Source: an optimization exercise on an open RTL-to-GDS flow (aim: small area and a short achievable clock period). Production flows keep margins and buffers that such runs may drop.
RTL that was checked went through simulation tests only; none was proved equivalent to the original.
Some runs may be left out. An edit can pass the tests and still lose a function that they never use.
The RTL of runs 6 to 9 and 13 was laid out without a check of its function.

File: design/flow/design.v
module RegistroCargaIn
#(parameter N = 4)
(
	clk, rst, Z_in, Y_in, mode_in, btn_change_in, Z_m, Y_m, mode_m, btn_change_m
);
	input logic clk;
	input logic rst;
	input logic [N-1:0] Z_in;
	input logic [N-1:0] Y_in;
	input logic [1:0] mode_in;
	input logic [1:0] btn_change_in;
	output logic [N-1:0] Z_m;
	output logic [N-1:0] Y_m;
	output logic [1:0] mode_m;
	output logic [1:0] btn_change_m;
	always @ (posedge clk or posedge rst)
		if (rst) begin
			Z_m <= 0;
			Y_m <= 0;
			mode_m <= 0;
			btn_change_m <= 0;
		end
		else begin
			Z_m <= Z_in;
			Y_m <= Y_in;
			mode_m <= mode_in;
			btn_change_m <= btn_change_in;
		end
endmodule
module RegistroCargaOut
#(parameter N = 4)
(
clk, rst, segA_out, segA_m, segB_out, segB_m, segD_out, segD_m, aritm_out_out, aritm_out_m
);
	input logic clk;
	input logic rst;
	output logic [6:0] segA_out;
	output logic [6:0] segB_out;
	output logic [6:0] segD_out;
	output logic [N-1:0] aritm_out_out;
	input [6:0] segA_m;
	input [6:0] segB_m;
	input [6:0] segD_m;
	input [N-1:0] aritm_out_m;
	always @ (posedge clk or posedge rst)
		if (rst) begin
			segA_out <= 0;
			segB_out <= 0;
			segD_out <= 0;
			aritm_out_out <= 0;
		end
		else begin
			segA_out <= segA_m;
			segB_out <= segB_m;
			segD_out <= segD_m;
			aritm_out_out <= aritm_out_m;
		end
endmodule
 module bin2bcd(
    bin,
     bcd
    );
    input [7:0] bin;
    output [11:0] bcd;
    reg [11 : 0] bcd; 
     reg [3:0] i;   
     always @(bin)
        begin
            bcd = 0;  
            for (i = 0; i < 8; i = i+1)  
            begin
                bcd = {bcd[10:0],bin[7-i]};  
                if(i < 7 && bcd[3:0] > 4) 
                    bcd[3:0] = bcd[3:0] + 3;
                if(i < 7 && bcd[7:4] > 4)
                    bcd[7:4] = bcd[7:4] + 3;
                if(i < 7 && bcd[11:8] > 4)
                    bcd[11:8] = bcd[11:8] + 3;  
            end
        end     
endmodule
module paramCalculator 
	# (parameter N = 4)	 
	(
	input		logic		[N-1 : 0]    Z, Y		,	 
	input		logic		[1 : 0]    mode		,	 
	input		logic		[1 : 0]    btn_change,	 
	output   logic    [6 : 0]    segA, segB,   
										  segD,
	output   logic    [N-1 : 0]  aritm_out  
	);
	logic    [N : 0]      temp_out;		 
	logic    [2*N-1 : 0]  prod_out;		 
	logic    [7 : 0]  	 bcd;				 
	logic 		  	  		 flag_N, flag_Z, 
								 flag_C, flag_V;
	logic    [N-1 : 0]    a1, b1;
	logic    [N   : 0]    p1;
	integer i;
	bin2bcd uut (
        .bin(aritm_out), 
        .bcd(bcd)
    );
	always_comb begin
		aritm_out = 0;
		temp_out	= 0;
		prod_out	= 0;
		flag_N = 0;
		flag_Z = 0;
		flag_C = 0;
		flag_V = 0;
		a1 = Z;
      b1 = Y;
      p1= 0;
		i = 0;
		case ({btn_change, mode})
			{2'b11, 2'b00}	:	begin		 
										temp_out = Z + Y;
										if (temp_out[N])
											begin
												aritm_out = 0;
												flag_C = 1;
											end
										else if (temp_out == 0)
											flag_Z = 1;
										else
											aritm_out = temp_out;
									 end
			{2'b11, 2'b01}	:	begin		 
										if (Z < Y)
											begin
												aritm_out = Y - Z;
												flag_N = 1; 			 
											end
										else if (Y == Z)
											flag_Z = 1;
										else if (Z > Y)
											aritm_out = Z - Y;
										end
			{2'b11, 2'b10}	:	begin		 
										prod_out = Z * Y;
										if (prod_out[2*N-1:N] != 0)
											begin
												aritm_out = 0;
												flag_C = 1;
											end
										else if (Z == 0  || Y == 0)
											begin
												flag_Z = 1;
												aritm_out = 0;
											end
										else
											aritm_out = prod_out[N-1:0];
										end
			{2'b11, 2'b11}	:	begin		 
										if (Y == 0)
											begin
												flag_V = 1;
												aritm_out = 0;
											end
										else if (Z == 0)
											begin
												flag_Z = 1;
												aritm_out = 0;
											end
										else  
											begin
											for(i=0;i < N;i=i+1)    
												begin  
													p1 = {p1[N-1:0],a1[N-1]};
													a1[N-1:1] = a1[N-2:0];
													p1 = p1-{1'b0,b1};
													if(p1[N] == 1)    
														begin
														 a1[0] = 0;
														 p1 = p1 + b1;   
														end
													else
														a1[0] = 1;
												end
											aritm_out = a1;
											end
										end	
			{2'b10, 2'b00}	:	begin		 
										if (Y == 0)
											begin
												flag_V = 1;
												aritm_out = 0;
											end
										else if (Z == 0)
											begin
												flag_Z = 1;
												aritm_out = 0;
											end
										else
											aritm_out = Z % Y;
										end	
			{2'b10, 2'b01}	:	begin		 
										aritm_out = Z & Y;
										if (aritm_out == 0)
											flag_Z = 1;
										end	
			{2'b10, 2'b10}	:	begin		 
										aritm_out = Z | Y;
										if (aritm_out == 0)
											flag_Z = 1;
										end
			{2'b10, 2'b11}	:	begin		 
										aritm_out = Z ^ Y;
										if (aritm_out == 0)
											flag_Z = 1;
										end
			{2'b00, 2'b10}	:	begin		 
										aritm_out = Z << Y;
										if (aritm_out == 0)
											flag_Z = 1;
										end
			{2'b00, 2'b01}	:	begin		 
										aritm_out = Z >> Y;
										if (aritm_out == 0)
											flag_Z = 1;
										end
			default:	
				aritm_out = 0;
		endcase
		case (bcd[3:0])
			4'b0000: segA = 7'b0000001;  
			4'b0001: segA = 7'b1001111;  
			4'b0010: segA = 7'b0010010;  
			4'b0011: segA = 7'b0000110;  
			4'b0100: segA = 7'b1001100;  
			4'b0101: segA = 7'b0100100;  
			4'b0110: segA = 7'b0100000;  
			4'b0111: segA = 7'b0001111;  
			4'b1000: segA = 7'b0000000;  
			4'b1001: segA = 7'b0000100;  
			default: segA = 7'b1111111;  
		 endcase
		case (bcd[7:4])
			4'b0000: segB = 7'b0000001;  
			4'b0001: segB = 7'b1001111;  
			4'b0010: segB = 7'b0010010;  
			4'b0011: segB = 7'b0000110;  
			4'b0100: segB = 7'b1001100;  
			4'b0101: segB = 7'b0100100;  
			4'b0110: segB = 7'b0100000;  
			4'b0111: segB = 7'b0001111;  
			4'b1000: segB = 7'b0000000;  
			4'b1001: segB = 7'b0000100;  
			default: segB = 7'b1111111;  
		endcase
		case ({flag_N, flag_Z, flag_C, flag_V})
			4'b1000:	begin
							segD = 7'b1111110;	 
						end
			4'b0100:	begin
							segD = 7'b0010010;    
						end
			4'b0010:	begin
							segD = 7'b1010101;    
						end
			4'b0001:	begin
							segD = 7'b1000001;    
						end
			default: 
						begin
							segD = 7'b1111111;  
						end
		endcase
	end
endmodule
module RegistroALU #(parameter N=16)
(
	clk, rst, Z_in, Y_in, mode_in, btn_change_in,
   segA_out, segB_out, segD_out, aritm_out_out
);
	input logic clk;
	input logic rst;
	input logic [N-1:0] Z_in;
	input logic [N-1:0] Y_in;
	input logic [1:0] mode_in;
	input logic [1:0] btn_change_in;
	logic [N-1:0] Z_m;
	logic [N-1:0] Y_m;
	logic [1:0] mode_m;	
	logic [1:0] btn_change_m;	
	output logic [6:0] segA_out;
	output logic [6:0] segB_out;
	output logic [6:0] segD_out;
	output logic [N-1:0] aritm_out_out;
	logic [6:0] segA_m;
	logic [6:0] segB_m;
	logic [6:0] segD_m;
	logic [N-1:0] aritm_out_m;
	RegistroCargaIn #(.N(N)) registroIn(clk, rst, Z_in, Y_in, mode_in, btn_change_in, Z_m, Y_m, mode_m, btn_change_m);
	paramCalculator #(.N(N)) alu_m(.Z(Z_m),
							.Y(Y_m),
							.mode(mode_m),
							.btn_change(btn_change_m),
							.segA(segA_m),
							.segB(segB_m),
							.segD(segD_m),
							.aritm_out(aritm_out_m)
							);
	RegistroCargaOut #(.N(N)) registroOut(clk, rst, segA_out, segA_m, segB_out, segB_m, segD_out, segD_m, aritm_out_out, aritm_out_m);
endmodule
File: design/flow/run.sh
#!/bin/bash
# synth_recipe.tcl (not shown) runs the flow's synth.tcl, then flattens the netlist and writes it again
# the make line also repeats each setting of config.mk as NAME=value (left out here)
make -C /OpenROAD-flow-scripts/flow DESIGN_CONFIG=/design/flow/config.mk WORK_HOME=/design/flow/orfs CLKGATE_MAP_FILE= SYNTH_SCRIPT=/design/flow/synth_recipe.tcl finish
File: design/flow/config.mk
export PLATFORM = sky130hd
export DESIGN_NAME = RegistroALU
export DESIGN_NICKNAME = RegistroALU
export VERILOG_FILES = /design/flow/design.v
export SDC_FILE = /design/flow/constraint.sdc
export NUM_CORES = 4
export LEC_CHECK = 0
export CAP_MARGIN = 20
export CORE_MARGIN = 2
export CORE_UTILIZATION = 40
export SLEW_MARGIN = 20
File: design/flow/constraint.sdc
create_clock -name core_clock -period 55.0 [get_ports {clk}]
set_input_delay 11.0000 -clock core_clock [delete_from_list [all_inputs] [get_ports {clk}]]
set_output_delay 11.0000 -clock core_clock [all_outputs]
set_load 0.01 [all_outputs]
Figure 1. Clock wiring as the flow saved it (run 1).
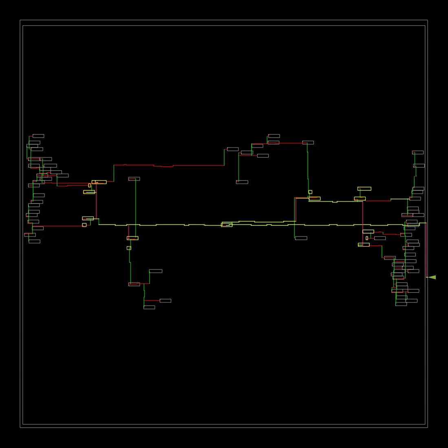
maximum clock skew at final layout: 0.0193 ns

Figure 2. Placement density heat map (run 1).
Drawn at 1 px/micron. 34 x 34 tiles, from white (low) to dark blue (high), 0 to 100% covered.
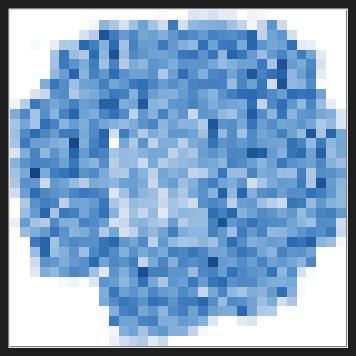
The fullest tile reaches 92%. 20% of the tiles are nearly empty. The mean over all tiles is 42%.

Figure 3. Sequential cells grouped by signal name (run 1).
Drawn at 1.5 px/micron.
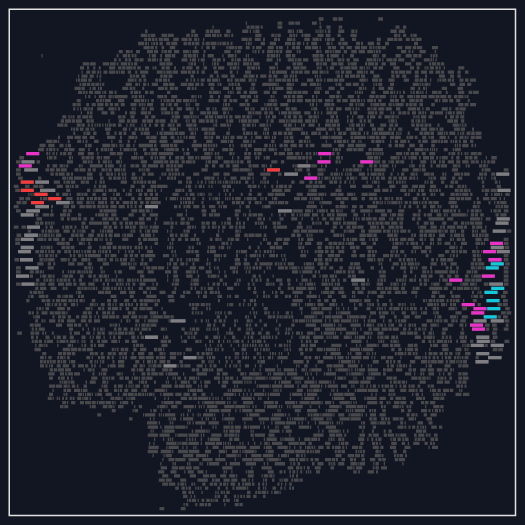
`registroOut.segD_out`: marked red, placed flops 6. `registroOut.aritm_out_out`: marked magenta, placed flops 16. `registroOut.segA_out`: marked cyan, placed flops 7, where east.
Another 43 sequential cells are not coloured.

==> impl_metrics.csv, run 1 <==
group,metric,value,unit
outcome,outcome,"timing/DRC/antenna clean",
routing,ant_nets,0,
synthesis,yosys.cell_count.top_type,"ha_1",
synthesis,synth-warning-count,6,
timing,worst_slew_margin_rel,24.3,%
timing,fmaxAchievable,19.5,MHz
finish,layout.comb_gates.multi_input,5123,
synthesis,post_synth_main_area_contributors,"ha_1, fa_1, xnor2_1",
grt,met3_layer_usage_reported_by_global_route,5.50,%
grt,globalRouteTotalUtil,27.7,%
place,placedCellCount,7462,
die,overall_die_width,336,microns
grt,grt_start_max_net_pins,54,
critical_path,worst_r2r_path_depth,280,
synthesis,synth_seq_area_share,4.07,%
finish,post_layout_nonfiller_instances,7522,
die,io-pin-count,75,
finish,fillerInstances,11126,
synthesis,syn_area_per_cell,7.52,sq um
critical_path,cp-endpoint,"registroOut.segA_out[0]",
routing,topRoutingLayerUsed,"met5",
finish,multi_input_gate_area,40300,sq um
finish,area.sequential,1820,sq um
synthesis,post_synth_and_or_nand_nor_area_fraction,17.8,%
critical_path,timing.critical_path.slowest_stage_cell,"or4_1",
synthesis,synth_top_family_by_area,"adder cells",
synthesis,yosys_register_bits,72,
synthesis,post_synth_fa_ha_maj_area_fraction,33.6,%
synthesis,synthXorXnorAreaFrac,9.59,%
synthesis,synth_cell_types,93,
finish,area_growth_syn_to_fin,10.6,%
routing,detailroute.wirelength.met3,13.2,mm
timing,final.min_clock_period,51.31,ns
synthesis,netlist_instances,5881,
timing,period_share,93.3,%
synthesis,synth.area.mux_share,4.37,%
routing,drt_pre_antenna_iters,8,
critical_path,slowest_delay,0.57,ns
finish,final_layout_size_suffix_gt1_share,9.38,%
finish,final_cell_mix,"ha_1, nor2_1, nand2_1",
cts,clk_pin_slew,0.08,ns
grt,first_global_vias,41977,
critical_path,worst_path_dominant_cell_family,"compound AO/OA/AOI/OAI gates",
cts,num_clock_sinks,72,
synthesis,synth.largest_area_cell,"ha_1",
place,post_detail_place_hpwl,125,mm
routing,routed-wl-met2,70.9,mm
cts,number_of_buffers_created_by_cts,9,
critical_path,worstSetupPathType,"reg2reg",
critical_path,cp_common_cell,"a21oi_1",
synthesis,mappedNetlistNets,6972,
cts,cts.root.buffer_cell,"clkbuf_16",
routing,met1Wirelength,69.7,mm
finish,non_cts_buffers,330,
critical_path,setup.worst_path.start,"registroIn.Y_m[0]",
routing,number_of_drc_violations_after_detailed_routing_iteration_0,3443,
timing,tightestPinTransition,1.12,ns
## Run 2: files that changed since run 1, shown whole
==> design/flow/design.v <==
module RegistroCargaIn #(parameter KA = 10)
(
	input  logic          clk,
	input  logic          rst,
	input  logic [15:0]   R_d,
	input  logic [15:0]   Y_d,
	input  logic [KA-1:0] rem_d,
	input  logic [3:0]    op_d,
	input  logic          zz_d,
	output logic [15:0]   R_q,
	output logic [15:0]   Y_q,
	output logic [KA-1:0] rem_q,
	output logic [3:0]    op_q,
	output logic          zz_q
);
	always @ (posedge clk or posedge rst)
		if (rst) begin
			R_q <= 0;
			Y_q <= 0;
			rem_q <= 0;
			op_q <= 0;
			zz_q <= 0;
		end
		else begin
			R_q <= R_d;
			Y_q <= Y_d;
			rem_q <= rem_d;
			op_q <= op_d;
			zz_q <= zz_d;
		end
endmodule
module RegistroCargaOut
(
	input  logic        clk,
	input  logic        rst,
	input  logic [15:0] res_d,
	input  logic [6:0]  segD_d,
	output logic [15:0] res_q,
	output logic [6:0]  segD_q
);
	always @ (posedge clk or posedge rst)
		if (rst) begin
			res_q <= 0;
			segD_q <= 0;
		end
		else begin
			res_q <= res_d;
			segD_q <= segD_d;
		end
endmodule
module bin2bcd
(
	input  logic [7:0] bin,
	input  logic       on,
	output logic [6:0] segA,
	output logic [6:0] segB
);
	logic [11:0] bcd;
	integer i;
	function automatic logic [6:0] seg7(input logic [3:0] d);
		case (d)
			4'd0: seg7 = 7'b0000001;
			4'd1: seg7 = 7'b1001111;
			4'd2: seg7 = 7'b0010010;
			4'd3: seg7 = 7'b0000110;
			4'd4: seg7 = 7'b1001100;
			4'd5: seg7 = 7'b0100100;
			4'd6: seg7 = 7'b0100000;
			4'd7: seg7 = 7'b0001111;
			4'd8: seg7 = 7'b0000000;
			default: seg7 = 7'b0000100;
		endcase
	endfunction
	always_comb begin
		bcd = 0;
		for (i = 0; i < 8; i = i + 1) begin
			bcd = {bcd[10:0], bin[7-i]};
			if (i < 7 && bcd[3:0] > 4) bcd[3:0] = bcd[3:0] + 3;
			if (i < 7 && bcd[7:4] > 4) bcd[7:4] = bcd[7:4] + 3;
		end
		segA = on ? seg7(bcd[3:0]) : 7'b0000000;
		segB = on ? seg7(bcd[7:4]) : 7'b0000000;
	end
endmodule
module divRow #(parameter J = 1)
(
	input  logic [15:0] r,
	input  logic        b,
	input  logic [15:0] Y,
	output logic        q,
	output logic [15:0] ro
);
	logic [J-1:0] t, rn;
	logic [J:0]   d;
	logic         hz;
	generate
		if (J == 1) begin : g1
			assign t = b;
		end else begin : gn
			assign t = {r[J-2:0], b};
		end
		if (J == 16) begin : g16
			assign hz = 1'b1;
			assign ro = rn;
		end else begin : gl
			assign hz = ~|Y[15:J];
			assign ro = {{(16-J){1'b0}}, rn};
		end
	endgenerate
	assign d  = {1'b0, t} - {1'b0, Y[J-1:0]};
	assign q  = hz & ~d[J];
	assign rn = q ? d[J-1:0] : t;
endmodule
module divFront #(parameter KA = 10)
(
	input  logic [15:0]   Z, Y,
	input  logic [3:0]    op,
	output logic [15:0]   R,
	output logic [KA-1:0] rem,
	output logic          zz
);
	logic [15:0]   rr [0:KA];
	logic [KA-1:0] qhi;
	genvar g;
	assign rr[0] = 16'd0;
	generate
		for (g = 1; g <= KA; g++) begin : rows
			divRow #(.J(g)) row (.r(rr[g-1]), .b(Z[16-g]), .Y(Y), .q(qhi[KA-g]), .ro(rr[g]));
		end
	endgenerate
	assign rem = rr[KA][KA-1:0];
	assign zz  = (Z == 16'd0);
	assign R   = (op == 4'b1111 || op == 4'b1000) ? {qhi, Z[15-KA:0]} : Z;
endmodule
module paramCalculator #(parameter KA = 10)
(
	input  logic [15:0]   R,
	input  logic [15:0]   Y,
	input  logic [KA-1:0] rem,
	input  logic [3:0]    op,
	input  logic          zz,
	output logic [15:0]   res,
	output logic [6:0]    segD
);
	logic [15:0]    rr [KA:16];
	logic [15-KA:0] qlo;
	genvar g;
	assign rr[KA] = {{(16-KA){1'b0}}, rem};
	generate
		for (g = KA + 1; g <= 16; g++) begin : rows
			divRow #(.J(g)) row (.r(rr[g-1]), .b(R[16-g]), .Y(Y), .q(qlo[16-g]), .ro(rr[g]));
		end
	endgenerate
	logic [15:0] Z;
	logic [16:0] s, p;
	logic [16:0] d1;
	logic [15:0] d2, lg, zs;
	logic        ovf, zy, yz, big, fN, fZ, fC, fV;
	assign Z  = R;
	assign s  = {1'b0, Z} + {1'b0, Y};
	assign d1 = {1'b0, Z} - {1'b0, Y};
	assign d2 = Y - Z;
	assign p  = {1'b0, Z} * {1'b0, Y};
	assign zy = (Z == 16'd0);
	assign yz = (Y == 16'd0);
	assign big = |Y[15:4];
	always_comb begin
		for (int i = 0; i < 16; i++) zs[i] = |(Z >> i);
		ovf = p[16];
		for (int j = 1; j < 16; j++) ovf = ovf | (Y[j] & zs[16-j]);
	end
	always_comb begin
		res = 16'd0;
		fN = 1'b0; fZ = 1'b0; fC = 1'b0; fV = 1'b0;
		lg = 16'd0;
		case (op)
			4'b1100: begin  
				if (s[16]) fC = 1'b1;
				else begin
					res = s[15:0];
					fZ = zy & yz;
				end
			end
			4'b1101: begin  
				if (d1[16]) begin
					res = d2;
					fN = 1'b1;
				end else if (d1[15:0] == 16'd0) fZ = 1'b1;
				else res = d1[15:0];
			end
			4'b1110: begin  
				if (ovf) fC = 1'b1;
				else if (zy | yz) fZ = 1'b1;
				else res = p[15:0];
			end
			4'b1111: begin  
				if (yz) fV = 1'b1;
				else if (zz) fZ = 1'b1;
				else res = {R[15:16-KA], qlo};
			end
			4'b1000: begin  
				if (yz) fV = 1'b1;
				else if (zz) fZ = 1'b1;
				else res = rr[16];
			end
			4'b1001, 4'b1010, 4'b1011, 4'b0010, 4'b0001: begin
				case (op)
					4'b1001: lg = Z & Y;
					4'b1010: lg = Z | Y;
					4'b1011: lg = Z ^ Y;
					4'b0010: lg = big ? 16'd0 : Z << Y[3:0];
					default: lg = big ? 16'd0 : Z >> Y[3:0];
				endcase
				res = lg;
				fZ = (lg == 16'd0);
			end
			default: ;
		endcase
		case ({fN, fZ, fC, fV})
			4'b1000: segD = 7'b1111110;
			4'b0100: segD = 7'b0010010;
			4'b0010: segD = 7'b1010101;
			4'b0001: segD = 7'b1000001;
			default: segD = 7'b1111111;
		endcase
	end
endmodule
module RegistroALU #(parameter N=16)
(
	clk, rst, Z_in, Y_in, mode_in, btn_change_in,
	segA_out, segB_out, segD_out, aritm_out_out
);
	localparam KA = 10;               
	input  logic clk;
	input  logic rst;
	input  logic [N-1:0] Z_in;
	input  logic [N-1:0] Y_in;
	input  logic [1:0] mode_in;
	input  logic [1:0] btn_change_in;
	output logic [6:0] segA_out;
	output logic [6:0] segB_out;
	output logic [6:0] segD_out;
	output logic [N-1:0] aritm_out_out;
	logic [15:0]   R_a,  R_m;
	logic [KA-1:0] rem_a, rem_m;
	logic          zz_a, zz_m;
	logic [15:0]   Y_m;
	logic [3:0]    op_m;
	logic [15:0]   res_b;
	logic [6:0]    segD_b;
	divFront #(.KA(KA)) front (
		.Z(Z_in), .Y(Y_in), .op({btn_change_in, mode_in}),
		.R(R_a), .rem(rem_a), .zz(zz_a));
	RegistroCargaIn #(.KA(KA)) registroIn (
		.clk(clk), .rst(rst),
		.R_d(R_a), .Y_d(Y_in), .rem_d(rem_a), .op_d({btn_change_in, mode_in}), .zz_d(zz_a),
		.R_q(R_m), .Y_q(Y_m), .rem_q(rem_m), .op_q(op_m), .zz_q(zz_m));
	paramCalculator #(.KA(KA)) alu (
		.R(R_m), .Y(Y_m), .rem(rem_m), .op(op_m), .zz(zz_m),
		.res(res_b), .segD(segD_b));
	RegistroCargaOut registroOut (
		.clk(clk), .rst(rst), .res_d(res_b), .segD_d(segD_b),
		.res_q(aritm_out_out), .segD_q(segD_out));
	bin2bcd display (
		.bin(aritm_out_out[7:0]), .on(segD_out[6] | segD_out[4]),
		.segA(segA_out), .segB(segB_out));
endmodule
Figure 4. I/O nets highlighted (run 2).
Drawn at 2 px/micron.
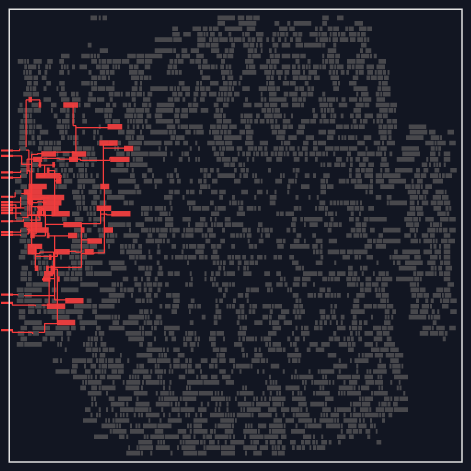
`Y_in`: marked red, direction input, edge west, end cells 57, buffers 17, wire 896 microns.

Figure 5. Sequential cells grouped by signal name (run 2).
Drawn at 2 px/micron.
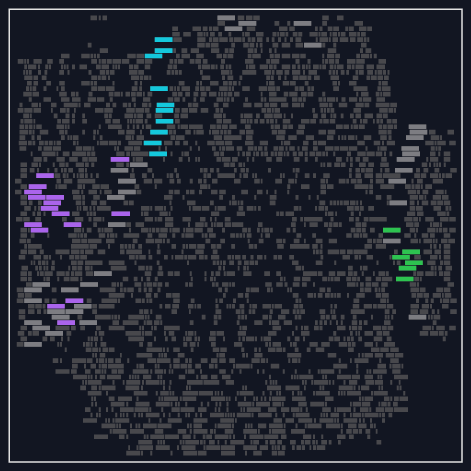
`registroIn.rem_q`: marked cyan, placed flops 10. `registroOut.segD_q`: marked green, placed flops 6, where east. `registroIn.Y_q`: marked purple, placed flops 16, where west.
Another 37 sequential cells are not coloured.

Figure 6. Clock wiring as the flow saved it (run 2).
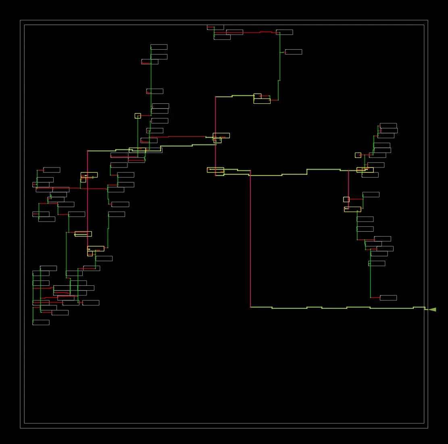
maximum clock skew at final layout: 0.0153 ns
final-layout clock buffer total: 9
clock latency reported for the late side of the worst-skew pair: 0.37 ns

==> impl_metrics.csv, run 2 <==
group,metric,value,unit
critical_path,setup.worst_path.start,"Y_in[12]",
finish,non_cts_buffers,124,
routing,number_of_drc_violations_after_detailed_routing_iteration_0,1770,
synthesis,synthesis.area,19700,sq um
synthesis,synth_cell_types,89,
routing,topRoutingLayerUsed,"met4",
grt,first_global_vias,18706,
timing,tightestPinTransition,0.992,ns
cts,num_clock_sinks,69,
synthesis,synth.largest_area_cell,"ha_1",
timing,fmaxAchievable,35.1,MHz
critical_path,timing.critical_path.slowest_stage_cell,"a211oi_1",
routing,detailroute.wirelength.met3,4.94,mm
routing,drt_pre_antenna_iters,8,
synthesis,synth_compound_area_share,21.0,%
finish,final_layout_size_suffix_gt1_share,8.68,%
timing,worst_slew_margin_rel,33.2,%
finish,layout.comb_gates.multi_input,2015,
place,placedCellCount,3136,
synthesis,synth_top_family_by_area,"adder cells",
synthesis,post_synth_fa_ha_maj_area_fraction,29.2,%
synthesis,synth-warning-count,9,
finish,multi_input_gate_area,16600,sq um
finish,fraction_of_area_in_registers,8.02,%
worst_hold_path,hold_end,"registroOut.segD_q[4]",
finish,area_growth_syn_to_fin,9.67,%
routing,met1Wirelength,32.3,mm
synthesis,syn_area_per_cell,8.05,sq um
synthesis,netlist_instances,2442,
finish,largest_cell_class_by_area,"multi-input gates",
finish,area.sequential,1730,sq um
grt,met3_layer_usage_reported_by_global_route,4.01,%
critical_path,path_max_fanout,13,
synthesis,yosys_register_bits,69,
finish,fillerInstances,4935,
critical_path,worst_path_dominant_cell_family,"compound AO/OA/AOI/OAI gates",
die,area_of_the_core,48700,sq um
cts,clk_pin_slew,0.07,ns
finish,post_layout_nonfiller_instances,3153,
synthesis,yosys.cell_count.top_type,"ha_1",
synthesis,synth.area.mux_share,10.5,%
cts,number_of_buffers_created_by_cts,9,
grt,grt_pass1_wl,113,mm
grt,grt_start_max_net_pins,70,
routing,ant_nets,0,
synthesis,post_synth_main_area_contributors,"ha_1, fa_1, dfrtp_1",
worst_hold_path,min-delay-path-class,"reg2reg",
worst_hold_path,min-delay-start,"registroIn.op_q[3]",
grt,globalRouteTotalUtil,29.3,%
critical_path,worstSetupPathType,"in2reg",
synthesis,synth_seq_area_share,8.79,%
routing,routed-wl-met2,33.7,mm
synthesis,yosysTopAreaCellShare,17.8,%
critical_path,worst_r2r_path_depth,51,
cts,cts.root.buffer_cell,"clkbuf_16",
outcome,outcome,"timing/DRC/antenna clean",
finish,final_cell_mix,"ha_1, inv_1, nor2_1",
synthesis,synthXorXnorAreaFrac,7.11,%
timing,final.min_clock_period,28.53,ns
timing,timing.final.setup_violations,0,
critical_path,slowest_delay,0.78,ns
timing,period_share,51.9,%
die,io-pin-count,75,
synthesis,mappedNetlistNets,2871,
critical_path,cp-endpoint,"registroIn.rem_q[7]",
critical_path,cp_common_cell,"o21ai_0",
synthesis,post_synth_and_or_nand_nor_area_fraction,16.5,%
==> run 2 -> run 3 <==
--- a/design/flow/design.v
+++ b/design/flow/design.v
@@ -83,5 +83,5 @@
 	end
 endmodule
-module divRow #(parameter J = 1)
+module divRow #(parameter J = 1, parameter RIP = 5)
 (
 	input  logic [15:0] r,
@@ -108,5 +108,17 @@
 		end
 	endgenerate
-	assign d  = {1'b0, t} - {1'b0, Y[J-1:0]};
+	generate
+		if (J <= RIP) begin : rip
+			logic [J:0] bw;
+			assign bw[0] = 1'b0;
+			for (genvar i = 0; i < J; i++) begin : bit_
+				assign d[i]    = t[i] ^ Y[i] ^ bw[i];
+				assign bw[i+1] = (~t[i] & Y[i]) | (~t[i] & bw[i]) | (Y[i] & bw[i]);
+			end
+			assign d[J] = bw[J];
+		end else begin : cla
+			assign d = {1'b0, t} - {1'b0, Y[J-1:0]};
+		end
+	endgenerate
 	assign q  = hz & ~d[J];
 	assign rn = q ? d[J-1:0] : t;
@@ -158,8 +170,37 @@
 	logic        ovf, zy, yz, big, fN, fZ, fC, fV;
 	assign Z  = R;
-	assign s  = {1'b0, Z} + {1'b0, Y};
-	assign d1 = {1'b0, Z} - {1'b0, Y};
-	assign d2 = Y - Z;
-	assign p  = {1'b0, Z} * {1'b0, Y};
+	function automatic logic [16:0] radd(input logic [15:0] a, input logic [15:0] b, input logic ci);
+		logic c;
+		c = ci;
+		for (int i = 0; i < 16; i++) begin
+			radd[i] = a[i] ^ b[i] ^ c;
+			c = (a[i] & b[i]) | (a[i] & c) | (b[i] & c);
+		end
+		radd[16] = c;
+	endfunction
+	logic [16:0] nd1, nd2;
+	assign s   = radd(Z, Y, 1'b0);
+	assign nd1 = radd(Z, ~Y, 1'b1);    
+	assign nd2 = radd(~Z, Y, 1'b1);    
+	assign d1  = {~nd1[16], nd1[15:0]};
+	assign d2  = nd2[15:0];
+	always_comb begin
+		logic [16:0] ps, pc, pp, ns, nc, cc;
+		ps = 0; pc = 0;
+		for (int i = 0; i < 16; i++) begin
+			pp = ({1'b0, Z} << i) & {17{Y[i]}};
+			for (int k = 0; k < 17; k++) begin
+				ns[k] = ps[k] ^ pc[k] ^ pp[k];
+				nc[k] = (ps[k] & pc[k]) | (ps[k] & pp[k]) | (pc[k] & pp[k]);
+			end
+			ps = ns;
+			pc = {nc[15:0], 1'b0};
+		end
+		cc = 0;
+		for (int k = 0; k < 17; k++) begin
+			p[k] = ps[k] ^ pc[k] ^ cc[k];
+			if (k < 16) cc[k+1] = (ps[k] & pc[k]) | (ps[k] & cc[k]) | (pc[k] & cc[k]);
+		end
+	end
 	assign zy = (Z == 16'd0);
 	assign yz = (Y == 16'd0);
@@ -231,5 +272,5 @@
 	segA_out, segB_out, segD_out, aritm_out_out
 );
-	localparam KA = 10;               
+	localparam KA = 6;               
 	input  logic clk;
 	input  logic rst;
==> design/flow/flow/run.sh (new file) <==
#!/bin/bash
# Standard layout, with repair_timing aiming for 37 ns of setup slack at the design's period.
set -euo pipefail
bash standard.sh SETUP_SLACK_MARGIN=37 finish > layout.log 2>&1
==> design/flow/standard.sh (new file) <==
#!/bin/bash
# synth_recipe.tcl (not shown) runs the flow's synth.tcl, then flattens the netlist and writes it again
# the make line also repeats each setting of config.mk as NAME=value (left out here)
make -C /OpenROAD-flow-scripts/flow DESIGN_CONFIG=/design/flow/config.mk WORK_HOME=/design/flow/orfs CLKGATE_MAP_FILE= SYNTH_SCRIPT=/design/flow/synth_recipe.tcl "${@:-finish}"
--- a/design/flow/config.mk
+++ b/design/flow/config.mk
@@ -6,4 +6,5 @@
 export NUM_CORES = 4
 export LEC_CHECK = 0
+export ABC_AREA = 1
 export CAP_MARGIN = 20
 export CORE_MARGIN = 2
removed: design/flow/run.sh
Figure 7. Power grid (run 3).
Drawn at 1.5 px/micron. Pins as bars on the die edge. Tap cells in grey.
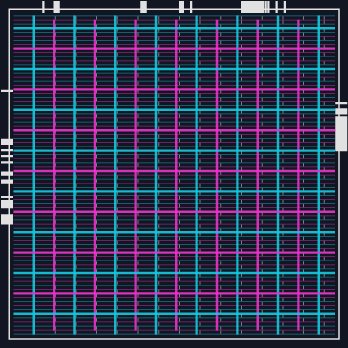
VDD: marked magenta. VSS: marked cyan.
75 signal pins sit on the boundary. The core has 78 rows. 15 straps on met5. 79 met1 rails follow the rows.

Figure 8. Clock wiring as the flow saved it (run 3).
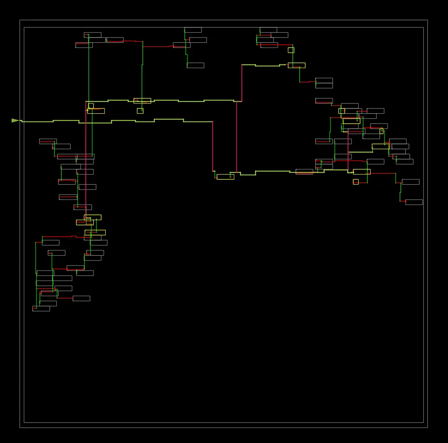
number of buffers created by CTS: 9
clock latency reported for the late side of the worst-skew pair: 0.38 ns
maximum clock skew at final layout: 0.0148 ns
Seq Cell Count: 65

Figure 9. I/O nets highlighted (run 3).
Drawn at 2 px/micron.
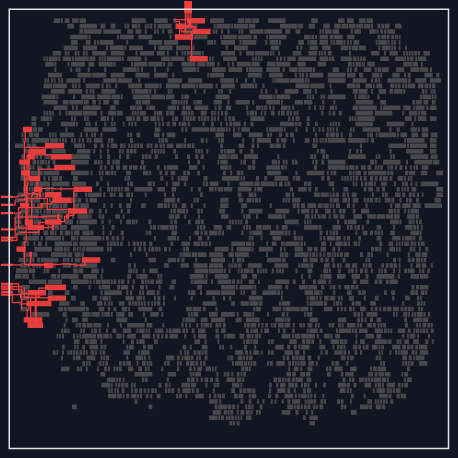
`Y_in`: marked red, direction input, edge 12 west, 4 north, end cells 39, buffers 16, wire 725 microns.

==> impl_metrics.csv, run 3 <==
group,metric,value,unit
outcome,outcome,"timing/DRC/antenna clean",
synthesis,synthesis.area,18500,sq um
worst_hold_path,min-delay-start,"registroIn.R_q[0]",
cts,clk_pin_slew,0.07,ns
cts,cts.root.buffer_cell,"clkbuf_16",
cts,num_clock_sinks,65,
grt,grt_start_max_net_pins,66,
finish,area.sequential,1640,sq um
routing,detailroute.wirelength.met3,4.06,mm
routing,number_of_drc_violations_after_detailed_routing_iteration_0,1451,
critical_path,timing.critical_path.slowest_stage_cell,"fa_2",
worst_hold_path,min-delay-path-class,"reg2reg",
timing,period_share,32.4,%
die,area_of_the_core,45500,sq um
finish,final_layout_size_suffix_gt1_share,11.7,%
synthesis,yosys.cell_count.top_type,"nand2_1",
timing,worst_slew_margin_rel,33.0,%
critical_path,setup.worst_path.start,"Y_in[10]",
finish,final_cell_mix,"nand2_1, inv_1, ha_1",
grt,met3_layer_usage_reported_by_global_route,3.60,%
routing,ant_nets,0,
synthesis,netlist_instances,2692,
critical_path,worst_path_dominant_cell_family,"adder cells",
synthesis,yosys_register_bits,65,
synthesis,synth.largest_area_cell,"fa_1",
critical_path,path_max_fanout,5,
finish,post_layout_nonfiller_instances,3413,
grt,globalRouteTotalUtil,27.5,%
critical_path,worst_r2r_path_depth,99,
routing,topRoutingLayerUsed,"met5",
routing,drt_pre_antenna_iters,8,
finish,nClkBuffers,9,
synthesis,synth_seq_area_share,8.81,%
critical_path,cp_common_cell,"fa_2",
timing,timing.final.setup_violations,0,
synthesis,synth-warning-count,9,
die,io-pin-count,75,
synthesis,yosysTopAreaCellShare,18.4,%
synthesis,mappedNetlistNets,3110,
finish,fraction_of_area_in_registers,7.68,%
grt,first_global_vias,18262,
finish,largest_cell_class_by_area,"multi-input gates",
finish,fillerInstances,4676,
finish,area_growth_syn_to_fin,15.8,%
worst_hold_path,hold_end,"registroOut.res_q[0]",
synthesis,post_synth_and_or_nand_nor_area_fraction,27.7,%
timing,fmaxAchievable,56.1,MHz
synthesis,post_synth_fa_ha_maj_area_fraction,32.7,%
finish,non_cts_buffers,173,
place,placedCellCount,3321,
finish,layout.comb_gates.multi_input,2145,
finish,multi_input_gate_area,15500,sq um
==> run 3 -> run 4 <==
==> design/flow/run.sh (new file) <==
#!/bin/bash
# synth_recipe.tcl (not shown) runs the flow's synth.tcl, then flattens the netlist and writes it again
# the make line also repeats each setting of config.mk as NAME=value (left out here)
make -C /OpenROAD-flow-scripts/flow DESIGN_CONFIG=/design/flow/config.mk WORK_HOME=/design/flow/orfs CLKGATE_MAP_FILE= SYNTH_SCRIPT=/design/flow/synth_recipe.tcl finish
removed: design/flow/flow/run.sh
removed: design/flow/standard.sh
Figure 10. I/O nets highlighted (run 4).
Drawn at 2 px/micron.
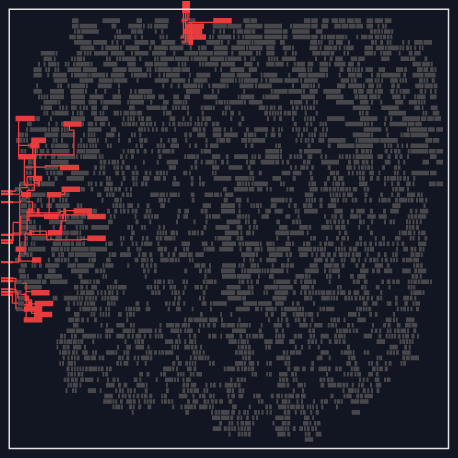
`Y_in`: marked red, direction input, edge 12 west, 4 north, end cells 39, buffers 16, wire 658 microns.

Figure 11. Sequential cells grouped by signal name (run 4).
Drawn at 2 px/micron.
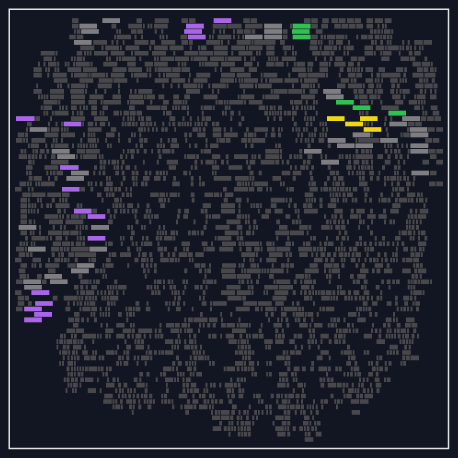
`registroOut.segD_q`: marked green, placed flops 6. `registroIn.op_q`: marked yellow, placed flops 4, where north-east. `registroIn.Y_q`: marked purple, placed flops 16.

Figure 12. Power grid (run 4).
Drawn at 1.5 px/micron. Pins as bars on the die edge. Tap cells in grey.
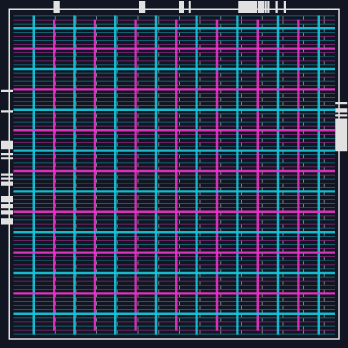
VDD: marked magenta. VSS: marked cyan.
75 signal pins sit on the boundary. 15 straps on met4.

==> impl_metrics.csv, run 4 <==
group,metric,value,unit
outcome,outcome,"timing/DRC/antenna clean",
synthesis,synth.area.mux_share,0.556,%
cts,num_clock_sinks,65,
timing,timing.final.setup_violations,0,
critical_path,timing.critical_path.depth,99,
synthesis,synth_seq_area_share,8.81,%
critical_path,worst_path_dominant_cell_family,"simple AND/OR/NAND/NOR gates",
critical_path,path_max_fanout,21,
cts,clkLatencyLatePin,0.37,ns
critical_path,worst_r2r_path_depth,99,
cts,number_of_buffers_created_by_cts,9,
worst_hold_path,min-delay-path-class,"reg2reg",
routing,detailroute.wirelength.met3,3.40,mm
die,die_area,47900,sq um
place,placement.io_buffers,74,
finish,multi_input_gate_area,15000,sq um
routing,drt_pre_antenna_iters,5,
synthesis,yosysTopAreaCellShare,18.4,%
finish,final_cell_mix,"nand2_1, inv_1, ha_1",
synthesis,synth-warning-count,9,
finish,fin_area,20200,sq um
die,area_of_the_core,45500,sq um
finish,area.sequential,1630,sq um
routing,ant_nets,0,
finish,nets,3150,
synthesis,yosys_register_bits,65,
finish,area_growth_syn_to_fin,9.49,%
grt,globalRouteTotalUtil,27.7,%
synthesis,netlist_instances,2692,
finish,nonClkBufAreaFrac,4.89,%
routing,routed_wire_per_std_cell,19.7,microns
critical_path,timing.critical_path.slowest_stage_cell,"dfrtp_1",
finish,fillerInstances,4807,
die,io-pin-count,75,
grt,met3_layer_usage_reported_by_global_route,3.16,%
finish,largest_cell_class_by_area,"multi-input gates",
die,number_of_rows_created_at_floorplan,78,
finish,flops_and_latches,65,
worst_hold_path,hold_end,"registroOut.res_q[0]",
cts,post-cts-setup-buffers,0,
grt,grt_start_max_net_pins,66,
synthesis,synth.largest_area_cell,"fa_1",
worst_hold_path,min-delay-start,"registroIn.R_q[0]",
critical_path,cp_common_cell,"nand2_1",
cts,cts_hold_repair.buffers,0,
synthesis,post_synth_fa_ha_maj_area_fraction,32.7,%
cts,cts.root.buffer_cell,"clkbuf_16",
cts,clk_pin_slew,0.06,ns
synthesis,synthesis.area,18500,sq um
grt,first_global_vias,18316,
critical_path,setup.worst_path.start,"registroIn.Y_q[6]",
finish,most_common_library_cell_in_the_layout_ignoring_fill_and_taps,"nand2_1",
grt,global_route.usage.met1,36.9,%
finish,post_layout_nonfiller_instances,3337,
finish,nClkBuffers,10,
synthesis,yosys.cell_count.top_type,"nand2_1",
==> run 4 -> run 5 <==
==> design/flow/flow/run.sh (new file) <==
#!/bin/bash
# Standard layout, with repair_timing aiming for 33 ns of setup slack at the design's period.
set -euo pipefail
bash standard.sh SETUP_SLACK_MARGIN=33 finish > layout.log 2>&1
==> design/flow/standard.sh (new file) <==
#!/bin/bash
# synth_recipe.tcl (not shown) runs the flow's synth.tcl, then flattens the netlist and writes it again
# the make line also repeats each setting of config.mk as NAME=value (left out here)
make -C /OpenROAD-flow-scripts/flow DESIGN_CONFIG=/design/flow/config.mk WORK_HOME=/design/flow/orfs CLKGATE_MAP_FILE= SYNTH_SCRIPT=/design/flow/synth_recipe.tcl "${@:-finish}"
removed: design/flow/run.sh
Figure 13. Sequential cells grouped by signal name (run 5).
Drawn at 2 px/micron.
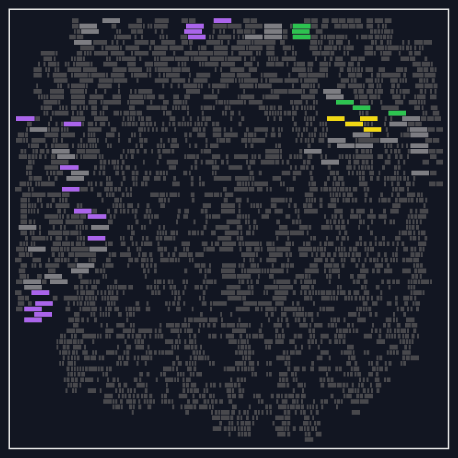
`registroIn.op_q`: marked yellow, placed flops 4, where north-east. `registroIn.Y_q`: marked purple, placed flops 16. `registroOut.segD_q`: marked green, placed flops 6.
Another 39 sequential cells are not coloured.

Figure 14. I/O nets highlighted (run 5).
Drawn at 2 px/micron.
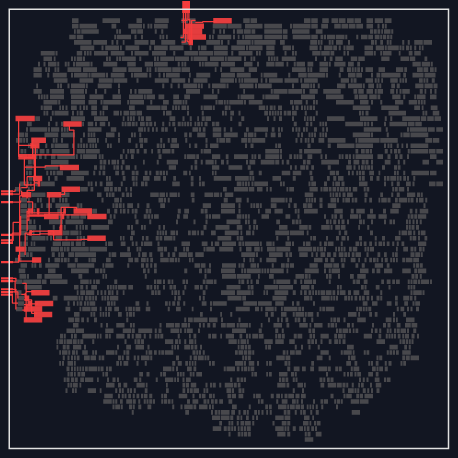
`Y_in`: marked red, direction input, edge 12 west, 4 north, end cells 39, buffers 16, wire 662 microns.

Figure 15. Clock wiring as the flow saved it (run 5).
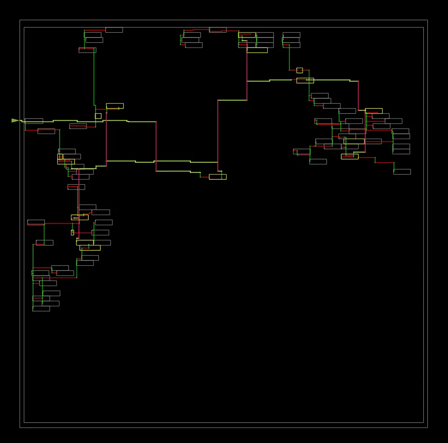
clock latency reported for the late side of the worst-skew pair: 0.37 ns
final-layout clock buffer total: 10
maximum clock skew at final layout: 0.0127 ns

==> impl_metrics.csv, run 5 <==
group,metric,value,unit
finish,nets,3154,
synthesis,synth_seq_area_share,8.81,%
routing,routed_wire_per_std_cell,19.7,microns
critical_path,worst_path_dominant_cell_family,"adder cells",
critical_path,setup.worst_path.start,"Y_in[9]",
critical_path,timing.critical_path.slowest_stage_cell,"o21ai_1",
die,io-pin-count,75,
worst_hold_path,hold_end,"registroOut.res_q[0]",
cts,post-cts-setup-buffers,0,
finish,area_growth_syn_to_fin,9.85,%
die,number_of_rows_created_at_floorplan,78,
synthesis,synth.area.mux_share,0.556,%
synthesis,synth.largest_area_cell,"fa_1",
finish,final_cell_mix,"nand2_1, inv_1, ha_1",
finish,nonClkBufAreaFrac,5.04,%
synthesis,synth-warning-count,9,
die,die_area,47900,sq um
finish,area.sequential,1630,sq um
worst_hold_path,min-delay-path-class,"reg2reg",
worst_hold_path,min-delay-start,"registroIn.R_q[0]",
critical_path,timing.critical_path.depth,43,
routing,drt_pre_antenna_iters,5,
synthesis,yosys.cell_count.top_type,"nand2_1",
place,placement.io_buffers,74,
synthesis,netlist_instances,2692,
grt,global_route.usage.met1,36.9,%
finish,flops_and_latches,65,
synthesis,yosysTopAreaCellShare,18.4,%
cts,cts_hold_repair.buffers,0,
cts,cts.root.buffer_cell,"clkbuf_16",
critical_path,path_max_fanout,12,
finish,multi_input_gate_area,15000,sq um
critical_path,worst_r2r_path_depth,100,
finish,largest_cell_class_by_area,"multi-input gates",
cts,number_of_buffers_created_by_cts,9,
finish,fin_area,20300,sq um
outcome,outcome,"timing/DRC/antenna clean",
grt,grt_start_max_net_pins,66,
synthesis,synthesis.area,18500,sq um
==> run 6: a larger rewrite; changed files in full <==
==> design/flow/design.v <==
module RegistroCargaIn #(parameter KA = 6)
(
	input  logic          clk,
	input  logic          rst,
	input  logic [15:0]   R_d,
	input  logic [15:0]   Y_d,
	input  logic [KA-1:0] rem_d,
	input  logic [3:0]    op_d,
	input  logic          zz_d,
	input  logic          bb_d,
	output logic [15:0]   R_q,
	output logic [15:0]   Y_q,
	output logic [KA-1:0] rem_q,
	output logic [3:0]    op_q,
	output logic          zz_q,
	output logic          bb_q
);
	always @ (posedge clk or posedge rst)
		if (rst) begin
			R_q <= 0;
			Y_q <= 0;
			rem_q <= 0;
			op_q <= 0;
			zz_q <= 0;
			bb_q <= 0;
		end
		else begin
			R_q <= R_d;
			Y_q <= Y_d;
			rem_q <= rem_d;
			op_q <= op_d;
			zz_q <= zz_d;
			bb_q <= bb_d;
		end
endmodule
module RegistroCargaOut
(
	input  logic        clk,
	input  logic        rst,
	input  logic [15:0] res_d,
	input  logic [6:0]  segD_d,
	output logic [15:0] res_q,
	output logic [6:0]  segD_q
);
	always @ (posedge clk or posedge rst)
		if (rst) begin
			res_q <= 0;
			segD_q <= 0;
		end
		else begin
			res_q <= res_d;
			segD_q <= segD_d;
		end
endmodule
module bin2bcd
(
	input  logic [7:0] bin,
	input  logic       on,
	output logic [6:0] segA,
	output logic [6:0] segB
);
	function automatic logic [3:0] add3(input logic [3:0] d);
		add3[3] = d[3] | d[2] & (d[1] | d[0]);
		add3[2] = d[2] & ~d[1] & ~d[0] | d[3] & d[0];
		add3[1] = ~d[2] & d[1] | d[1] & d[0] | d[3] & ~d[0];
		add3[0] = ~d[3] & ~d[2] & d[0] | d[2] & d[1] & ~d[0] | d[3] & ~d[0];
	endfunction
	function automatic logic [6:0] seg7(input logic [3:0] d);
		seg7[6] = ~d[3] & ~d[2] & ~d[1] & d[0] | d[2] & ~d[1] & ~d[0];
		seg7[5] = d[2] & (d[1] ^ d[0]);
		seg7[4] = ~d[2] & d[1] & ~d[0];
		seg7[3] = ~d[3] & ~d[2] & ~d[1] & d[0] | d[2] & ~d[1] & ~d[0] | d[2] & d[1] & d[0];
		seg7[2] = d[0] | d[2] & ~d[1];
		seg7[1] = ~d[3] & ~d[2] & (d[1] | d[0]) | d[2] & d[1] & d[0];
		seg7[0] = ~d[3] & ~d[2] & ~d[1] | d[2] & d[1] & d[0];
	endfunction
	logic [3:0] u1, u2, u3, u4, u5, t6, t7;
	always_comb begin
		u1 = add3({1'b0, bin[7:5]});
		u2 = add3({u1[2:0], bin[4]});
		u3 = add3({u2[2:0], bin[3]});
		u4 = add3({u3[2:0], bin[2]});
		u5 = add3({u4[2:0], bin[1]});
		t6 = add3({1'b0, u1[3], u2[3], u3[3]});
		t7 = add3({t6[2:0], u4[3]});
		segA = on ? seg7({u5[2:0], bin[0]}) : 7'b0000000;
		segB = on ? seg7({t7[2:0], u5[3]}) : 7'b0000000;
	end
endmodule
module divRow #(parameter J = 1)
(
	input  logic [15:0] r,
	input  logic        b,
	input  logic [15:0] Y,
	output logic        q,
	output logic [15:0] ro
);
	logic [J-1:0] t, rn;
	logic [J:0]   d;
	logic         hz;
	generate
		if (J == 1) begin : g1
			assign t = b;
		end else begin : gn
			assign t = {r[J-2:0], b};
		end
		if (J == 16) begin : g16
			assign hz = 1'b1;
			assign ro = rn;
		end else begin : gl
			assign hz = ~|Y[15:J];
			assign ro = {{(16-J){1'b0}}, rn};
		end
		if (J <= 5) begin : rip
			logic [J:0] bw;
			assign bw[0] = 1'b0;
			for (genvar i = 0; i < J; i++) begin : bit_
				assign d[i]    = t[i] ^ Y[i] ^ bw[i];
				assign bw[i+1] = (~t[i] & Y[i]) | (~t[i] & bw[i]) | (Y[i] & bw[i]);
			end
			assign d[J] = bw[J];
		end else begin : cla
			assign d = {1'b0, t} - {1'b0, Y[J-1:0]};
		end
	endgenerate
	assign q  = hz & ~d[J];
	assign rn = q ? d[J-1:0] : t;
endmodule
module macRow #(parameter J = 9)
(
	input  logic [15:0] r,
	input  logic        b,
	input  logic [15:0] Y,
	input  logic        m,
	output logic        q,
	output logic [15:0] ro,
	output logic        ov
);
	logic [J-1:0] t, w, rn;
	logic [J:0]   s;
	logic [J+1:0] s1;
	logic         hz;
	assign t = {r[J-2:0], b & ~m};
	assign w = m ? (Y[J-1:0] & {J{b}}) : ~Y[J-1:0];
	assign s1 = {1'b0, t, 1'b1} + {1'b0, w, ~m};
	assign s  = s1[J+1:1];
	generate
		if (J == 16) begin : g16
			assign hz = 1'b1;
			assign ro = rn;
		end else begin : gl
			assign hz = ~|Y[15:J];
			assign ro = {{(16-J){1'b0}}, rn};
		end
	endgenerate
	assign q  = hz & s[J];
	assign rn = (m | q) ? s[J-1:0] : t;
	assign ov = m & (s[J] | b & ~hz);
endmodule
module aluFront #(parameter KA = 6)
(
	input  logic [15:0]   Z, Y,
	input  logic [3:0]    op,
	output logic [15:0]   R,
	output logic [15:0]   Yr,
	output logic [KA-1:0] rem,
	output logic          zz,
	output logic          bb
);
	logic [15:0]   rr [0:KA];
	logic [KA-1:0] qhi;
	logic          dm, mul, shl, shr, sw, big;
	logic [15:0]   zs, oh, msk, A;
	logic [7:0]    B;
	genvar g;
	assign rr[0] = 16'd0;
	generate
		for (g = 1; g <= KA; g++) begin : rows
			divRow #(.J(g)) row (.r(rr[g-1]), .b(Z[16-g]), .Y(Y), .q(qhi[KA-g]), .ro(rr[g]));
		end
	endgenerate
	always_comb begin
		dm  = (op == 4'b1111) | (op == 4'b1000);
		mul = (op == 4'b1110);
		shl = (op == 4'b0010);
		shr = (op == 4'b0001);
		rem = dm ? rr[KA][KA-1:0] : '0;
		for (int i = 0; i < 16; i++) zs[i] = shr ? Z[15-i] : Z[i];
		sw  = |Y[15:8];
		big = |Y[15:4];
		oh  = 16'd1 << Y[3:0];
		msk = 16'hFFFF >> Y[3:0];
		if (mul) begin
			A = sw ? Y : Z;
			B = sw ? Z[7:0] : Y[7:0];
		end else begin
			A = Y[3] ? oh : zs;
			B = big ? 8'd0 : (Y[3] ? zs[7:0] : oh[7:0]);
		end
		if (dm)                    R = {qhi, Z[15-KA:0]};
		else if (mul | shl | shr)  R = {8'd0, B};
		else                       R = Z;
		Yr = (mul | shl | shr) ? A : Y;
		if (shl | shr) zz = big | ((zs & msk) == 16'd0);
		else           zz = (Z == 16'd0) | (Y == 16'd0);
		bb = (|Z[15:8]) & sw;
	end
endmodule
module paramCalculator #(parameter KA = 6)
(
	input  logic [15:0]   R,
	input  logic [15:0]   Y,
	input  logic [KA-1:0] rem,
	input  logic [3:0]    op,
	input  logic          zz,
	input  logic          bb,
	output logic [15:0]   res,
	output logic [6:0]    segD
);
	logic [15:0]    rr [KA:16];
	logic [15-KA:0] qlo;
	logic [16:9]    ov;
	logic           mm;
	genvar g;
	assign mm = (op == 4'b1110) | (op == 4'b0010) | (op == 4'b0001);
	assign rr[KA] = {{(16-KA){1'b0}}, rem};
	generate
		for (g = KA + 1; g <= 8; g++) begin : rows
			divRow #(.J(g)) row (.r(rr[g-1]), .b(R[16-g]), .Y(Y), .q(qlo[16-g]), .ro(rr[g]));
		end
		for (g = 9; g <= 16; g++) begin : macs
			macRow #(.J(g)) row (.r(rr[g-1]), .b(R[16-g]), .Y(Y), .m(mm), .q(qlo[16-g]), .ro(rr[g]), .ov(ov[g]));
		end
	endgenerate
	function automatic logic [16:0] radd(input logic [15:0] a, input logic [15:0] b, input logic ci);
		logic c;
		c = ci;
		for (int i = 0; i < 16; i++) begin
			radd[i] = a[i] ^ b[i] ^ c;
			c = (a[i] & b[i]) | (a[i] & c) | (b[i] & c);
		end
		radd[16] = c;
	endfunction
	function automatic logic gtr(input logic [15:0] a, input logic [15:0] b);
		logic c;
		c = 1'b0;
		for (int i = 0; i < 16; i++) c = (a[i] & ~b[i]) | (a[i] & c) | (~b[i] & c);
		gtr = c;
	endfunction
	logic        sub, gt, yz, ovf, fN, fZ, fC, fV;
	logic [16:0] s;
	logic [15:0] lg, acc;
	always_comb begin
		sub = op[0];
		gt  = gtr(R, Y);
		s   = radd(R, sub ? ~Y : Y, sub & gt);
		yz  = (Y == 16'd0);
		acc = rr[16];
		ovf = bb | (|ov);
		res = 16'd0;
		fN = 1'b0; fZ = 1'b0; fC = 1'b0; fV = 1'b0;
		lg = 16'd0;
		case (op)
			4'b1100: begin  
				if (s[16]) fC = 1'b1;
				else begin
					res = s[15:0];
					fZ = (s[15:0] == 16'd0);
				end
			end
			4'b1101: begin  
				if (gt) res = s[15:0];
				else begin
					res = ~s[15:0];
					fZ = (s[15:0] == 16'hFFFF);
					fN = ~fZ;
				end
			end
			4'b1110: begin  
				if (ovf) fC = 1'b1;
				else begin
					res = acc;
					fZ = zz;
				end
			end
			4'b1111: begin  
				if (yz) fV = 1'b1;
				else begin
					res = {R[15:16-KA], qlo};
					fZ = zz;
				end
			end
			4'b1000: begin  
				if (yz) fV = 1'b1;
				else begin
					res = acc;
					fZ = zz;
				end
			end
			4'b0010: begin  
				res = acc;
				fZ = zz;
			end
			4'b0001: begin  
				for (int i = 0; i < 16; i++) res[i] = acc[15-i];
				fZ = zz;
			end
			4'b1001, 4'b1010, 4'b1011: begin
				case (op[1:0])
					2'b01:   lg = R & Y;
					2'b10:   lg = R | Y;
					default: lg = R ^ Y;
				endcase
				res = lg;
				fZ = (lg == 16'd0);
			end
			default: ;
		endcase
		case ({fN, fZ, fC, fV})
			4'b1000: segD = 7'b1111110;
			4'b0100: segD = 7'b0010010;
			4'b0010: segD = 7'b1010101;
			4'b0001: segD = 7'b1000001;
			default: segD = 7'b1111111;
		endcase
	end
endmodule
module RegistroALU #(parameter N=16)
(
	clk, rst, Z_in, Y_in, mode_in, btn_change_in,
	segA_out, segB_out, segD_out, aritm_out_out
);
	localparam KA = 7;                
	input  logic clk;
	input  logic rst;
	input  logic [N-1:0] Z_in;
	input  logic [N-1:0] Y_in;
	input  logic [1:0] mode_in;
	input  logic [1:0] btn_change_in;
	output logic [6:0] segA_out;
	output logic [6:0] segB_out;
	output logic [6:0] segD_out;
	output logic [N-1:0] aritm_out_out;
	logic [15:0]   R_a, R_m, Y_a, Y_m;
	logic [KA-1:0] rem_a, rem_m;
	logic          zz_a, zz_m, bb_a, bb_m;
	logic [3:0]    op_m;
	logic [15:0]   res_b;
	logic [6:0]    segD_b;
	aluFront #(.KA(KA)) front (
		.Z(Z_in), .Y(Y_in), .op({btn_change_in, mode_in}),
		.R(R_a), .Yr(Y_a), .rem(rem_a), .zz(zz_a), .bb(bb_a));
	RegistroCargaIn #(.KA(KA)) registroIn (
		.clk(clk), .rst(rst),
		.R_d(R_a), .Y_d(Y_a), .rem_d(rem_a), .op_d({btn_change_in, mode_in}), .zz_d(zz_a), .bb_d(bb_a),
		.R_q(R_m), .Y_q(Y_m), .rem_q(rem_m), .op_q(op_m), .zz_q(zz_m), .bb_q(bb_m));
	paramCalculator #(.KA(KA)) alu (
		.R(R_m), .Y(Y_m), .rem(rem_m), .op(op_m), .zz(zz_m), .bb(bb_m),
		.res(res_b), .segD(segD_b));
	RegistroCargaOut registroOut (
		.clk(clk), .rst(rst), .res_d(res_b), .segD_d(segD_b),
		.res_q(aritm_out_out), .segD_q(segD_out));
	bin2bcd display (
		.bin(aritm_out_out[7:0]), .on(segD_out[6] | segD_out[4]),
		.segA(segA_out), .segB(segB_out));
endmodule
==> design/flow/flow/run.sh <==
#!/bin/bash
# Standard layout, with repair_timing aiming for 37 ns of setup slack at the design's period.
set -euo pipefail
bash standard.sh SETUP_SLACK_MARGIN=37 finish > layout.log 2>&1
Figure 16. Clock wiring as the flow saved it (run 6).
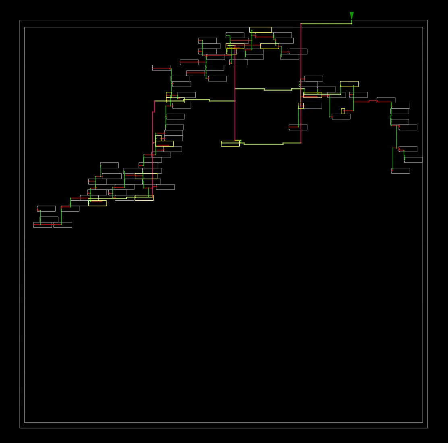
Num Clock Sinks: 67
maximum clock skew at final layout: 0.00801 ns

Figure 17. Power grid (run 6).
Drawn at 2 px/micron. Pins as bars on the die edge. Tap cells in grey.
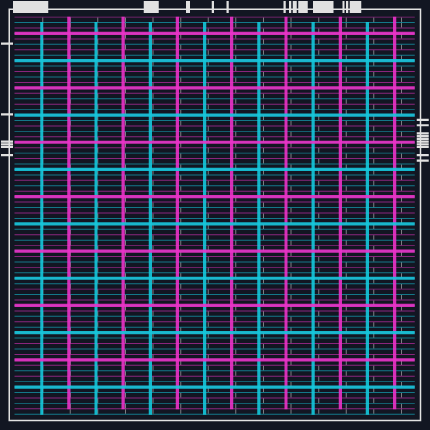
VSS: marked cyan. VDD: marked magenta.
74 met1 rails follow the rows. 525 tap cells. 14 straps on met4.

Figure 18. Placement density heat map (run 6).
Drawn at 2 px/micron. 20 x 20 tiles, from white (low) to dark blue (high), 0 to 100% covered.
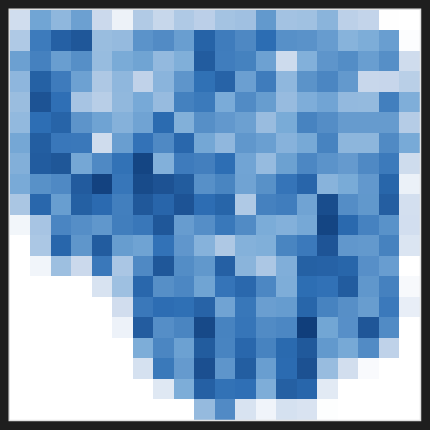
The mean over all tiles is 48%. The emptiest ninth of the die: south-west. 15% of the tiles are nearly empty. 17% of the tiles are over 75% full. The fullest tile reaches 95%.

==> impl_metrics.csv, run 6 <==
group,metric,value,unit
finish,nets,3086,
worst_hold_path,min-delay-start,"registroIn.zz_q",
finish,area.sequential,1690,sq um
grt,met3_layer_usage_reported_by_global_route,4.92,%
finish,final_cell_mix,"nand2_1, inv_1, o21ai_0",
synthesis,synth.largest_area_cell,"nand2_1",
die,io-pin-count,75,
finish,largest_registers,"registroIn.R_q: 16 flops, registroIn.Y_q: 16 flops, registroOut.res_q: 16 flops",
worst_hold_path,min-delay-path-class,"reg2reg",
cts,cts_hold_repair.buffers,0,
finish,nClkBuffers,10,
timing,timing.final.setup_violations,0,
finish,fillerInstances,3915,
finish,fraction_of_area_in_registers,8.11,%
synthesis,post_synth_main_area_contributors,"nand2_1, ha_1, inv_1",
synthesis,yosys.cell_count.top_type,"nand2_1",
synthesis,synth_compound_area_share,19.2,%
place,placement.io_buffers,74,
finish,area_growth_syn_to_fin,28.9,%
critical_path,path_max_fanout,6,
synthesis,synth_seq_area_share,10.4,%
synthesis,synth-warning-count,9,
synthesis,synthesis.area,16100,sq um
synthesis,synth-async-reset-ratio,100,%
critical_path,worst_path_dominant_cell_family,"adder cells",
finish,largest_cell_class_by_area,"multi-input gates",
outcome,outcome,"timing/DRC/antenna clean",
finish,non_clock_inverter_count,495,
cts,cts.root.buffer_cell,"clkbuf_16",
finish,fin_area,20800,sq um
finish,nonClkBufAreaFrac,11.1,%
cts,cts_tree,"done",
grt,grt_start_max_net_pins,95,
finish,post_layout_nonfiller_instances,3372,
cts,cts.path.max_buffers,2,
grt,global_route.usage.met1,34.7,%
critical_path,worst_r2r_path_depth,128,
critical_path,worstSetupPathType,"in2reg",
critical_path,timing.critical_path.slowest_stage_cell,"fa_2",
finish,share_of_the_final_layout_cell_area_in_multi_input_gates,66.5,%
finish,multi_input_gate_area,13800,sq um
routing,met1Wirelength,25.3,mm
cts,clkLatencyLatePin,0.35,ns
cts,post-cts-setup-buffers,58,
place,placedCellCount,3168,
synthesis,netlist_instances,2633,
cts,number_of_buffers_created_by_cts,9,
synthesis,synth.area.mux_share,0.380,%
routing,drt_pre_antenna_iters,5,
finish,flops_and_latches,67,
worst_hold_path,hold_end,"registroOut.segD_q[0]",
die,number_of_rows_created_at_floorplan,73,
critical_path,timing.critical_path.depth,58,
critical_path,setup.worst_path.start,"Y_in[10]",
==> run 6 -> run 7 <==
==> design/flow/flow/run.sh (replaced) <==
#!/bin/bash
# Standard layout, with repair_timing aiming for 40 ns of setup slack at the design's period.
set -euo pipefail
bash standard.sh SETUP_SLACK_MARGIN=40 finish > layout.log 2>&1
Figure 19. Power grid (run 7).
Drawn at 2 px/micron. Pins as bars on the die edge. Tap cells in grey.
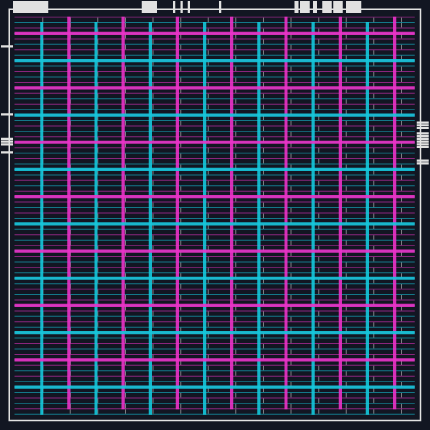
VDD: marked magenta. VSS: marked cyan.
14 straps on met4. 525 tap cells. 14 straps on met5.

Figure 20. Clock wiring as the flow saved it (run 7).
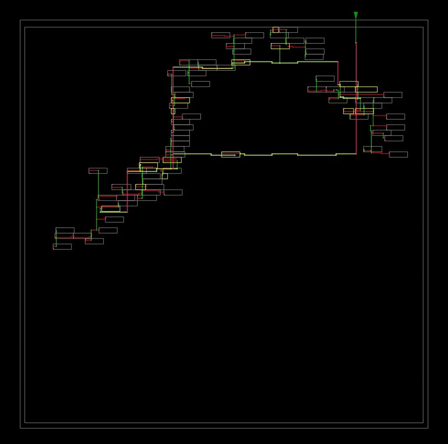
Seq Cell Count: 67

Figure 21. Placement density heat map (run 7).
Drawn at 2 px/micron. 20 x 20 tiles, from white (low) to dark blue (high), 0 to 100% covered.
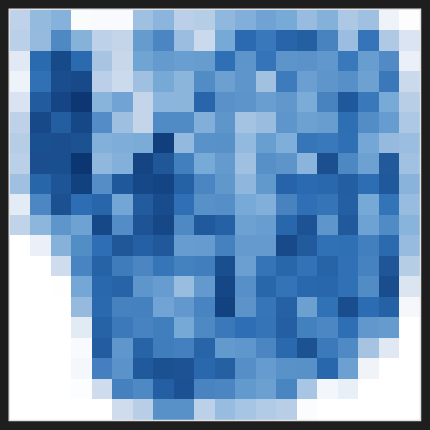
The mean over all tiles is 53%. 23% of the tiles are over 75% full. The fullest tile reaches 98%. 10% of the tiles are nearly empty.

==> impl_metrics.csv, run 7 <==
group,metric,value,unit
synthesis,synth_compound_area_share,19.2,%
cts,clkLatencyLatePin,0.35,ns
critical_path,worst_path_dominant_cell_family,"adder cells",
synthesis,post_synth_main_area_contributors,"nand2_1, ha_1, inv_1",
timing,timing.final.setup_violations,0,
die,io-pin-count,75,
worst_hold_path,min-delay-path-class,"reg2reg",
outcome,outcome,"timing/DRC/antenna clean",
routing,drt_pre_antenna_iters,10,
synthesis,synthesis.area,16100,sq um
cts,cts.path.max_buffers,2,
finish,share_of_the_final_layout_cell_area_in_multi_input_gates,64.2,%
worst_hold_path,min-delay-start,"registroIn.bb_q",
synthesis,yosys.cell_count.top_type,"nand2_1",
place,placedCellCount,3167,
finish,multi_input_gate_area,14700,sq um
cts,number_of_buffers_created_by_cts,9,
cts,cts.root.buffer_cell,"clkbuf_16",
finish,fillerInstances,3671,
finish,largest_registers,"registroIn.R_q: 16 flops, registroIn.Y_q: 16 flops, registroOut.res_q: 16 flops",
worst_hold_path,hold_end,"registroOut.segD_q[6]",
finish,area.sequential,1690,sq um
critical_path,path_max_fanout,6,
timing,worst_clock_skew,0.00963,ns
synthesis,synth.area.mux_share,0.380,%
cts,num_clock_sinks,67,
finish,largest_cell_class_by_area,"multi-input gates",
synthesis,netlist_instances,2633,
critical_path,timing.critical_path.slowest_stage_cell,"fa_2",
grt,global_route.usage.met1,37.4,%
synthesis,synth-async-reset-ratio,100,%
critical_path,timing.critical_path.depth,59,
finish,nets,3223,
grt,met3_layer_usage_reported_by_global_route,4.06,%
place,placement.io_buffers,74,
die,number_of_rows_created_at_floorplan,73,
synthesis,synth-warning-count,9,
cts,cts_tree,"done",
finish,nonClkBufAreaFrac,15.2,%
routing,met1Wirelength,26.7,mm
==> run 7 -> run 8 <==
--- a/design/flow/design.v
+++ b/design/flow/design.v
@@ -137,12 +137,10 @@
 	output logic        ov
 );
-	logic [J-1:0] t, w, rn;
-	logic [J:0]   s;
-	logic [J+1:0] s1;
+	logic [J-1:0] t, x, rn;
+	logic [J:0]   d;
 	logic         hz;
-	assign t = {r[J-2:0], b & ~m};
-	assign w = m ? (Y[J-1:0] & {J{b}}) : ~Y[J-1:0];
-	assign s1 = {1'b0, t, 1'b1} + {1'b0, w, ~m};
-	assign s  = s1[J+1:1];
+	assign t = {r[J-2:0], b | m};
+	assign x = Y[J-1:0] & {J{b | ~m}};
+	assign d = {1'b0, t} - {1'b0, x};
 	generate
 		if (J == 16) begin : g16
@@ -154,7 +152,7 @@
 		end
 	endgenerate
-	assign q  = hz & s[J];
-	assign rn = (m | q) ? s[J-1:0] : t;
-	assign ov = m & (s[J] | b & ~hz);
+	assign q  = hz & ~d[J];
+	assign rn = (m | q) ? d[J-1:0] : t;
+	assign ov = m & (d[J] | b & ~hz);
 endmodule
 module aluFront #(parameter KA = 6)
@@ -230,5 +228,6 @@
 		end
 		for (g = 9; g <= 16; g++) begin : macs
-			macRow #(.J(g)) row (.r(rr[g-1]), .b(R[16-g]), .Y(Y), .m(mm), .q(qlo[16-g]), .ro(rr[g]), .ov(ov[g]));
+			macRow #(.J(g)) row (.r(g == 9 ? rr[8] | {16{mm}} : rr[g-1]), .b(R[16-g]), .Y(Y), .m(mm),
+				.q(qlo[16-g]), .ro(rr[g]), .ov(ov[g]));
 		end
 	endgenerate
@@ -256,5 +255,5 @@
 		s   = radd(R, sub ? ~Y : Y, sub & gt);
 		yz  = (Y == 16'd0);
-		acc = rr[16];
+		acc = ~rr[16];
 		ovf = bb | (|ov);
 		res = 16'd0;
@@ -294,5 +293,5 @@
 				if (yz) fV = 1'b1;
 				else begin
-					res = acc;
+					res = rr[16];
 					fZ = zz;
 				end
@@ -331,5 +330,5 @@
 	segA_out, segB_out, segD_out, aritm_out_out
 );
-	localparam KA = 7;                
+	localparam KA = 6;                
 	input  logic clk;
 	input  logic rst;
==> design/flow/flow/run.sh (replaced) <==
#!/bin/bash
# Standard layout, with repair_timing asked for more setup slack than the period needs.
set -euo pipefail
bash standard.sh SETUP_SLACK_MARGIN=38 TNS_END_PERCENT=20 finish > layout.log 2>&1
Figure 22. Sequential cells grouped by signal name (run 8).
Drawn at 2 px/micron.
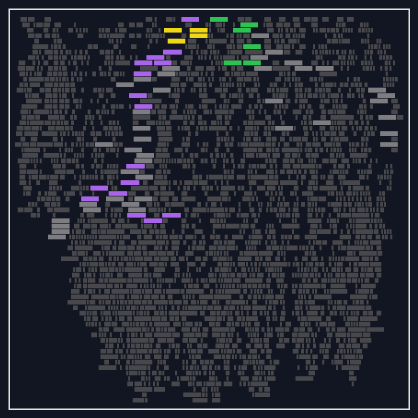
`registroIn.op_q`: marked yellow, placed flops 4, where north. `registroIn.Y_q`: marked purple, placed flops 16. `registroOut.segD_q`: marked green, placed flops 6, where north.
Another 40 sequential cells are not coloured.

Figure 23. Placement density heat map (run 8).
Drawn at 2 px/micron. 20 x 20 tiles, from white (low) to dark blue (high), 0 to 100% covered.
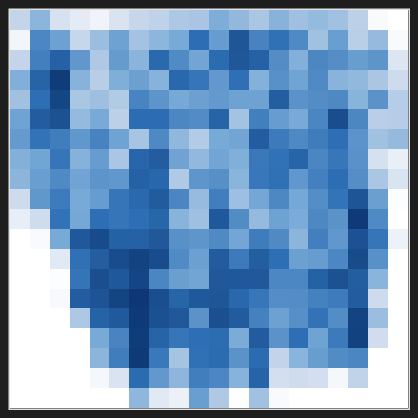
21% of the tiles are over 75% full. The emptiest ninth of the die: south-west. The mean over all tiles is 51%. The fullest tile reaches 97%.

Figure 24. Power grid (run 8).
Drawn at 2 px/micron. Pins as bars on the die edge. Tap cells in grey.
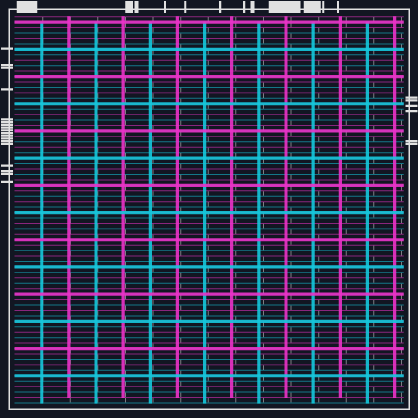
VSS: marked cyan. VDD: marked magenta.
14 straps on met5. The core has 71 rows. 511 tap cells. 14 straps on met4.

==> impl_metrics.csv, run 8 <==
group,metric,value,unit
critical_path,setup.worst_path.start,"Y_in[9]",
worst_hold_path,hold_end,"registroOut.res_q[0]",
die,io-pin-count,75,
critical_path,worst_path_dominant_cell_family,"buffers and inverters",
grt,global_route.usage.met1,35.6,%
critical_path,worst_r2r_path_depth,130,
cts,cts.path.max_buffers,2,
routing,vias,17761,
routing,number_of_drc_violations_after_detailed_routing_iteration_0,1510,
timing,timing.final.setup_violations,0,
synthesis,yosys.cell_count.top_type,"nand2_1",
finish,fin_util,55.1,%
routing,postRouteWirelength,59.4,mm
finish,nets,2947,
finish,fin_area,20700,sq um
synthesis,synth_compound_area_share,16.7,%
routing,drt_pre_antenna_iters,8,
grt,gr-usage-met2,50.2,%
timing,fin_setup_tns,0,ns
cts,number_of_buffers_created_by_cts,9,
finish,flops_and_latches,66,
finish,share_of_the_final_layout_cell_area_in_multi_input_gates,66.8,%
finish,largest_registers,"registroIn.R_q: 16 flops, registroIn.Y_q: 16 flops, registroOut.res_q: 16 flops",
cts,cts.root.buffer_cell,"clkbuf_16",
worst_hold_path,min-delay-path-class,"reg2reg",
critical_path,ff2ff_setup_slack,37.70,ns
critical_path,cp-endpoint,"registroIn.R_q[13]",
critical_path,worstPathRequired,55.24,ns
synthesis,synthesis.area,15200,sq um
critical_path,worstReg2RegEnd,"registroOut.segD_q[5]",
finish,largest_cell_class_by_area,"multi-input gates",
routing,met1Wirelength,23.8,mm
cts,postCtsResizedCells,318,
place,placedCellCount,2983,
die,taps,511,
cts,cts_tree,"done",
critical_path,path_max_fanout,5,
finish,multi_input_gate_area,13800,sq um
timing,worst_clock_skew,0.00993,ns
critical_path,timing.critical_path.depth,53,
critical_path,cp_common_cell,"buf_4",
finish,nonClkBufAreaFrac,12.8,%
finish,area_growth_syn_to_fin,36.0,%
synthesis,synth.area.mux_share,0.550,%
grt,globalRouteTotalUtil,29.1,%
synthesis,synth-warning-count,9,
cts,num_clock_sinks,66,
worst_hold_path,hold_depth,3,
synthesis,synth-async-reset-ratio,100,%
timing,final.min_clock_period,18.28,ns
finish,fillerInstances,3569,
synthesis,synthXorXnorAreaFrac,5.29,%
timing,worst_slew_margin_rel,23.4,%
synthesis,post_synth_main_area_contributors,"ha_1, nand2_1, dfrtp_1",
grt,met3_layer_usage_reported_by_global_route,4.81,%
die,number_of_rows_created_at_floorplan,71,
grt,overflow,0,
outcome,outcome,"timing/DRC/antenna clean",
synthesis,netlist_instances,2449,
cts,cts_hold_repair.buffers,0,
cts,clkLatencyLatePin,0.35,ns
place,placement.io_buffers,74,
worst_hold_path,min-delay-start,"registroIn.bb_q",
critical_path,timing.critical_path.slowest_stage_cell,"fa_2",
finish,area.sequential,1660,sq um
critical_path,slowest_delay,0.36,ns
synthesis,yosysTopAreaCellShare,13.9,%
==> run 8 -> run 9 <==
==> design/flow/flow/run.sh (replaced) <==
#!/bin/bash
# Standard layout, with repair_timing asked for more setup slack than the period needs.
set -euo pipefail
bash standard.sh SETUP_SLACK_MARGIN=37 finish > layout.log 2>&1
Figure 25. I/O nets highlighted (run 9).
Drawn at 3 px/micron.
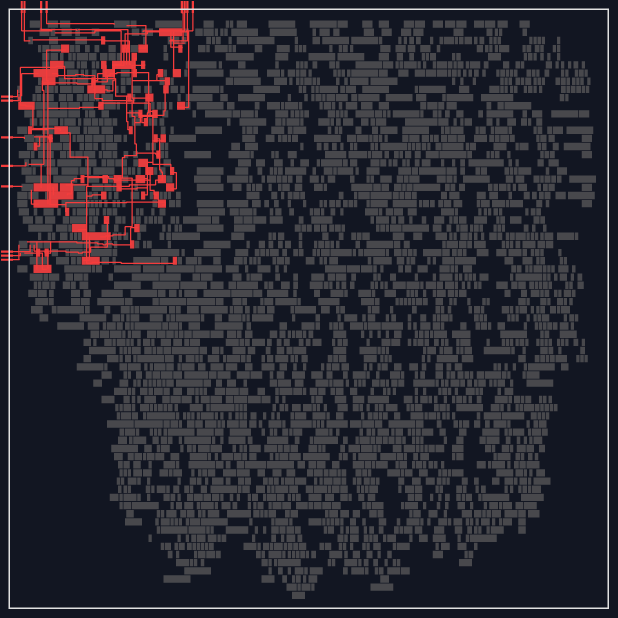
`Y_in`: marked red, direction input, edge 8 west, 8 north, end cells 70, buffers 16, wire 1380 microns.

Figure 26. Clock wiring as the flow saved it (run 9).
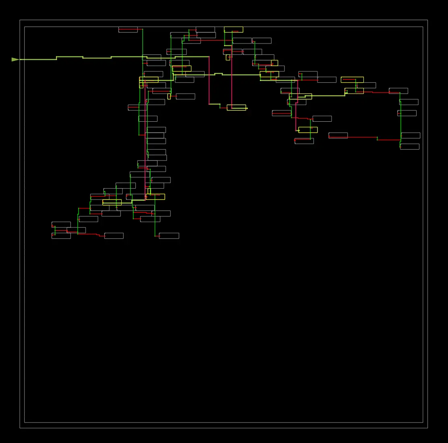
maximum clock skew at final layout: 0.00901 ns
Num Clock Sinks: 66
clock latency reported for the late side of the worst-skew pair: 0.35 ns

Figure 27. Power grid (run 9).
Drawn at 2 px/micron. Pins as bars on the die edge. Tap cells in grey.
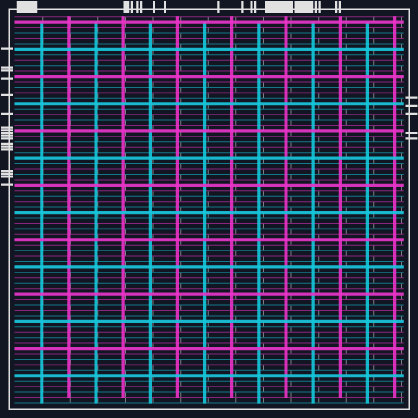
VSS: marked cyan. VDD: marked magenta.
14 straps on met5. 72 met1 rails follow the rows.

==> impl_metrics.csv, run 9 <==
group,metric,value,unit
place,placement.io_buffers,74,
synthesis,synth_compound_area_share,16.7,%
synthesis,synthXorXnorAreaFrac,5.29,%
synthesis,synthesis.area,15200,sq um
worst_hold_path,hold_depth,3,
finish,largest_registers,"registroIn.R_q: 16 flops, registroIn.Y_q: 16 flops, registroOut.res_q: 16 flops",
finish,area.sequential,1660,sq um
grt,globalRouteTotalUtil,28.0,%
cts,number_of_buffers_created_by_cts,9,
timing,final.min_clock_period,18.08,ns
outcome,outcome,"timing/DRC/antenna clean",
finish,nonClkBufAreaFrac,12.5,%
cts,cts.path.max_buffers,2,
critical_path,cp-endpoint,"registroIn.rem_q[1]",
synthesis,yosys.cell_count.top_type,"nand2_1",
grt,global_route.usage.met1,35.5,%
timing,worst_slew_margin_rel,24.6,%
routing,number_of_drc_violations_after_detailed_routing_iteration_0,1534,
critical_path,worst_path_dominant_cell_family,"adder cells",
critical_path,ff2ff_setup_slack,37.58,ns
synthesis,yosysTopAreaCellShare,13.9,%
die,number_of_rows_created_at_floorplan,71,
grt,met3_layer_usage_reported_by_global_route,3.41,%
finish,fillerInstances,3597,
finish,multi_input_gate_area,13600,sq um
critical_path,worstPathRequired,55.26,ns
critical_path,slowest_delay,0.38,ns
worst_hold_path,min-delay-start,"registroIn.bb_q",
finish,nets,2925,
routing,met1Wirelength,23.8,mm
synthesis,post_synth_main_area_contributors,"ha_1, nand2_1, dfrtp_1",
worst_hold_path,hold_end,"registroOut.res_q[0]",
cts,cts.root.buffer_cell,"clkbuf_16",
grt,overflow,0,
routing,postRouteWirelength,58.5,mm
routing,vias,17782,
finish,largest_cell_class_by_area,"multi-input gates",
critical_path,worstReg2RegEnd,"registroOut.res_q[1]",
grt,gr-usage-met2,48.4,%
finish,area_growth_syn_to_fin,33.4,%
synthesis,netlist_instances,2449,
worst_hold_path,min-delay-path-class,"reg2reg",
synthesis,synth.area.mux_share,0.550,%
timing,fin_setup_tns,0,ns
==> run 9 -> run 10 <==
--- a/design/flow/design.v
+++ b/design/flow/design.v
@@ -112,5 +112,5 @@
 			assign ro = {{(16-J){1'b0}}, rn};
 		end
-		if (J <= 5) begin : rip
+		if (J <= 1) begin : rip
 			logic [J:0] bw;
 			assign bw[0] = 1'b0;
==> design/flow/flow/run.sh (replaced) <==
#!/bin/bash
# Standard layout, with repair_timing asked for more setup slack than the period needs.
set -euo pipefail
bash standard.sh SETUP_SLACK_MARGIN=33 finish > layout.log 2>&1
Figure 28. Sequential cells grouped by signal name (run 10).
Drawn at 2 px/micron.
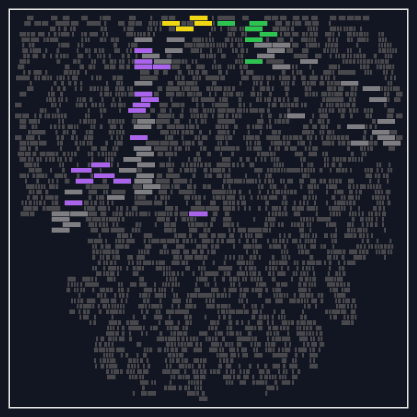
`registroIn.Y_q`: marked purple, placed flops 16. `registroIn.op_q`: marked yellow, placed flops 4, where north. `registroOut.segD_q`: marked green, placed flops 6, where north.

Figure 29. Clock wiring as the flow saved it (run 10).
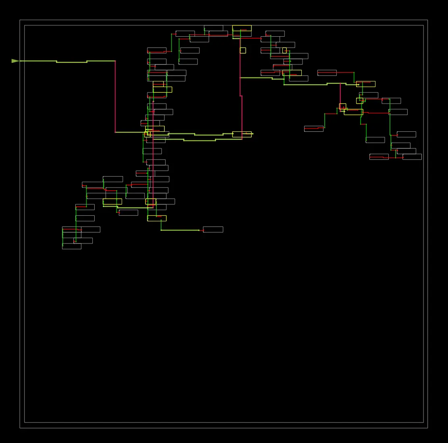
maximum clock skew at final layout: 0.00809 ns
Seq Cell Count: 66

Figure 30. I/O nets highlighted (run 10).
Drawn at 3 px/micron.
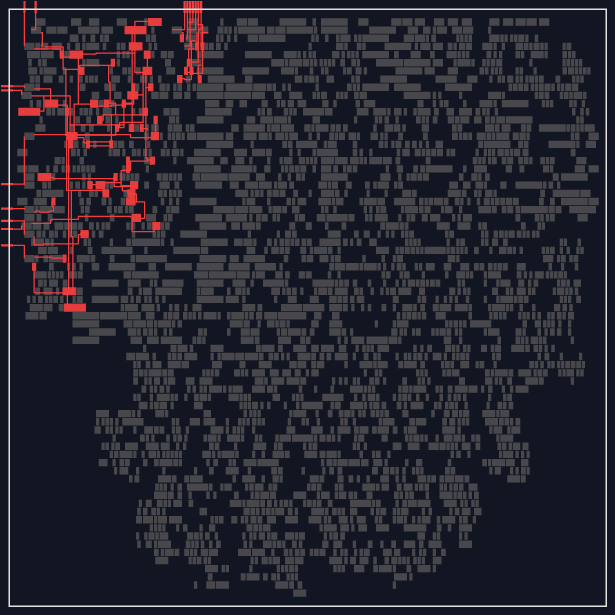
`Y_in`: marked red, direction input, edge 9 north, 7 west, end cells 62, buffers 17, wire 1080 microns.

==> impl_metrics.csv, run 10 <==
group,metric,value,unit
synthesis,post_synth_main_area_contributors,"ha_1, nand2_1, dfrtp_1",
synthesis,synth.largest_area_cell,"ha_1",
synthesis,synthesis.area,15100,sq um
timing,final_hold_viol_count,0,
die,floorplan.initialDensity,40.4,%
routing,met1Wirelength,22.6,mm
finish,largest_cell_class_by_area,"multi-input gates",
routing,drt_pre_antenna_iters,5,
grt,overflow,0,
critical_path,worst_path_dominant_cell_family,"compound AO/OA/AOI/OAI gates",
finish,fillerInstances,4008,
finish,non_clock_inverter_count,401,
critical_path,setup.worst_path.start,"Y_in[8]",
synthesis,synth_seq_area_share,10.9,%
synthesis,synthXorXnorAreaFrac,5.50,%
grt,met3_layer_usage_reported_by_global_route,4.22,%
place,finalWeightedCongestion,0.981,
routing,routed_wire_per_std_cell,17.1,microns
finish,antenna_cells_inserted,0,
routing,vias,16411,
routing,postRouteWirelength,52.0,mm
routing,route.detailed.vias_per_inst,5.40,
critical_path,ff2ff_setup_slack,34.98,ns
timing,worst_slack,34.87,ns
die,number_of_rows_created_at_floorplan,71,
timing,final.min_clock_period,20.13,ns
cts,clk_pin_slew,0.05,ns
grt,grt_most_used_layer,"met2",
routing,ant_nets,0,
finish,area.sequential,1660,sq um
finish,fin_util,45.0,%
worst_hold_path,hold_end,"registroOut.res_q[0]",
synthesis,synth_enable_flop_cells,0,
critical_path,cp_common_cell,"nand2_1",
place,placement.io_buffers,74,
critical_path,worstSetupPathType,"in2reg",
cts,num_clock_sinks,66,
routing,drc,0,
die,die_y,198,microns
synthesis,synth-warning-count,9,
timing,worst_slew_margin_rel,37.4,%
finish,post_layout_nonfiller_instances,3037,
timing,fin_setup_tns,0,ns
cts,cts.root.buffer_cell,"clkbuf_16",
critical_path,slowest_delay,0.61,ns
finish,nClkBuffers,11,
timing,fmaxAchievable,49.7,MHz
critical_path,worstPathArrival,20.38,ns
finish,multi_input_gate_area,11800,sq um
cts,number_of_buffers_created_by_cts,9,
critical_path,cp-endpoint,"registroIn.rem_q[2]",
cts,cts.path.max_buffers,2,
outcome,outcome,"timing/DRC/antenna clean",
cts,clkLatencyLatePin,0.35,ns
grt,global_route.usage.met1,33.4,%
finish,largest_registers,"registroIn.R_q: 16 flops, registroIn.Y_q: 16 flops, registroOut.res_q: 16 flops",
grt,gr-usage-met2,45.1,%
critical_path,critical_path.endpoint_type,"flip-flop",
critical_path,timing.critical_path.depth,45,
timing,timing.final.setup_violations,0,
synthesis,yosysTopAreaCellShare,14.7,%
worst_hold_path,hold_depth,3,
run,drv.max_cap_violation_count,0,
critical_path,worst_r2r_path_depth,140,
synthesis,synth.area.mux_share,0.430,%
critical_path,worstReg2RegEnd,"registroOut.res_q[7]",
synthesis,synth_compound_area_share,17.3,%
synthesis,netlist_instances,2473,
finish,nets,2766,
die,area_of_the_core,37500,sq um
grt,first_global_vias,15695,
synthesis,yosys.cell_count.top_type,"nand2_1",
critical_path,worstPathRequired,55.25,ns
worst_hold_path,min-delay-start,"registroIn.op_q[2]",
finish,area_growth_syn_to_fin,11.5,%
worst_hold_path,min-delay-path-class,"reg2reg",
finish,nonClkBufAreaFrac,5.83,%
die,die_area,39400,sq um
finish,most_common_library_cell_in_the_layout_ignoring_fill_and_taps,"nand2_1",
grt,globalRouteTotalUtil,26.6,%
critical_path,worst_setup_sp_type,"input pin",
routing,routed-wl-met2,24.1,mm
cts,post-cts-setup-buffers,0,
routing,number_of_drc_violations_after_detailed_routing_iteration_0,1292,
die,io-pin-count,75,
==> run 10 -> run 11 <==
==> design/flow/flow/run.sh (replaced) <==
#!/bin/bash
# Standard layout, with repair_timing asked for more setup slack than the period needs.
set -euo pipefail
bash standard.sh SETUP_SLACK_MARGIN=36 finish > layout.log 2>&1
Figure 31. Clock wiring as the flow saved it (run 11).
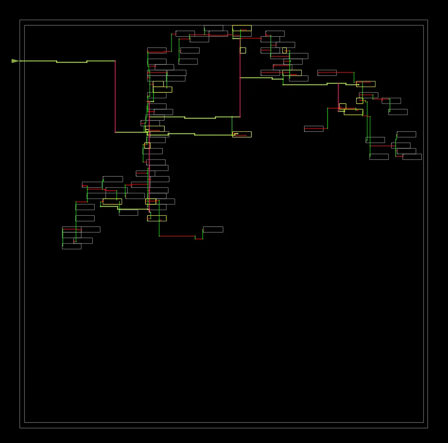
final-layout clock buffer total: 11
maximum clock skew at final layout: 0.00764 ns

Figure 32. Sequential cells grouped by signal name (run 11).
Drawn at 2 px/micron.
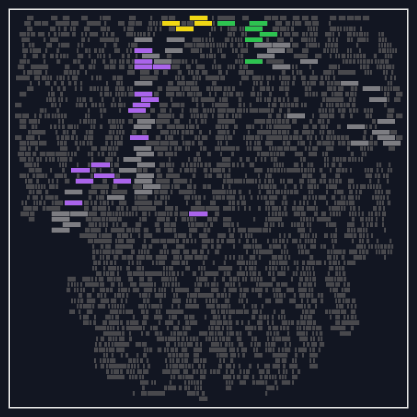
`registroIn.op_q`: marked yellow, placed flops 4, where north. `registroIn.Y_q`: marked purple, placed flops 16. `registroOut.segD_q`: marked green, placed flops 6, where north.
Another 40 sequential cells are not coloured.

Figure 33. I/O nets highlighted (run 11).
Drawn at 3 px/micron.
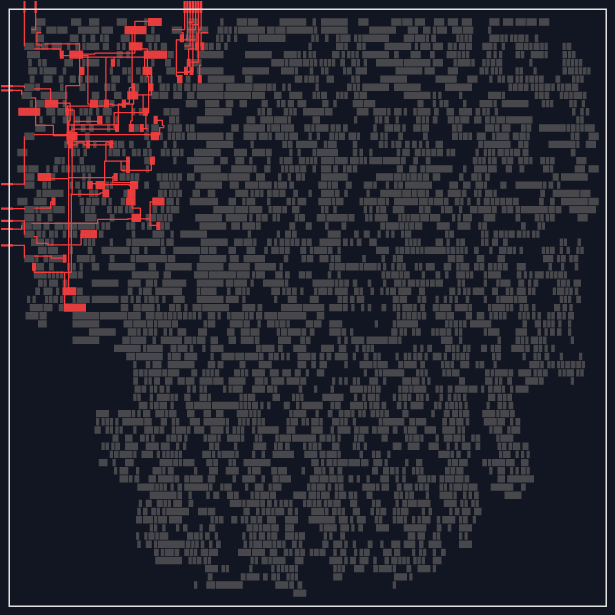
`Y_in`: marked red, direction input, edge 9 north, 7 west, end cells 62, buffers 17, wire 1090 microns.

==> impl_metrics.csv, run 11 <==
group,metric,value,unit
outcome,outcome,"timing/DRC/antenna clean",
finish,nets,2841,
worst_hold_path,min-delay-path-class,"reg2reg",
synthesis,synth-warning-count,9,
synthesis,netlist_instances,2473,
timing,worst_slew_margin_rel,36.8,%
routing,routed-wl-met2,25.4,mm
synthesis,yosysTopAreaCellShare,14.7,%
place,post_detail_place_hpwl,42.1,mm
critical_path,slowest_delay,0.47,ns
worst_hold_path,hold_depth,3,
cts,num_clock_sinks,66,
die,area_of_the_core,37500,sq um
critical_path,worstPathArrival,18.69,ns
finish,area_growth_syn_to_fin,19.6,%
routing,met1Wirelength,23.0,mm
grt,met3_layer_usage_reported_by_global_route,4.26,%
cts,clk_pin_slew,0.06,ns
critical_path,worstPathBufferInverterCount,9,
finish,most_common_library_cell_in_the_layout_ignoring_fill_and_taps,"nand2_1",
die,die_area,39400,sq um
place,finalWeightedCongestion,0.981,
routing,drc,0,
grt,overflow,0,
place,placement.io_buffers,74,
die,taps,511,
grt,first_global_vias,15883,
finish,largest_registers,"registroIn.R_q: 16 flops, registroIn.Y_q: 16 flops, registroOut.res_q: 16 flops",
finish,multi_input_gate_area,12500,sq um
routing,postRouteWirelength,54.3,mm
grt,grt_most_used_layer,"met2",
critical_path,worst_setup_sp_type,"input pin",
cts,post-cts-setup-buffers,22,
finish,post_layout_nonfiller_instances,3112,
synthesis,mappedNetlistNets,2718,
finish,nonClkBufAreaFrac,8.08,%
critical_path,worstSetupPathType,"in2reg",
timing,final_hold_viol_count,0,
routing,vias,16867,
synthesis,synth.largest_area_cell,"ha_1",
cts,clkLatencyLatePin,0.35,ns
die,io-pin-count,75,
place,placedCellCount,3009,
timing,fmaxAchievable,54.3,MHz
finish,fillerInstances,3926,
grt,gr-usage-met2,45.5,%
finish,non_clock_inverter_count,403,
synthesis,synth.area.mux_share,0.430,%
cts,cts.path.max_buffers,2,
timing,final.min_clock_period,18.43,ns
critical_path,worstReg2RegEnd,"registroOut.res_q[0]",
routing,ant_nets,0,
synthesis,synth_seq_area_share,10.9,%
critical_path,ff2ff_setup_slack,37.04,ns
cts,cts.root.buffer_cell,"clkbuf_16",
finish,largest_cell_class_by_area,"multi-input gates",
routing,number_of_drc_violations_after_detailed_routing_iteration_0,1278,
run,drv.max_cap_violation_count,0,
grt,grt_start_max_net_pins,67,
place,place_ws,32.66,ns
synthesis,synthXorXnorAreaFrac,5.50,%
worst_hold_path,min-delay-start,"registroIn.op_q[2]",
synthesis,synthesis.area,15100,sq um
critical_path,worstPathRequired,55.27,ns
timing,fin_setup_tns,0,ns
critical_path,crit-reg2reg-launch,"registroIn.R_q[9]",
synthesis,yosys.cell_count.top_type,"nand2_1",
critical_path,critical_path.endpoint_type,"flip-flop",
routing,drt_pre_antenna_iters,6,
grt,global_route.usage.met1,33.6,%
timing,timing.final.setup_violations,0,
synthesis,post_synth_main_area_contributors,"ha_1, nand2_1, dfrtp_1",
synthesis,synth-async-reset-ratio,100,%
finish,area.sequential,1660,sq um
timing,worst_slack,36.57,ns
critical_path,timing.critical_path.depth,49,
grt,globalRouteTotalUtil,26.8,%
die,floorplan.initialDensity,40.4,%
finish,antenna_cells_inserted,0,
cts,cts_tree,"done",
grt,grt_pass1_wl,83.2,mm
critical_path,path_max_fanout,6,
synthesis,synth_compound_area_share,17.3,%
critical_path,cp-endpoint,"registroIn.rem_q[0]",
finish,flops_and_latches,66,
critical_path,worst_r2r_path_depth,132,
finish,fraction_of_area_in_registers,9.18,%
synthesis,synth_enable_flop_cells,0,
critical_path,worst_path_dominant_cell_family,"simple AND/OR/NAND/NOR gates",
finish,fin_util,48.3,%
routing,route.detailed.vias_per_inst,5.42,
die,die_y,198,microns
cts,number_of_buffers_created_by_cts,9,
worst_hold_path,hold_end,"registroOut.res_q[0]",
routing,routed_wire_per_std_cell,17.4,microns
critical_path,setup.worst_path.start,"Y_in[8]",
die,number_of_rows_created_at_floorplan,71,
==> run 11 -> run 12 <==
==> design/flow/flow/run.sh (replaced) <==
#!/bin/bash
# Standard layout, with repair_timing asked for more setup slack than the period needs.
set -euo pipefail
bash standard.sh SETUP_SLACK_MARGIN=35 finish > layout.log 2>&1
Figure 34. Power grid (run 12).
Drawn at 2 px/micron. Pins as bars on the die edge. Tap cells in grey.
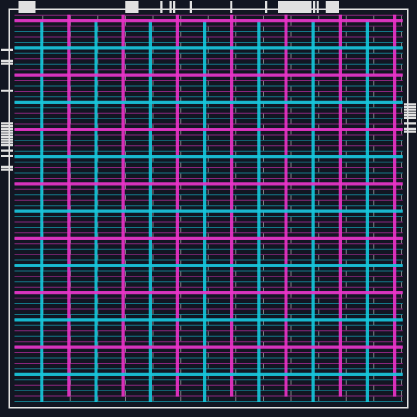
VDD: marked magenta. VSS: marked cyan.
75 signal pins sit on the boundary. 14 straps on met5. The core has 71 rows.

Figure 35. Sequential cells grouped by signal name (run 12).
Drawn at 2 px/micron.
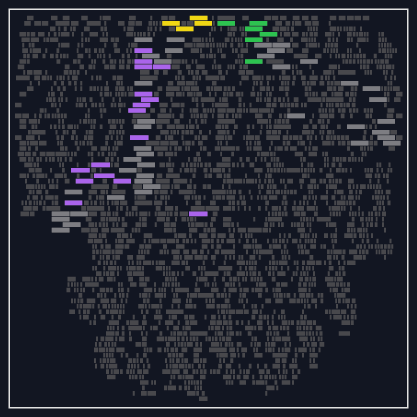
`registroIn.op_q`: marked yellow, placed flops 4, where north. `registroIn.Y_q`: marked purple, placed flops 16. `registroOut.segD_q`: marked green, placed flops 6, where north.
Another 40 sequential cells are not coloured.

Figure 36. Clock wiring as the flow saved it (run 12).
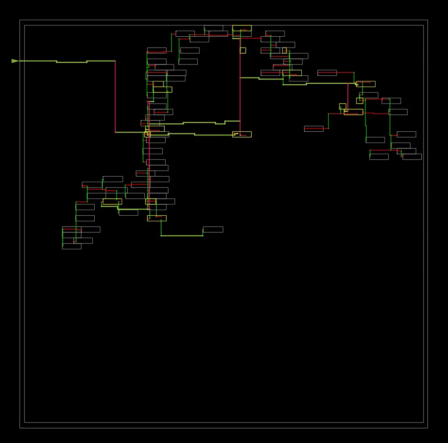
maximum clock skew at final layout: 0.00775 ns

==> impl_metrics.csv, run 12 <==
group,metric,value,unit
outcome,outcome,"timing/DRC/antenna clean",
cts,cts_tree,"done",
finish,non_clock_inverter_count,402,
grt,grt_pass1_wl,82.7,mm
place,placedCellCount,3009,
routing,met1Wirelength,22.7,mm
synthesis,synth_seq_area_share,10.9,%
cts,clk_pin_slew,0.06,ns
timing,worst_slack,35.85,ns
synthesis,synthesis.area,15100,sq um
critical_path,worstPathArrival,19.41,ns
finish,largest_registers,"registroIn.R_q: 16 flops, registroIn.Y_q: 16 flops, registroOut.res_q: 16 flops",
critical_path,worst_path_dominant_cell_family,"simple AND/OR/NAND/NOR gates",
finish,flops_and_latches,66,
routing,postRouteWirelength,53.1,mm
finish,largest_cell_class_by_area,"multi-input gates",
timing,fin_setup_tns,0,ns
critical_path,worstPathBufferInverterCount,8,
finish,fin_util,46.5,%
synthesis,synthXorXnorAreaFrac,5.50,%
critical_path,path_max_fanout,10,
place,post_detail_place_hpwl,42.1,mm
routing,drc,0,
timing,final.min_clock_period,19.15,ns
cts,cts.path.max_buffers,2,
place,placement.io_buffers,74,
grt,met3_layer_usage_reported_by_global_route,4.54,%
critical_path,worst_r2r_path_depth,132,
critical_path,ff2ff_setup_slack,36.22,ns
routing,route.detailed.vias_per_inst,5.41,
routing,drt_pre_antenna_iters,6,
critical_path,timing.critical_path.depth,47,
synthesis,post_synth_main_area_contributors,"ha_1, nand2_1, dfrtp_1",
routing,routed_wire_per_std_cell,17.3,microns
critical_path,worstPathRequired,55.25,ns
cts,number_of_buffers_created_by_cts,9,
finish,most_common_library_cell_in_the_layout_ignoring_fill_and_taps,"nand2_1",
die,die_y,198,microns
synthesis,netlist_instances,2473,
finish,fraction_of_area_in_registers,9.53,%
worst_hold_path,min-delay-path-class,"reg2reg",
critical_path,critical_path.endpoint_type,"flip-flop",
grt,grt_start_max_net_pins,67,
finish,area.sequential,1660,sq um
cts,cts.root.buffer_cell,"clkbuf_16",
timing,timing.final.setup_violations,0,
finish,fillerInstances,3972,
critical_path,slowest_delay,0.46,ns
grt,gr-usage-met2,45.0,%
finish,multi_input_gate_area,12100,sq um
finish,area_growth_syn_to_fin,15.2,%
critical_path,cp-endpoint,"registroIn.rem_q[2]",
critical_path,worstSetupPathType,"in2reg",
routing,number_of_drc_violations_after_detailed_routing_iteration_0,1391,
==> run 12 -> run 13 <==
--- a/design/flow/design.v
+++ b/design/flow/design.v
@@ -88,5 +88,37 @@
 	end
 endmodule
-module divRow #(parameter J = 1)
+module pSub #(parameter J = 16, parameter SK = 0)
+(
+	input  logic [J-1:0] t,
+	input  logic [J-1:0] x,
+	output logic [J-1:0] d,
+	output logic         bout
+);
+	logic [J-1:0] G, P, Gn, Pn, bin;
+	always_comb begin
+		G = ~t & x;      
+		P = ~t | x;      
+		for (int l = 0; (1 << l) < J; l++) begin
+			Gn = G;
+			Pn = P;
+			for (int i = 0; i < J; i++) begin
+				if (SK == 0 && i >= (1 << l)) begin
+					Gn[i] = G[i] | (P[i] & G[i - (1 << l)]);
+					Pn[i] = P[i] & P[i - (1 << l)];
+				end
+				if (SK != 0 && ((i >> l) & 1)) begin
+					Gn[i] = G[i] | (P[i] & G[((i >> l) << l) - 1]);
+					Pn[i] = P[i] & P[((i >> l) << l) - 1];
+				end
+			end
+			G = Gn;
+			P = Pn;
+		end
+		bin  = {G[J-2:0], 1'b0};
+		d    = (t ^ bin) ^ x;
+		bout = G[J-1];
+	end
+endmodule
+module divRow #(parameter J = 1, parameter SK = 0)
 (
 	input  logic [15:0] r,
@@ -112,14 +144,8 @@
 			assign ro = {{(16-J){1'b0}}, rn};
 		end
-		if (J <= 1) begin : rip
-			logic [J:0] bw;
-			assign bw[0] = 1'b0;
-			for (genvar i = 0; i < J; i++) begin : bit_
-				assign d[i]    = t[i] ^ Y[i] ^ bw[i];
-				assign bw[i+1] = (~t[i] & Y[i]) | (~t[i] & bw[i]) | (Y[i] & bw[i]);
-			end
-			assign d[J] = bw[J];
-		end else begin : cla
-			assign d = {1'b0, t} - {1'b0, Y[J-1:0]};
+		if (J == 1) begin : one
+			assign d = {~t & Y[0], t ^ Y[0]};
+		end else begin : sub
+			pSub #(.J(J), .SK(SK)) s (.t(t), .x(Y[J-1:0]), .d(d[J-1:0]), .bout(d[J]));
 		end
 	endgenerate
@@ -127,5 +153,5 @@
 	assign rn = q ? d[J-1:0] : t;
 endmodule
-module macRow #(parameter J = 9)
+module macRow #(parameter J = 9, parameter SK = 0)
 (
 	input  logic [15:0] r,
@@ -142,5 +168,5 @@
 	assign t = {r[J-2:0], b | m};
 	assign x = Y[J-1:0] & {J{b | ~m}};
-	assign d = {1'b0, t} - {1'b0, x};
+	pSub #(.J(J), .SK(SK)) s (.t(t), .x(x), .d(d[J-1:0]), .bout(d[J]));
 	generate
 		if (J == 16) begin : g16
@@ -330,5 +356,5 @@
 	segA_out, segB_out, segD_out, aritm_out_out
 );
-	localparam KA = 6;                
+	localparam KA = 5;                
 	input  logic clk;
 	input  logic rst;
==> design/flow/flow/run.sh (replaced) <==
#!/bin/bash
# Standard layout, with repair_timing asked for more setup slack than the period needs.
set -euo pipefail
bash standard.sh SETUP_SLACK_MARGIN=38 finish > layout.log 2>&1
Figure 37. I/O nets highlighted (run 13).
Drawn at 3 px/micron.
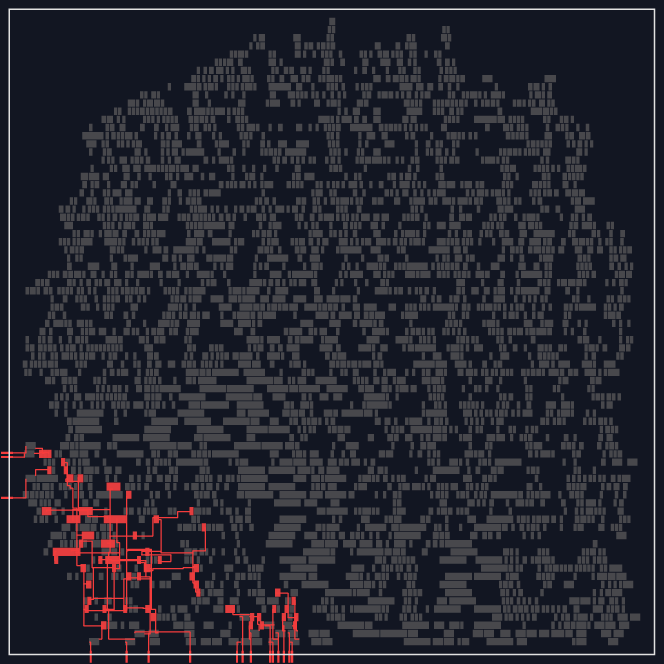
`Y_in`: marked red, direction input, edge 13 south, 3 west, end cells 58, buffers 16, wire 845 microns.

Figure 38. Sequential cells grouped by signal name (run 13).
Drawn at 2 px/micron.
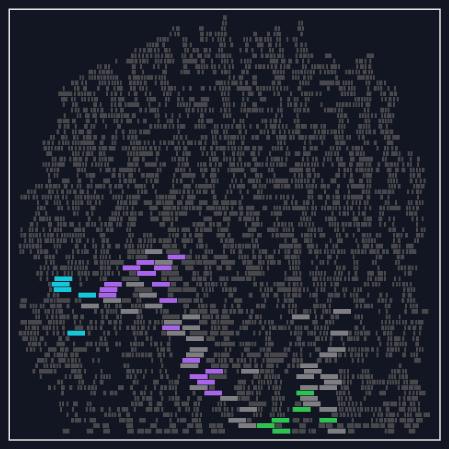
`registroIn.Y_q`: marked purple, placed flops 16. `registroIn.rem_q`: marked cyan, placed flops 5. `registroOut.segD_q`: marked green, placed flops 6.

Figure 39. Power grid (run 13).
Drawn at 1.5 px/micron. Pins as bars on the die edge. Tap cells in grey.
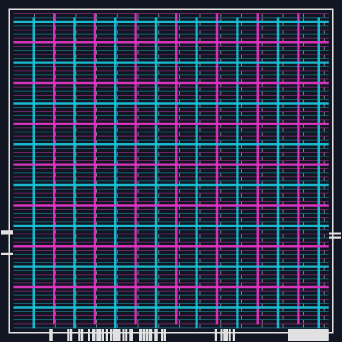
VSS: marked cyan. VDD: marked magenta.
15 straps on met4. 75 signal pins sit on the boundary. 15 straps on met5. 78 met1 rails follow the rows. The core has 77 rows.

==> impl_metrics.csv, run 13 <==
group,metric,value,unit
outcome,outcome,"timing/DRC/antenna clean",
timing,final_hold_viol_count,0,
grt,grt_pass1_wl,98.8,mm
finish,largest_registers,"registroIn.R_q: 16 flops, registroIn.Y_q: 16 flops, registroOut.res_q: 16 flops",
place,post_detail_place_hpwl,50.2,mm
critical_path,setup.worst_path.start,"Y_in[15]",
critical_path,path_max_fanout,7,
place,place_ws,37.38,ns
die,io-pin-count,75,
timing,worst_slack,38.66,ns
grt,gr-usage-met2,44.2,%
critical_path,worst_setup_sp_type,"input pin",
cts,cts.path.max_buffers,2,
cts,number_of_buffers_created_by_cts,9,
critical_path,timing.critical_path.depth,34,
critical_path,worstPathRequired,55.26,ns
finish,most_common_library_cell_in_the_layout_ignoring_fill_and_taps,"nand2_1",
grt,met3_layer_usage_reported_by_global_route,3.05,%
finish,fin_util,43.8,%
timing,fin_setup_tns,0,ns
finish,fraction_of_area_in_registers,8.45,%
critical_path,worstPathBufferInverterCount,6,
synthesis,netlist_instances,3189,
synthesis,post_synth_main_area_contributors,"nand2_1, inv_1, nand3_1",
critical_path,worst_path_dominant_cell_family,"simple AND/OR/NAND/NOR gates",
timing,finalMaxSlewViolations,0,
synthesis,synth.area.mux_share,0.120,%
synthesis,synth-async-reset-ratio,100,%
synthesis,synthXorXnorAreaFrac,3.26,%
critical_path,worstSetupPathType,"in2reg",
timing,worst_clock_skew,0.0164,ns
worst_hold_path,min-delay-path-class,"reg2reg",
critical_path,worst_r2r_path_depth,109,
finish,non_clock_inverter_count,498,
critical_path,slowest_delay,0.45,ns
finish,fillerInstances,4909,
critical_path,timing.critical_path.slowest_stage_cell,"or3_1",
routing,routed_wire_per_std_cell,16.2,microns
cts,cts_tree,"done",
finish,fin_area,19300,sq um
run,drv.max_cap_violation_count,0,
worst_hold_path,min-delay-start,"registroIn.bb_q",
die,floorplan.initialDensity,40.3,%
die,number_of_rows_created_at_floorplan,77,
timing,final.min_clock_period,16.34,ns
routing,met1Wirelength,27.9,mm
routing,topRoutingLayerUsed,"met4",
grt,grt_most_used_layer,"met2",
finish,largest_cell_class_by_area,"multi-input gates",
die,area_of_the_core,44000,sq um
routing,route.detailed.vias_per_inst,5.27,
worst_hold_path,hold_depth,6,
routing,postRouteWirelength,61.9,mm
critical_path,critical_path.endpoint_type,"flip-flop",
cts,clkLatencyLatePin,0.34,ns
finish,nClkBuffers,10,
finish,flops_and_latches,65,
grt,global_route.usage.met1,34.3,%
critical_path,ff2ff_setup_slack,39.37,ns
timing,timing.final.setup_violations,0,
place,placement.io_buffers,74,
critical_path,crit-reg2reg-launch,"registroIn.Y_q[4]",
cts,post-cts-setup-buffers,0,
finish,antenna_cells_inserted,0,
synthesis,synth-warning-count,24,
grt,grt_start_max_net_pins,69,
die,die_y,215,microns
finish,multi_input_gate_area,13700,sq um
critical_path,cp-endpoint,"registroIn.rem_q[1]",
cts,postCtsResizedCells,4,
die,overall_die_width,215,microns
cts,cts.root.buffer_cell,"clkbuf_16",
grt,overflow,0,
finish,area_growth_syn_to_fin,8.69,%
critical_path,worstPathArrival,16.59,ns
routing,number_of_drc_violations_after_detailed_routing_iteration_0,1680,
routing,drc,0,
finish,area.sequential,1630,sq um
synthesis,synthesis.area,17700,sq um
cts,clk_pin_slew,0.07,ns
place,placedCellCount,3790,
cts,cts.htree.levels,3,
synthesis,synth_seq_area_share,9.17,%
routing,drt_pre_antenna_iters,6,
==> run 13 -> run 14 <==
--- a/design/flow/design.v
+++ b/design/flow/design.v
@@ -95,9 +95,33 @@
 	output logic         bout
 );
-	logic [J-1:0] G, P, Gn, Pn, bin;
+	logic [J-1:0] G, P, Gn, Pn, bin, g2, p2;
 	always_comb begin
 		G = ~t & x;      
 		P = ~t | x;      
-		for (int l = 0; (1 << l) < J; l++) begin
+		for (int i = 0; i < J; i++) begin
+			g2[i] = (i == 0) ? G[0] : G[i] | (P[i] & G[i-1]);
+			p2[i] = (i == 0) ? P[0] : P[i] & P[i-1];
+		end
+		if (SK == 2) begin
+			for (int i = 1; i < J; i += 2) begin
+				G[i] = G[i] | (P[i] & G[i-1]);
+				P[i] = P[i] & P[i-1];
+			end
+			for (int l = 1; (1 << l) < J; l++) begin
+				Gn = G;
+				Pn = P;
+				for (int i = 1; i < J; i += 2)
+					if (i >= (1 << l) + 1) begin
+						Gn[i] = G[i] | (P[i] & G[i - (1 << l)]);
+						Pn[i] = P[i] & P[i - (1 << l)];
+					end
+				G = Gn;
+				P = Pn;
+			end
+			for (int i = 2; i < J; i += 2) begin
+				G[i] = g2[i] | (p2[i] & G[i-2]);
+			end
+		end
+		else for (int l = 0; (1 << l) < J; l++) begin
 			Gn = G;
 			Pn = P;
@@ -120,5 +144,5 @@
 	end
 endmodule
-module divRow #(parameter J = 1, parameter SK = 0)
+module divRow #(parameter J = 1, parameter SK = 2)
 (
 	input  logic [15:0] r,
@@ -153,5 +177,5 @@
 	assign rn = q ? d[J-1:0] : t;
 endmodule
-module macRow #(parameter J = 9, parameter SK = 0)
+module macRow #(parameter J = 9, parameter SK = 2)
 (
 	input  logic [15:0] r,
==> design/flow/flow/run.sh (replaced) <==
#!/bin/bash
# Standard layout, with repair_timing asked for more setup slack than the period needs.
set -euo pipefail
bash standard.sh SETUP_SLACK_MARGIN=40 finish > layout.log 2>&1
Figure 40. Sequential cells grouped by signal name (run 14).
Drawn at 2 px/micron.
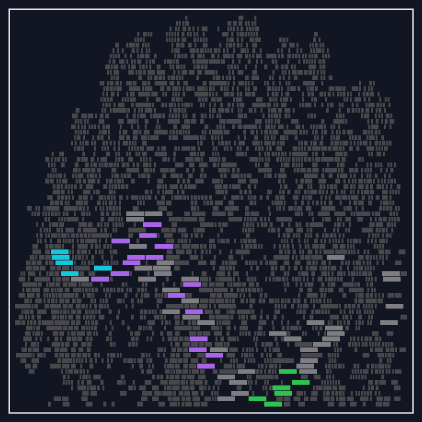
`registroIn.rem_q`: marked cyan, placed flops 5. `registroOut.segD_q`: marked green, placed flops 6. `registroIn.Y_q`: marked purple, placed flops 16.
Another 38 sequential cells are not coloured.

Figure 41. I/O nets highlighted (run 14).
Drawn at 3 px/micron.
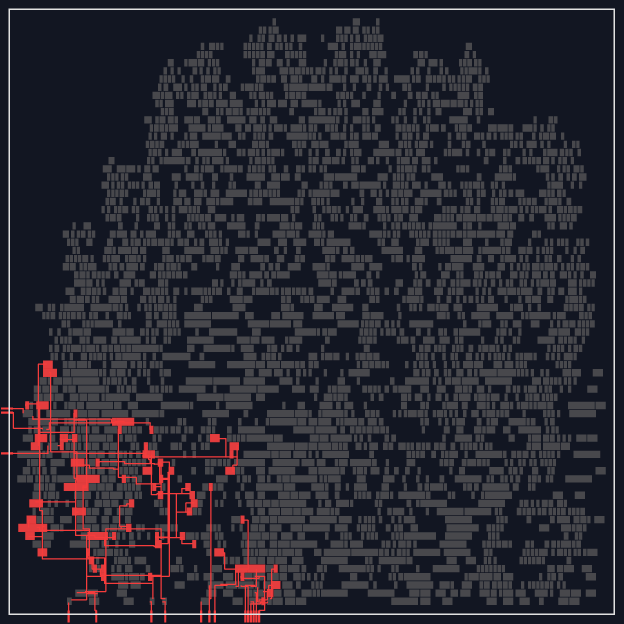
`Y_in`: marked red, direction input, edge 13 south, 3 west, end cells 69, buffers 17, wire 1200 microns.

Figure 42. Power grid (run 14).
Drawn at 2 px/micron. Pins as bars on the die edge. Tap cells in grey.
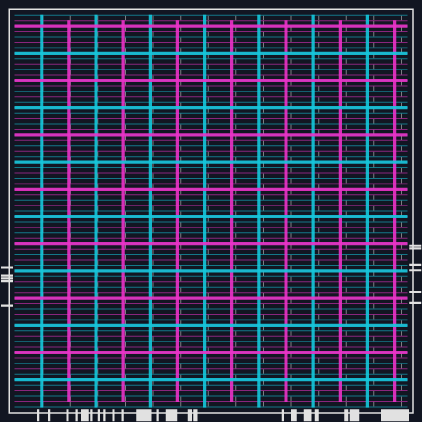
VSS: marked cyan. VDD: marked magenta.
14 straps on met5. The core has 72 rows.

==> impl_metrics.csv, run 14 <==
group,metric,value,unit
timing,final_hold_viol_count,0,
worst_hold_path,hold_depth,6,
finish,fillerInstances,3957,
finish,antenna_cells_inserted,0,
worst_hold_path,min-delay-path-class,"reg2reg",
cts,cts.path.max_buffers,2,
finish,area.sequential,1630,sq um
timing,fin_setup_tns,0,ns
finish,flops_and_latches,65,
place,placement.io_buffers,74,
die,overall_die_width,201,microns
synthesis,netlist_instances,2768,
finish,fin_util,50.4,%
grt,grt_pass1_wl,88.3,mm
critical_path,worstReg2RegEnd,"registroOut.res_q[12]",
routing,drc,0,
place,finalWeightedCongestion,0.953,
outcome,outcome,"timing/DRC/antenna clean",
critical_path,timing.critical_path.slowest_stage_cell,"nor2_4",
finish,multi_input_gate_area,12800,sq um
grt,grt_start_max_net_pins,66,
cts,post-cts-setup-buffers,107,
synthesis,synth_seq_area_share,10.5,%
grt,met3_layer_usage_reported_by_global_route,2.66,%
synthesis,ys_top_cells_by_count,"nand2_1, inv_1, nor2_1, nand3_1, o21ai_0",
place,placedCellCount,3294,
routing,routed_wire_per_std_cell,16.4,microns
routing,route.detailed.vias_per_inst,5.35,
place,post_detail_place_hpwl,42.7,mm
routing,topRoutingLayerUsed,"met4",
grt,global_route.usage.met1,35.7,%
synthesis,synth-async-reset-ratio,100,%
finish,largest_cell_class_by_area,"multi-input gates",
critical_path,crit-reg2reg-launch,"registroIn.Y_q[9]",
cts,cts_tree,"done",
cts,clk_pin_slew,0.05,ns
critical_path,cp-endpoint,"registroIn.R_q[15]",
synthesis,synth_enable_flop_cells,0,
critical_path,worst_r2r_path_depth,110,
routing,detailroute.wirelength.met3,3.04,mm
critical_path,worstPathRequired,55.24,ns
finish,largest_registers,"registroIn.R_q: 16 flops, registroIn.Y_q: 16 flops, registroOut.res_q: 16 flops",
timing,worst_slack,39.56,ns
synthesis,synth.area.mux_share,0.0644,%
critical_path,worst_path_dominant_cell_family,"buffers and inverters",
die,area_of_the_core,38500,sq um
grt,grt_most_used_layer,"met2",
critical_path,worstSetupPathType,"in2reg",
synthesis,synthXorXnorAreaFrac,5.35,%
run,drv.max_cap_violation_count,0,
routing,met1Wirelength,24.9,mm
routing,drt_pre_antenna_iters,8,
finish,fraction_of_area_in_registers,8.41,%
cts,cts.htree.levels,3,
grt,overflow,0,
critical_path,slowest_delay,0.21,ns
cts,cts.root.buffer_cell,"clkbuf_16",
synthesis,synthesis.area,15600,sq um
finish,most_common_library_cell_in_the_layout_ignoring_fill_and_taps,"nand2_1",
synthesis,synth-warning-count,24,
grt,gr-usage-met2,45.6,%
cts,postCtsResizedCells,92,
synthesis,post_synth_main_area_contributors,"nand2_1, dfrtp_1, inv_1",
routing,postRouteWirelength,57.1,mm
die,io-pin-count,75,
cts,number_of_buffers_created_by_cts,9,
critical_path,worst_setup_sp_type,"input pin",
cts,clkLatencyLatePin,0.34,ns
critical_path,setup.worst_path.start,"Y_in[14]",
timing,period_share,28.1,%
critical_path,ff2ff_setup_slack,40.95,ns
critical_path,worstPathBufferInverterCount,30,
die,die_y,201,microns
finish,share_of_the_final_layout_cell_area_in_multi_input_gates,65.9,%
timing,timing.final.setup_violations,0,
place,place_area,16600,sq um
critical_path,critical_path.endpoint_type,"flip-flop",
worst_hold_path,min-delay-start,"registroIn.bb_q",
timing,finalMaxSlewViolations,0,
cts,num_clock_sinks,65,
critical_path,path_max_fanout,2,
critical_path,worstPathArrival,15.68,ns
routing,number_of_drc_violations_after_detailed_routing_iteration_0,1661,
finish,non_clock_inverter_count,448,
finish,area_growth_syn_to_fin,24.7,%
critical_path,timing.critical_path.depth,37,
finish,fin_area,19400,sq um
finish,nClkBuffers,11,
place,place_ws,38.37,ns
die,floorplan.initialDensity,40.4,%
timing,worst_clock_skew,0.0123,ns
die,number_of_rows_created_at_floorplan,72,

==> gallery <==
Sequential cells grouped by signal name.
Drawn at 2 px/micron.
shot_01.png
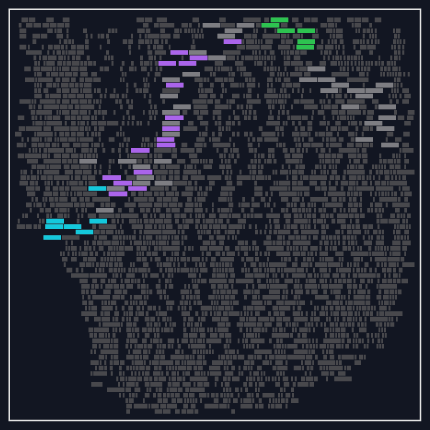
shot_02.png
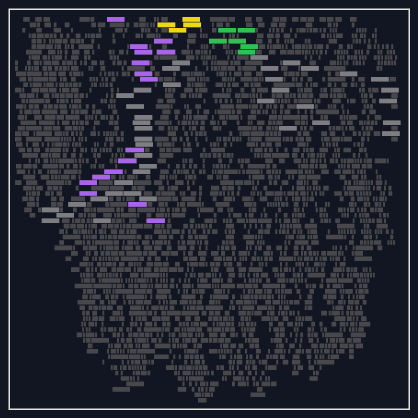
shot_03.png
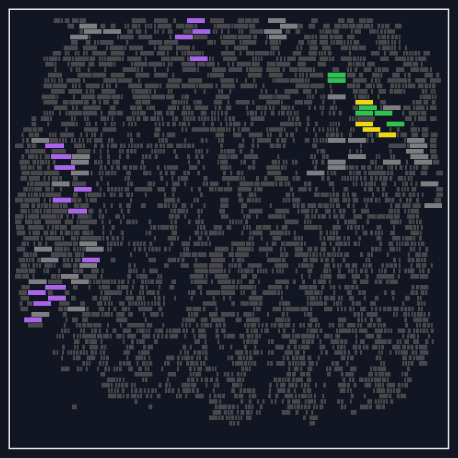
shot_03.png comes from run 3.
shot_01.png comes from run 7.
shot_02.png comes from run 9.

Key to shot_02.png:
`registroOut.segD_q`: marked green, placed flops 6, where north. `registroIn.Y_q`: marked purple, placed flops 16. `registroIn.op_q`: marked yellow, placed flops 4, where north.
Another 40 sequential cells are not coloured.


==> gallery <==
Clock wiring as the flow saved it.
picture 1
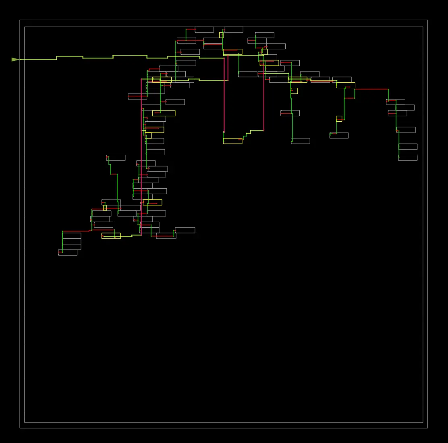
picture 2
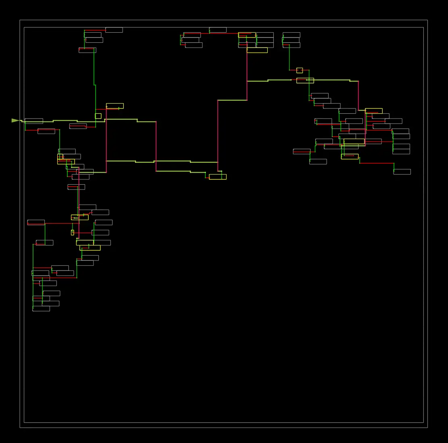
picture 3
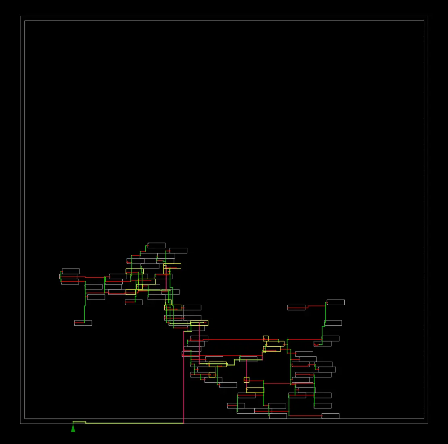
Picture 2 is run 4.
Picture 3 is run 13.
Picture 1 is run 8.

-- afterwards: timing with drivers on the ports --
How much do the figures lean on ideal ports? The routed layouts below were timed once more, with nothing changed but the port constraints.
Step 1, drivers: a clkbuf_16 drives clk and a buf_2 each remaining input, both assumed.
Step 2 times the ports against the registers' clock, not the clock port: input delays grow and output delays shrink by t, the midpoint of the rising clock arrivals with the driver on.
Slacks: no drivers / after step 1 / after step 2; pairs: no drivers / after step 1.
run | t, ns | setup slack, ns | clock arrival spread, ns | slew at the worst register clock pin (ns)
run 1 | 0.442 | 3.691 / 3.691 / 3.691 | 0.020 / 0.020 | 0.08 / 0.08
run 2 | 0.427 | 26.470 / 26.508 / 26.080 | 0.015 / 0.015 | 0.07 / 0.07
run 3 | 0.417 | 37.170 / 37.185 / 36.767 | 0.014 / 0.015 | 0.07 / 0.07
run 4 | 0.416 | 33.152 / 33.152 / 33.152 | 0.013 / 0.013 | 0.07 / 0.07
run 5 | 0.415 | 35.148 / 35.156 / 34.759 | 0.013 / 0.013 | 0.07 / 0.07
run 6 | 0.388 | 35.426 / 35.432 / 35.044 | 0.008 / 0.008 | 0.06 / 0.06
run 7 | 0.394 | 35.177 / 35.193 / 34.799 | 0.010 / 0.009 | 0.06 / 0.06
run 8 | 0.393 | 36.718 / 36.735 / 36.342 | 0.010 / 0.010 | 0.06 / 0.06
run 9 | 0.389 | 36.922 / 36.940 / 36.551 | 0.011 / 0.011 | 0.06 / 0.06
run 10 | 0.395 | 34.874 / 34.895 / 34.500 | 0.009 / 0.008 | 0.06 / 0.06
run 11 | 0.397 | 36.575 / 36.597 / 36.200 | 0.009 / 0.009 | 0.06 / 0.06
run 12 | 0.394 | 35.846 / 35.868 / 35.474 | 0.008 / 0.008 | 0.06 / 0.06
run 13 | 0.368 | 38.662 / 38.679 / 38.311 | 0.017 / 0.016 | 0.07 / 0.07
run 14 | 0.380 | 39.557 / 39.557 / 39.177 | 0.012 / 0.012 | 0.06 / 0.06
After both steps setup and hold are still met in every run listed. The setup slack of run 3, which loses most, moves by +0.015 ns with the drivers and by -0.403 ns with both steps.
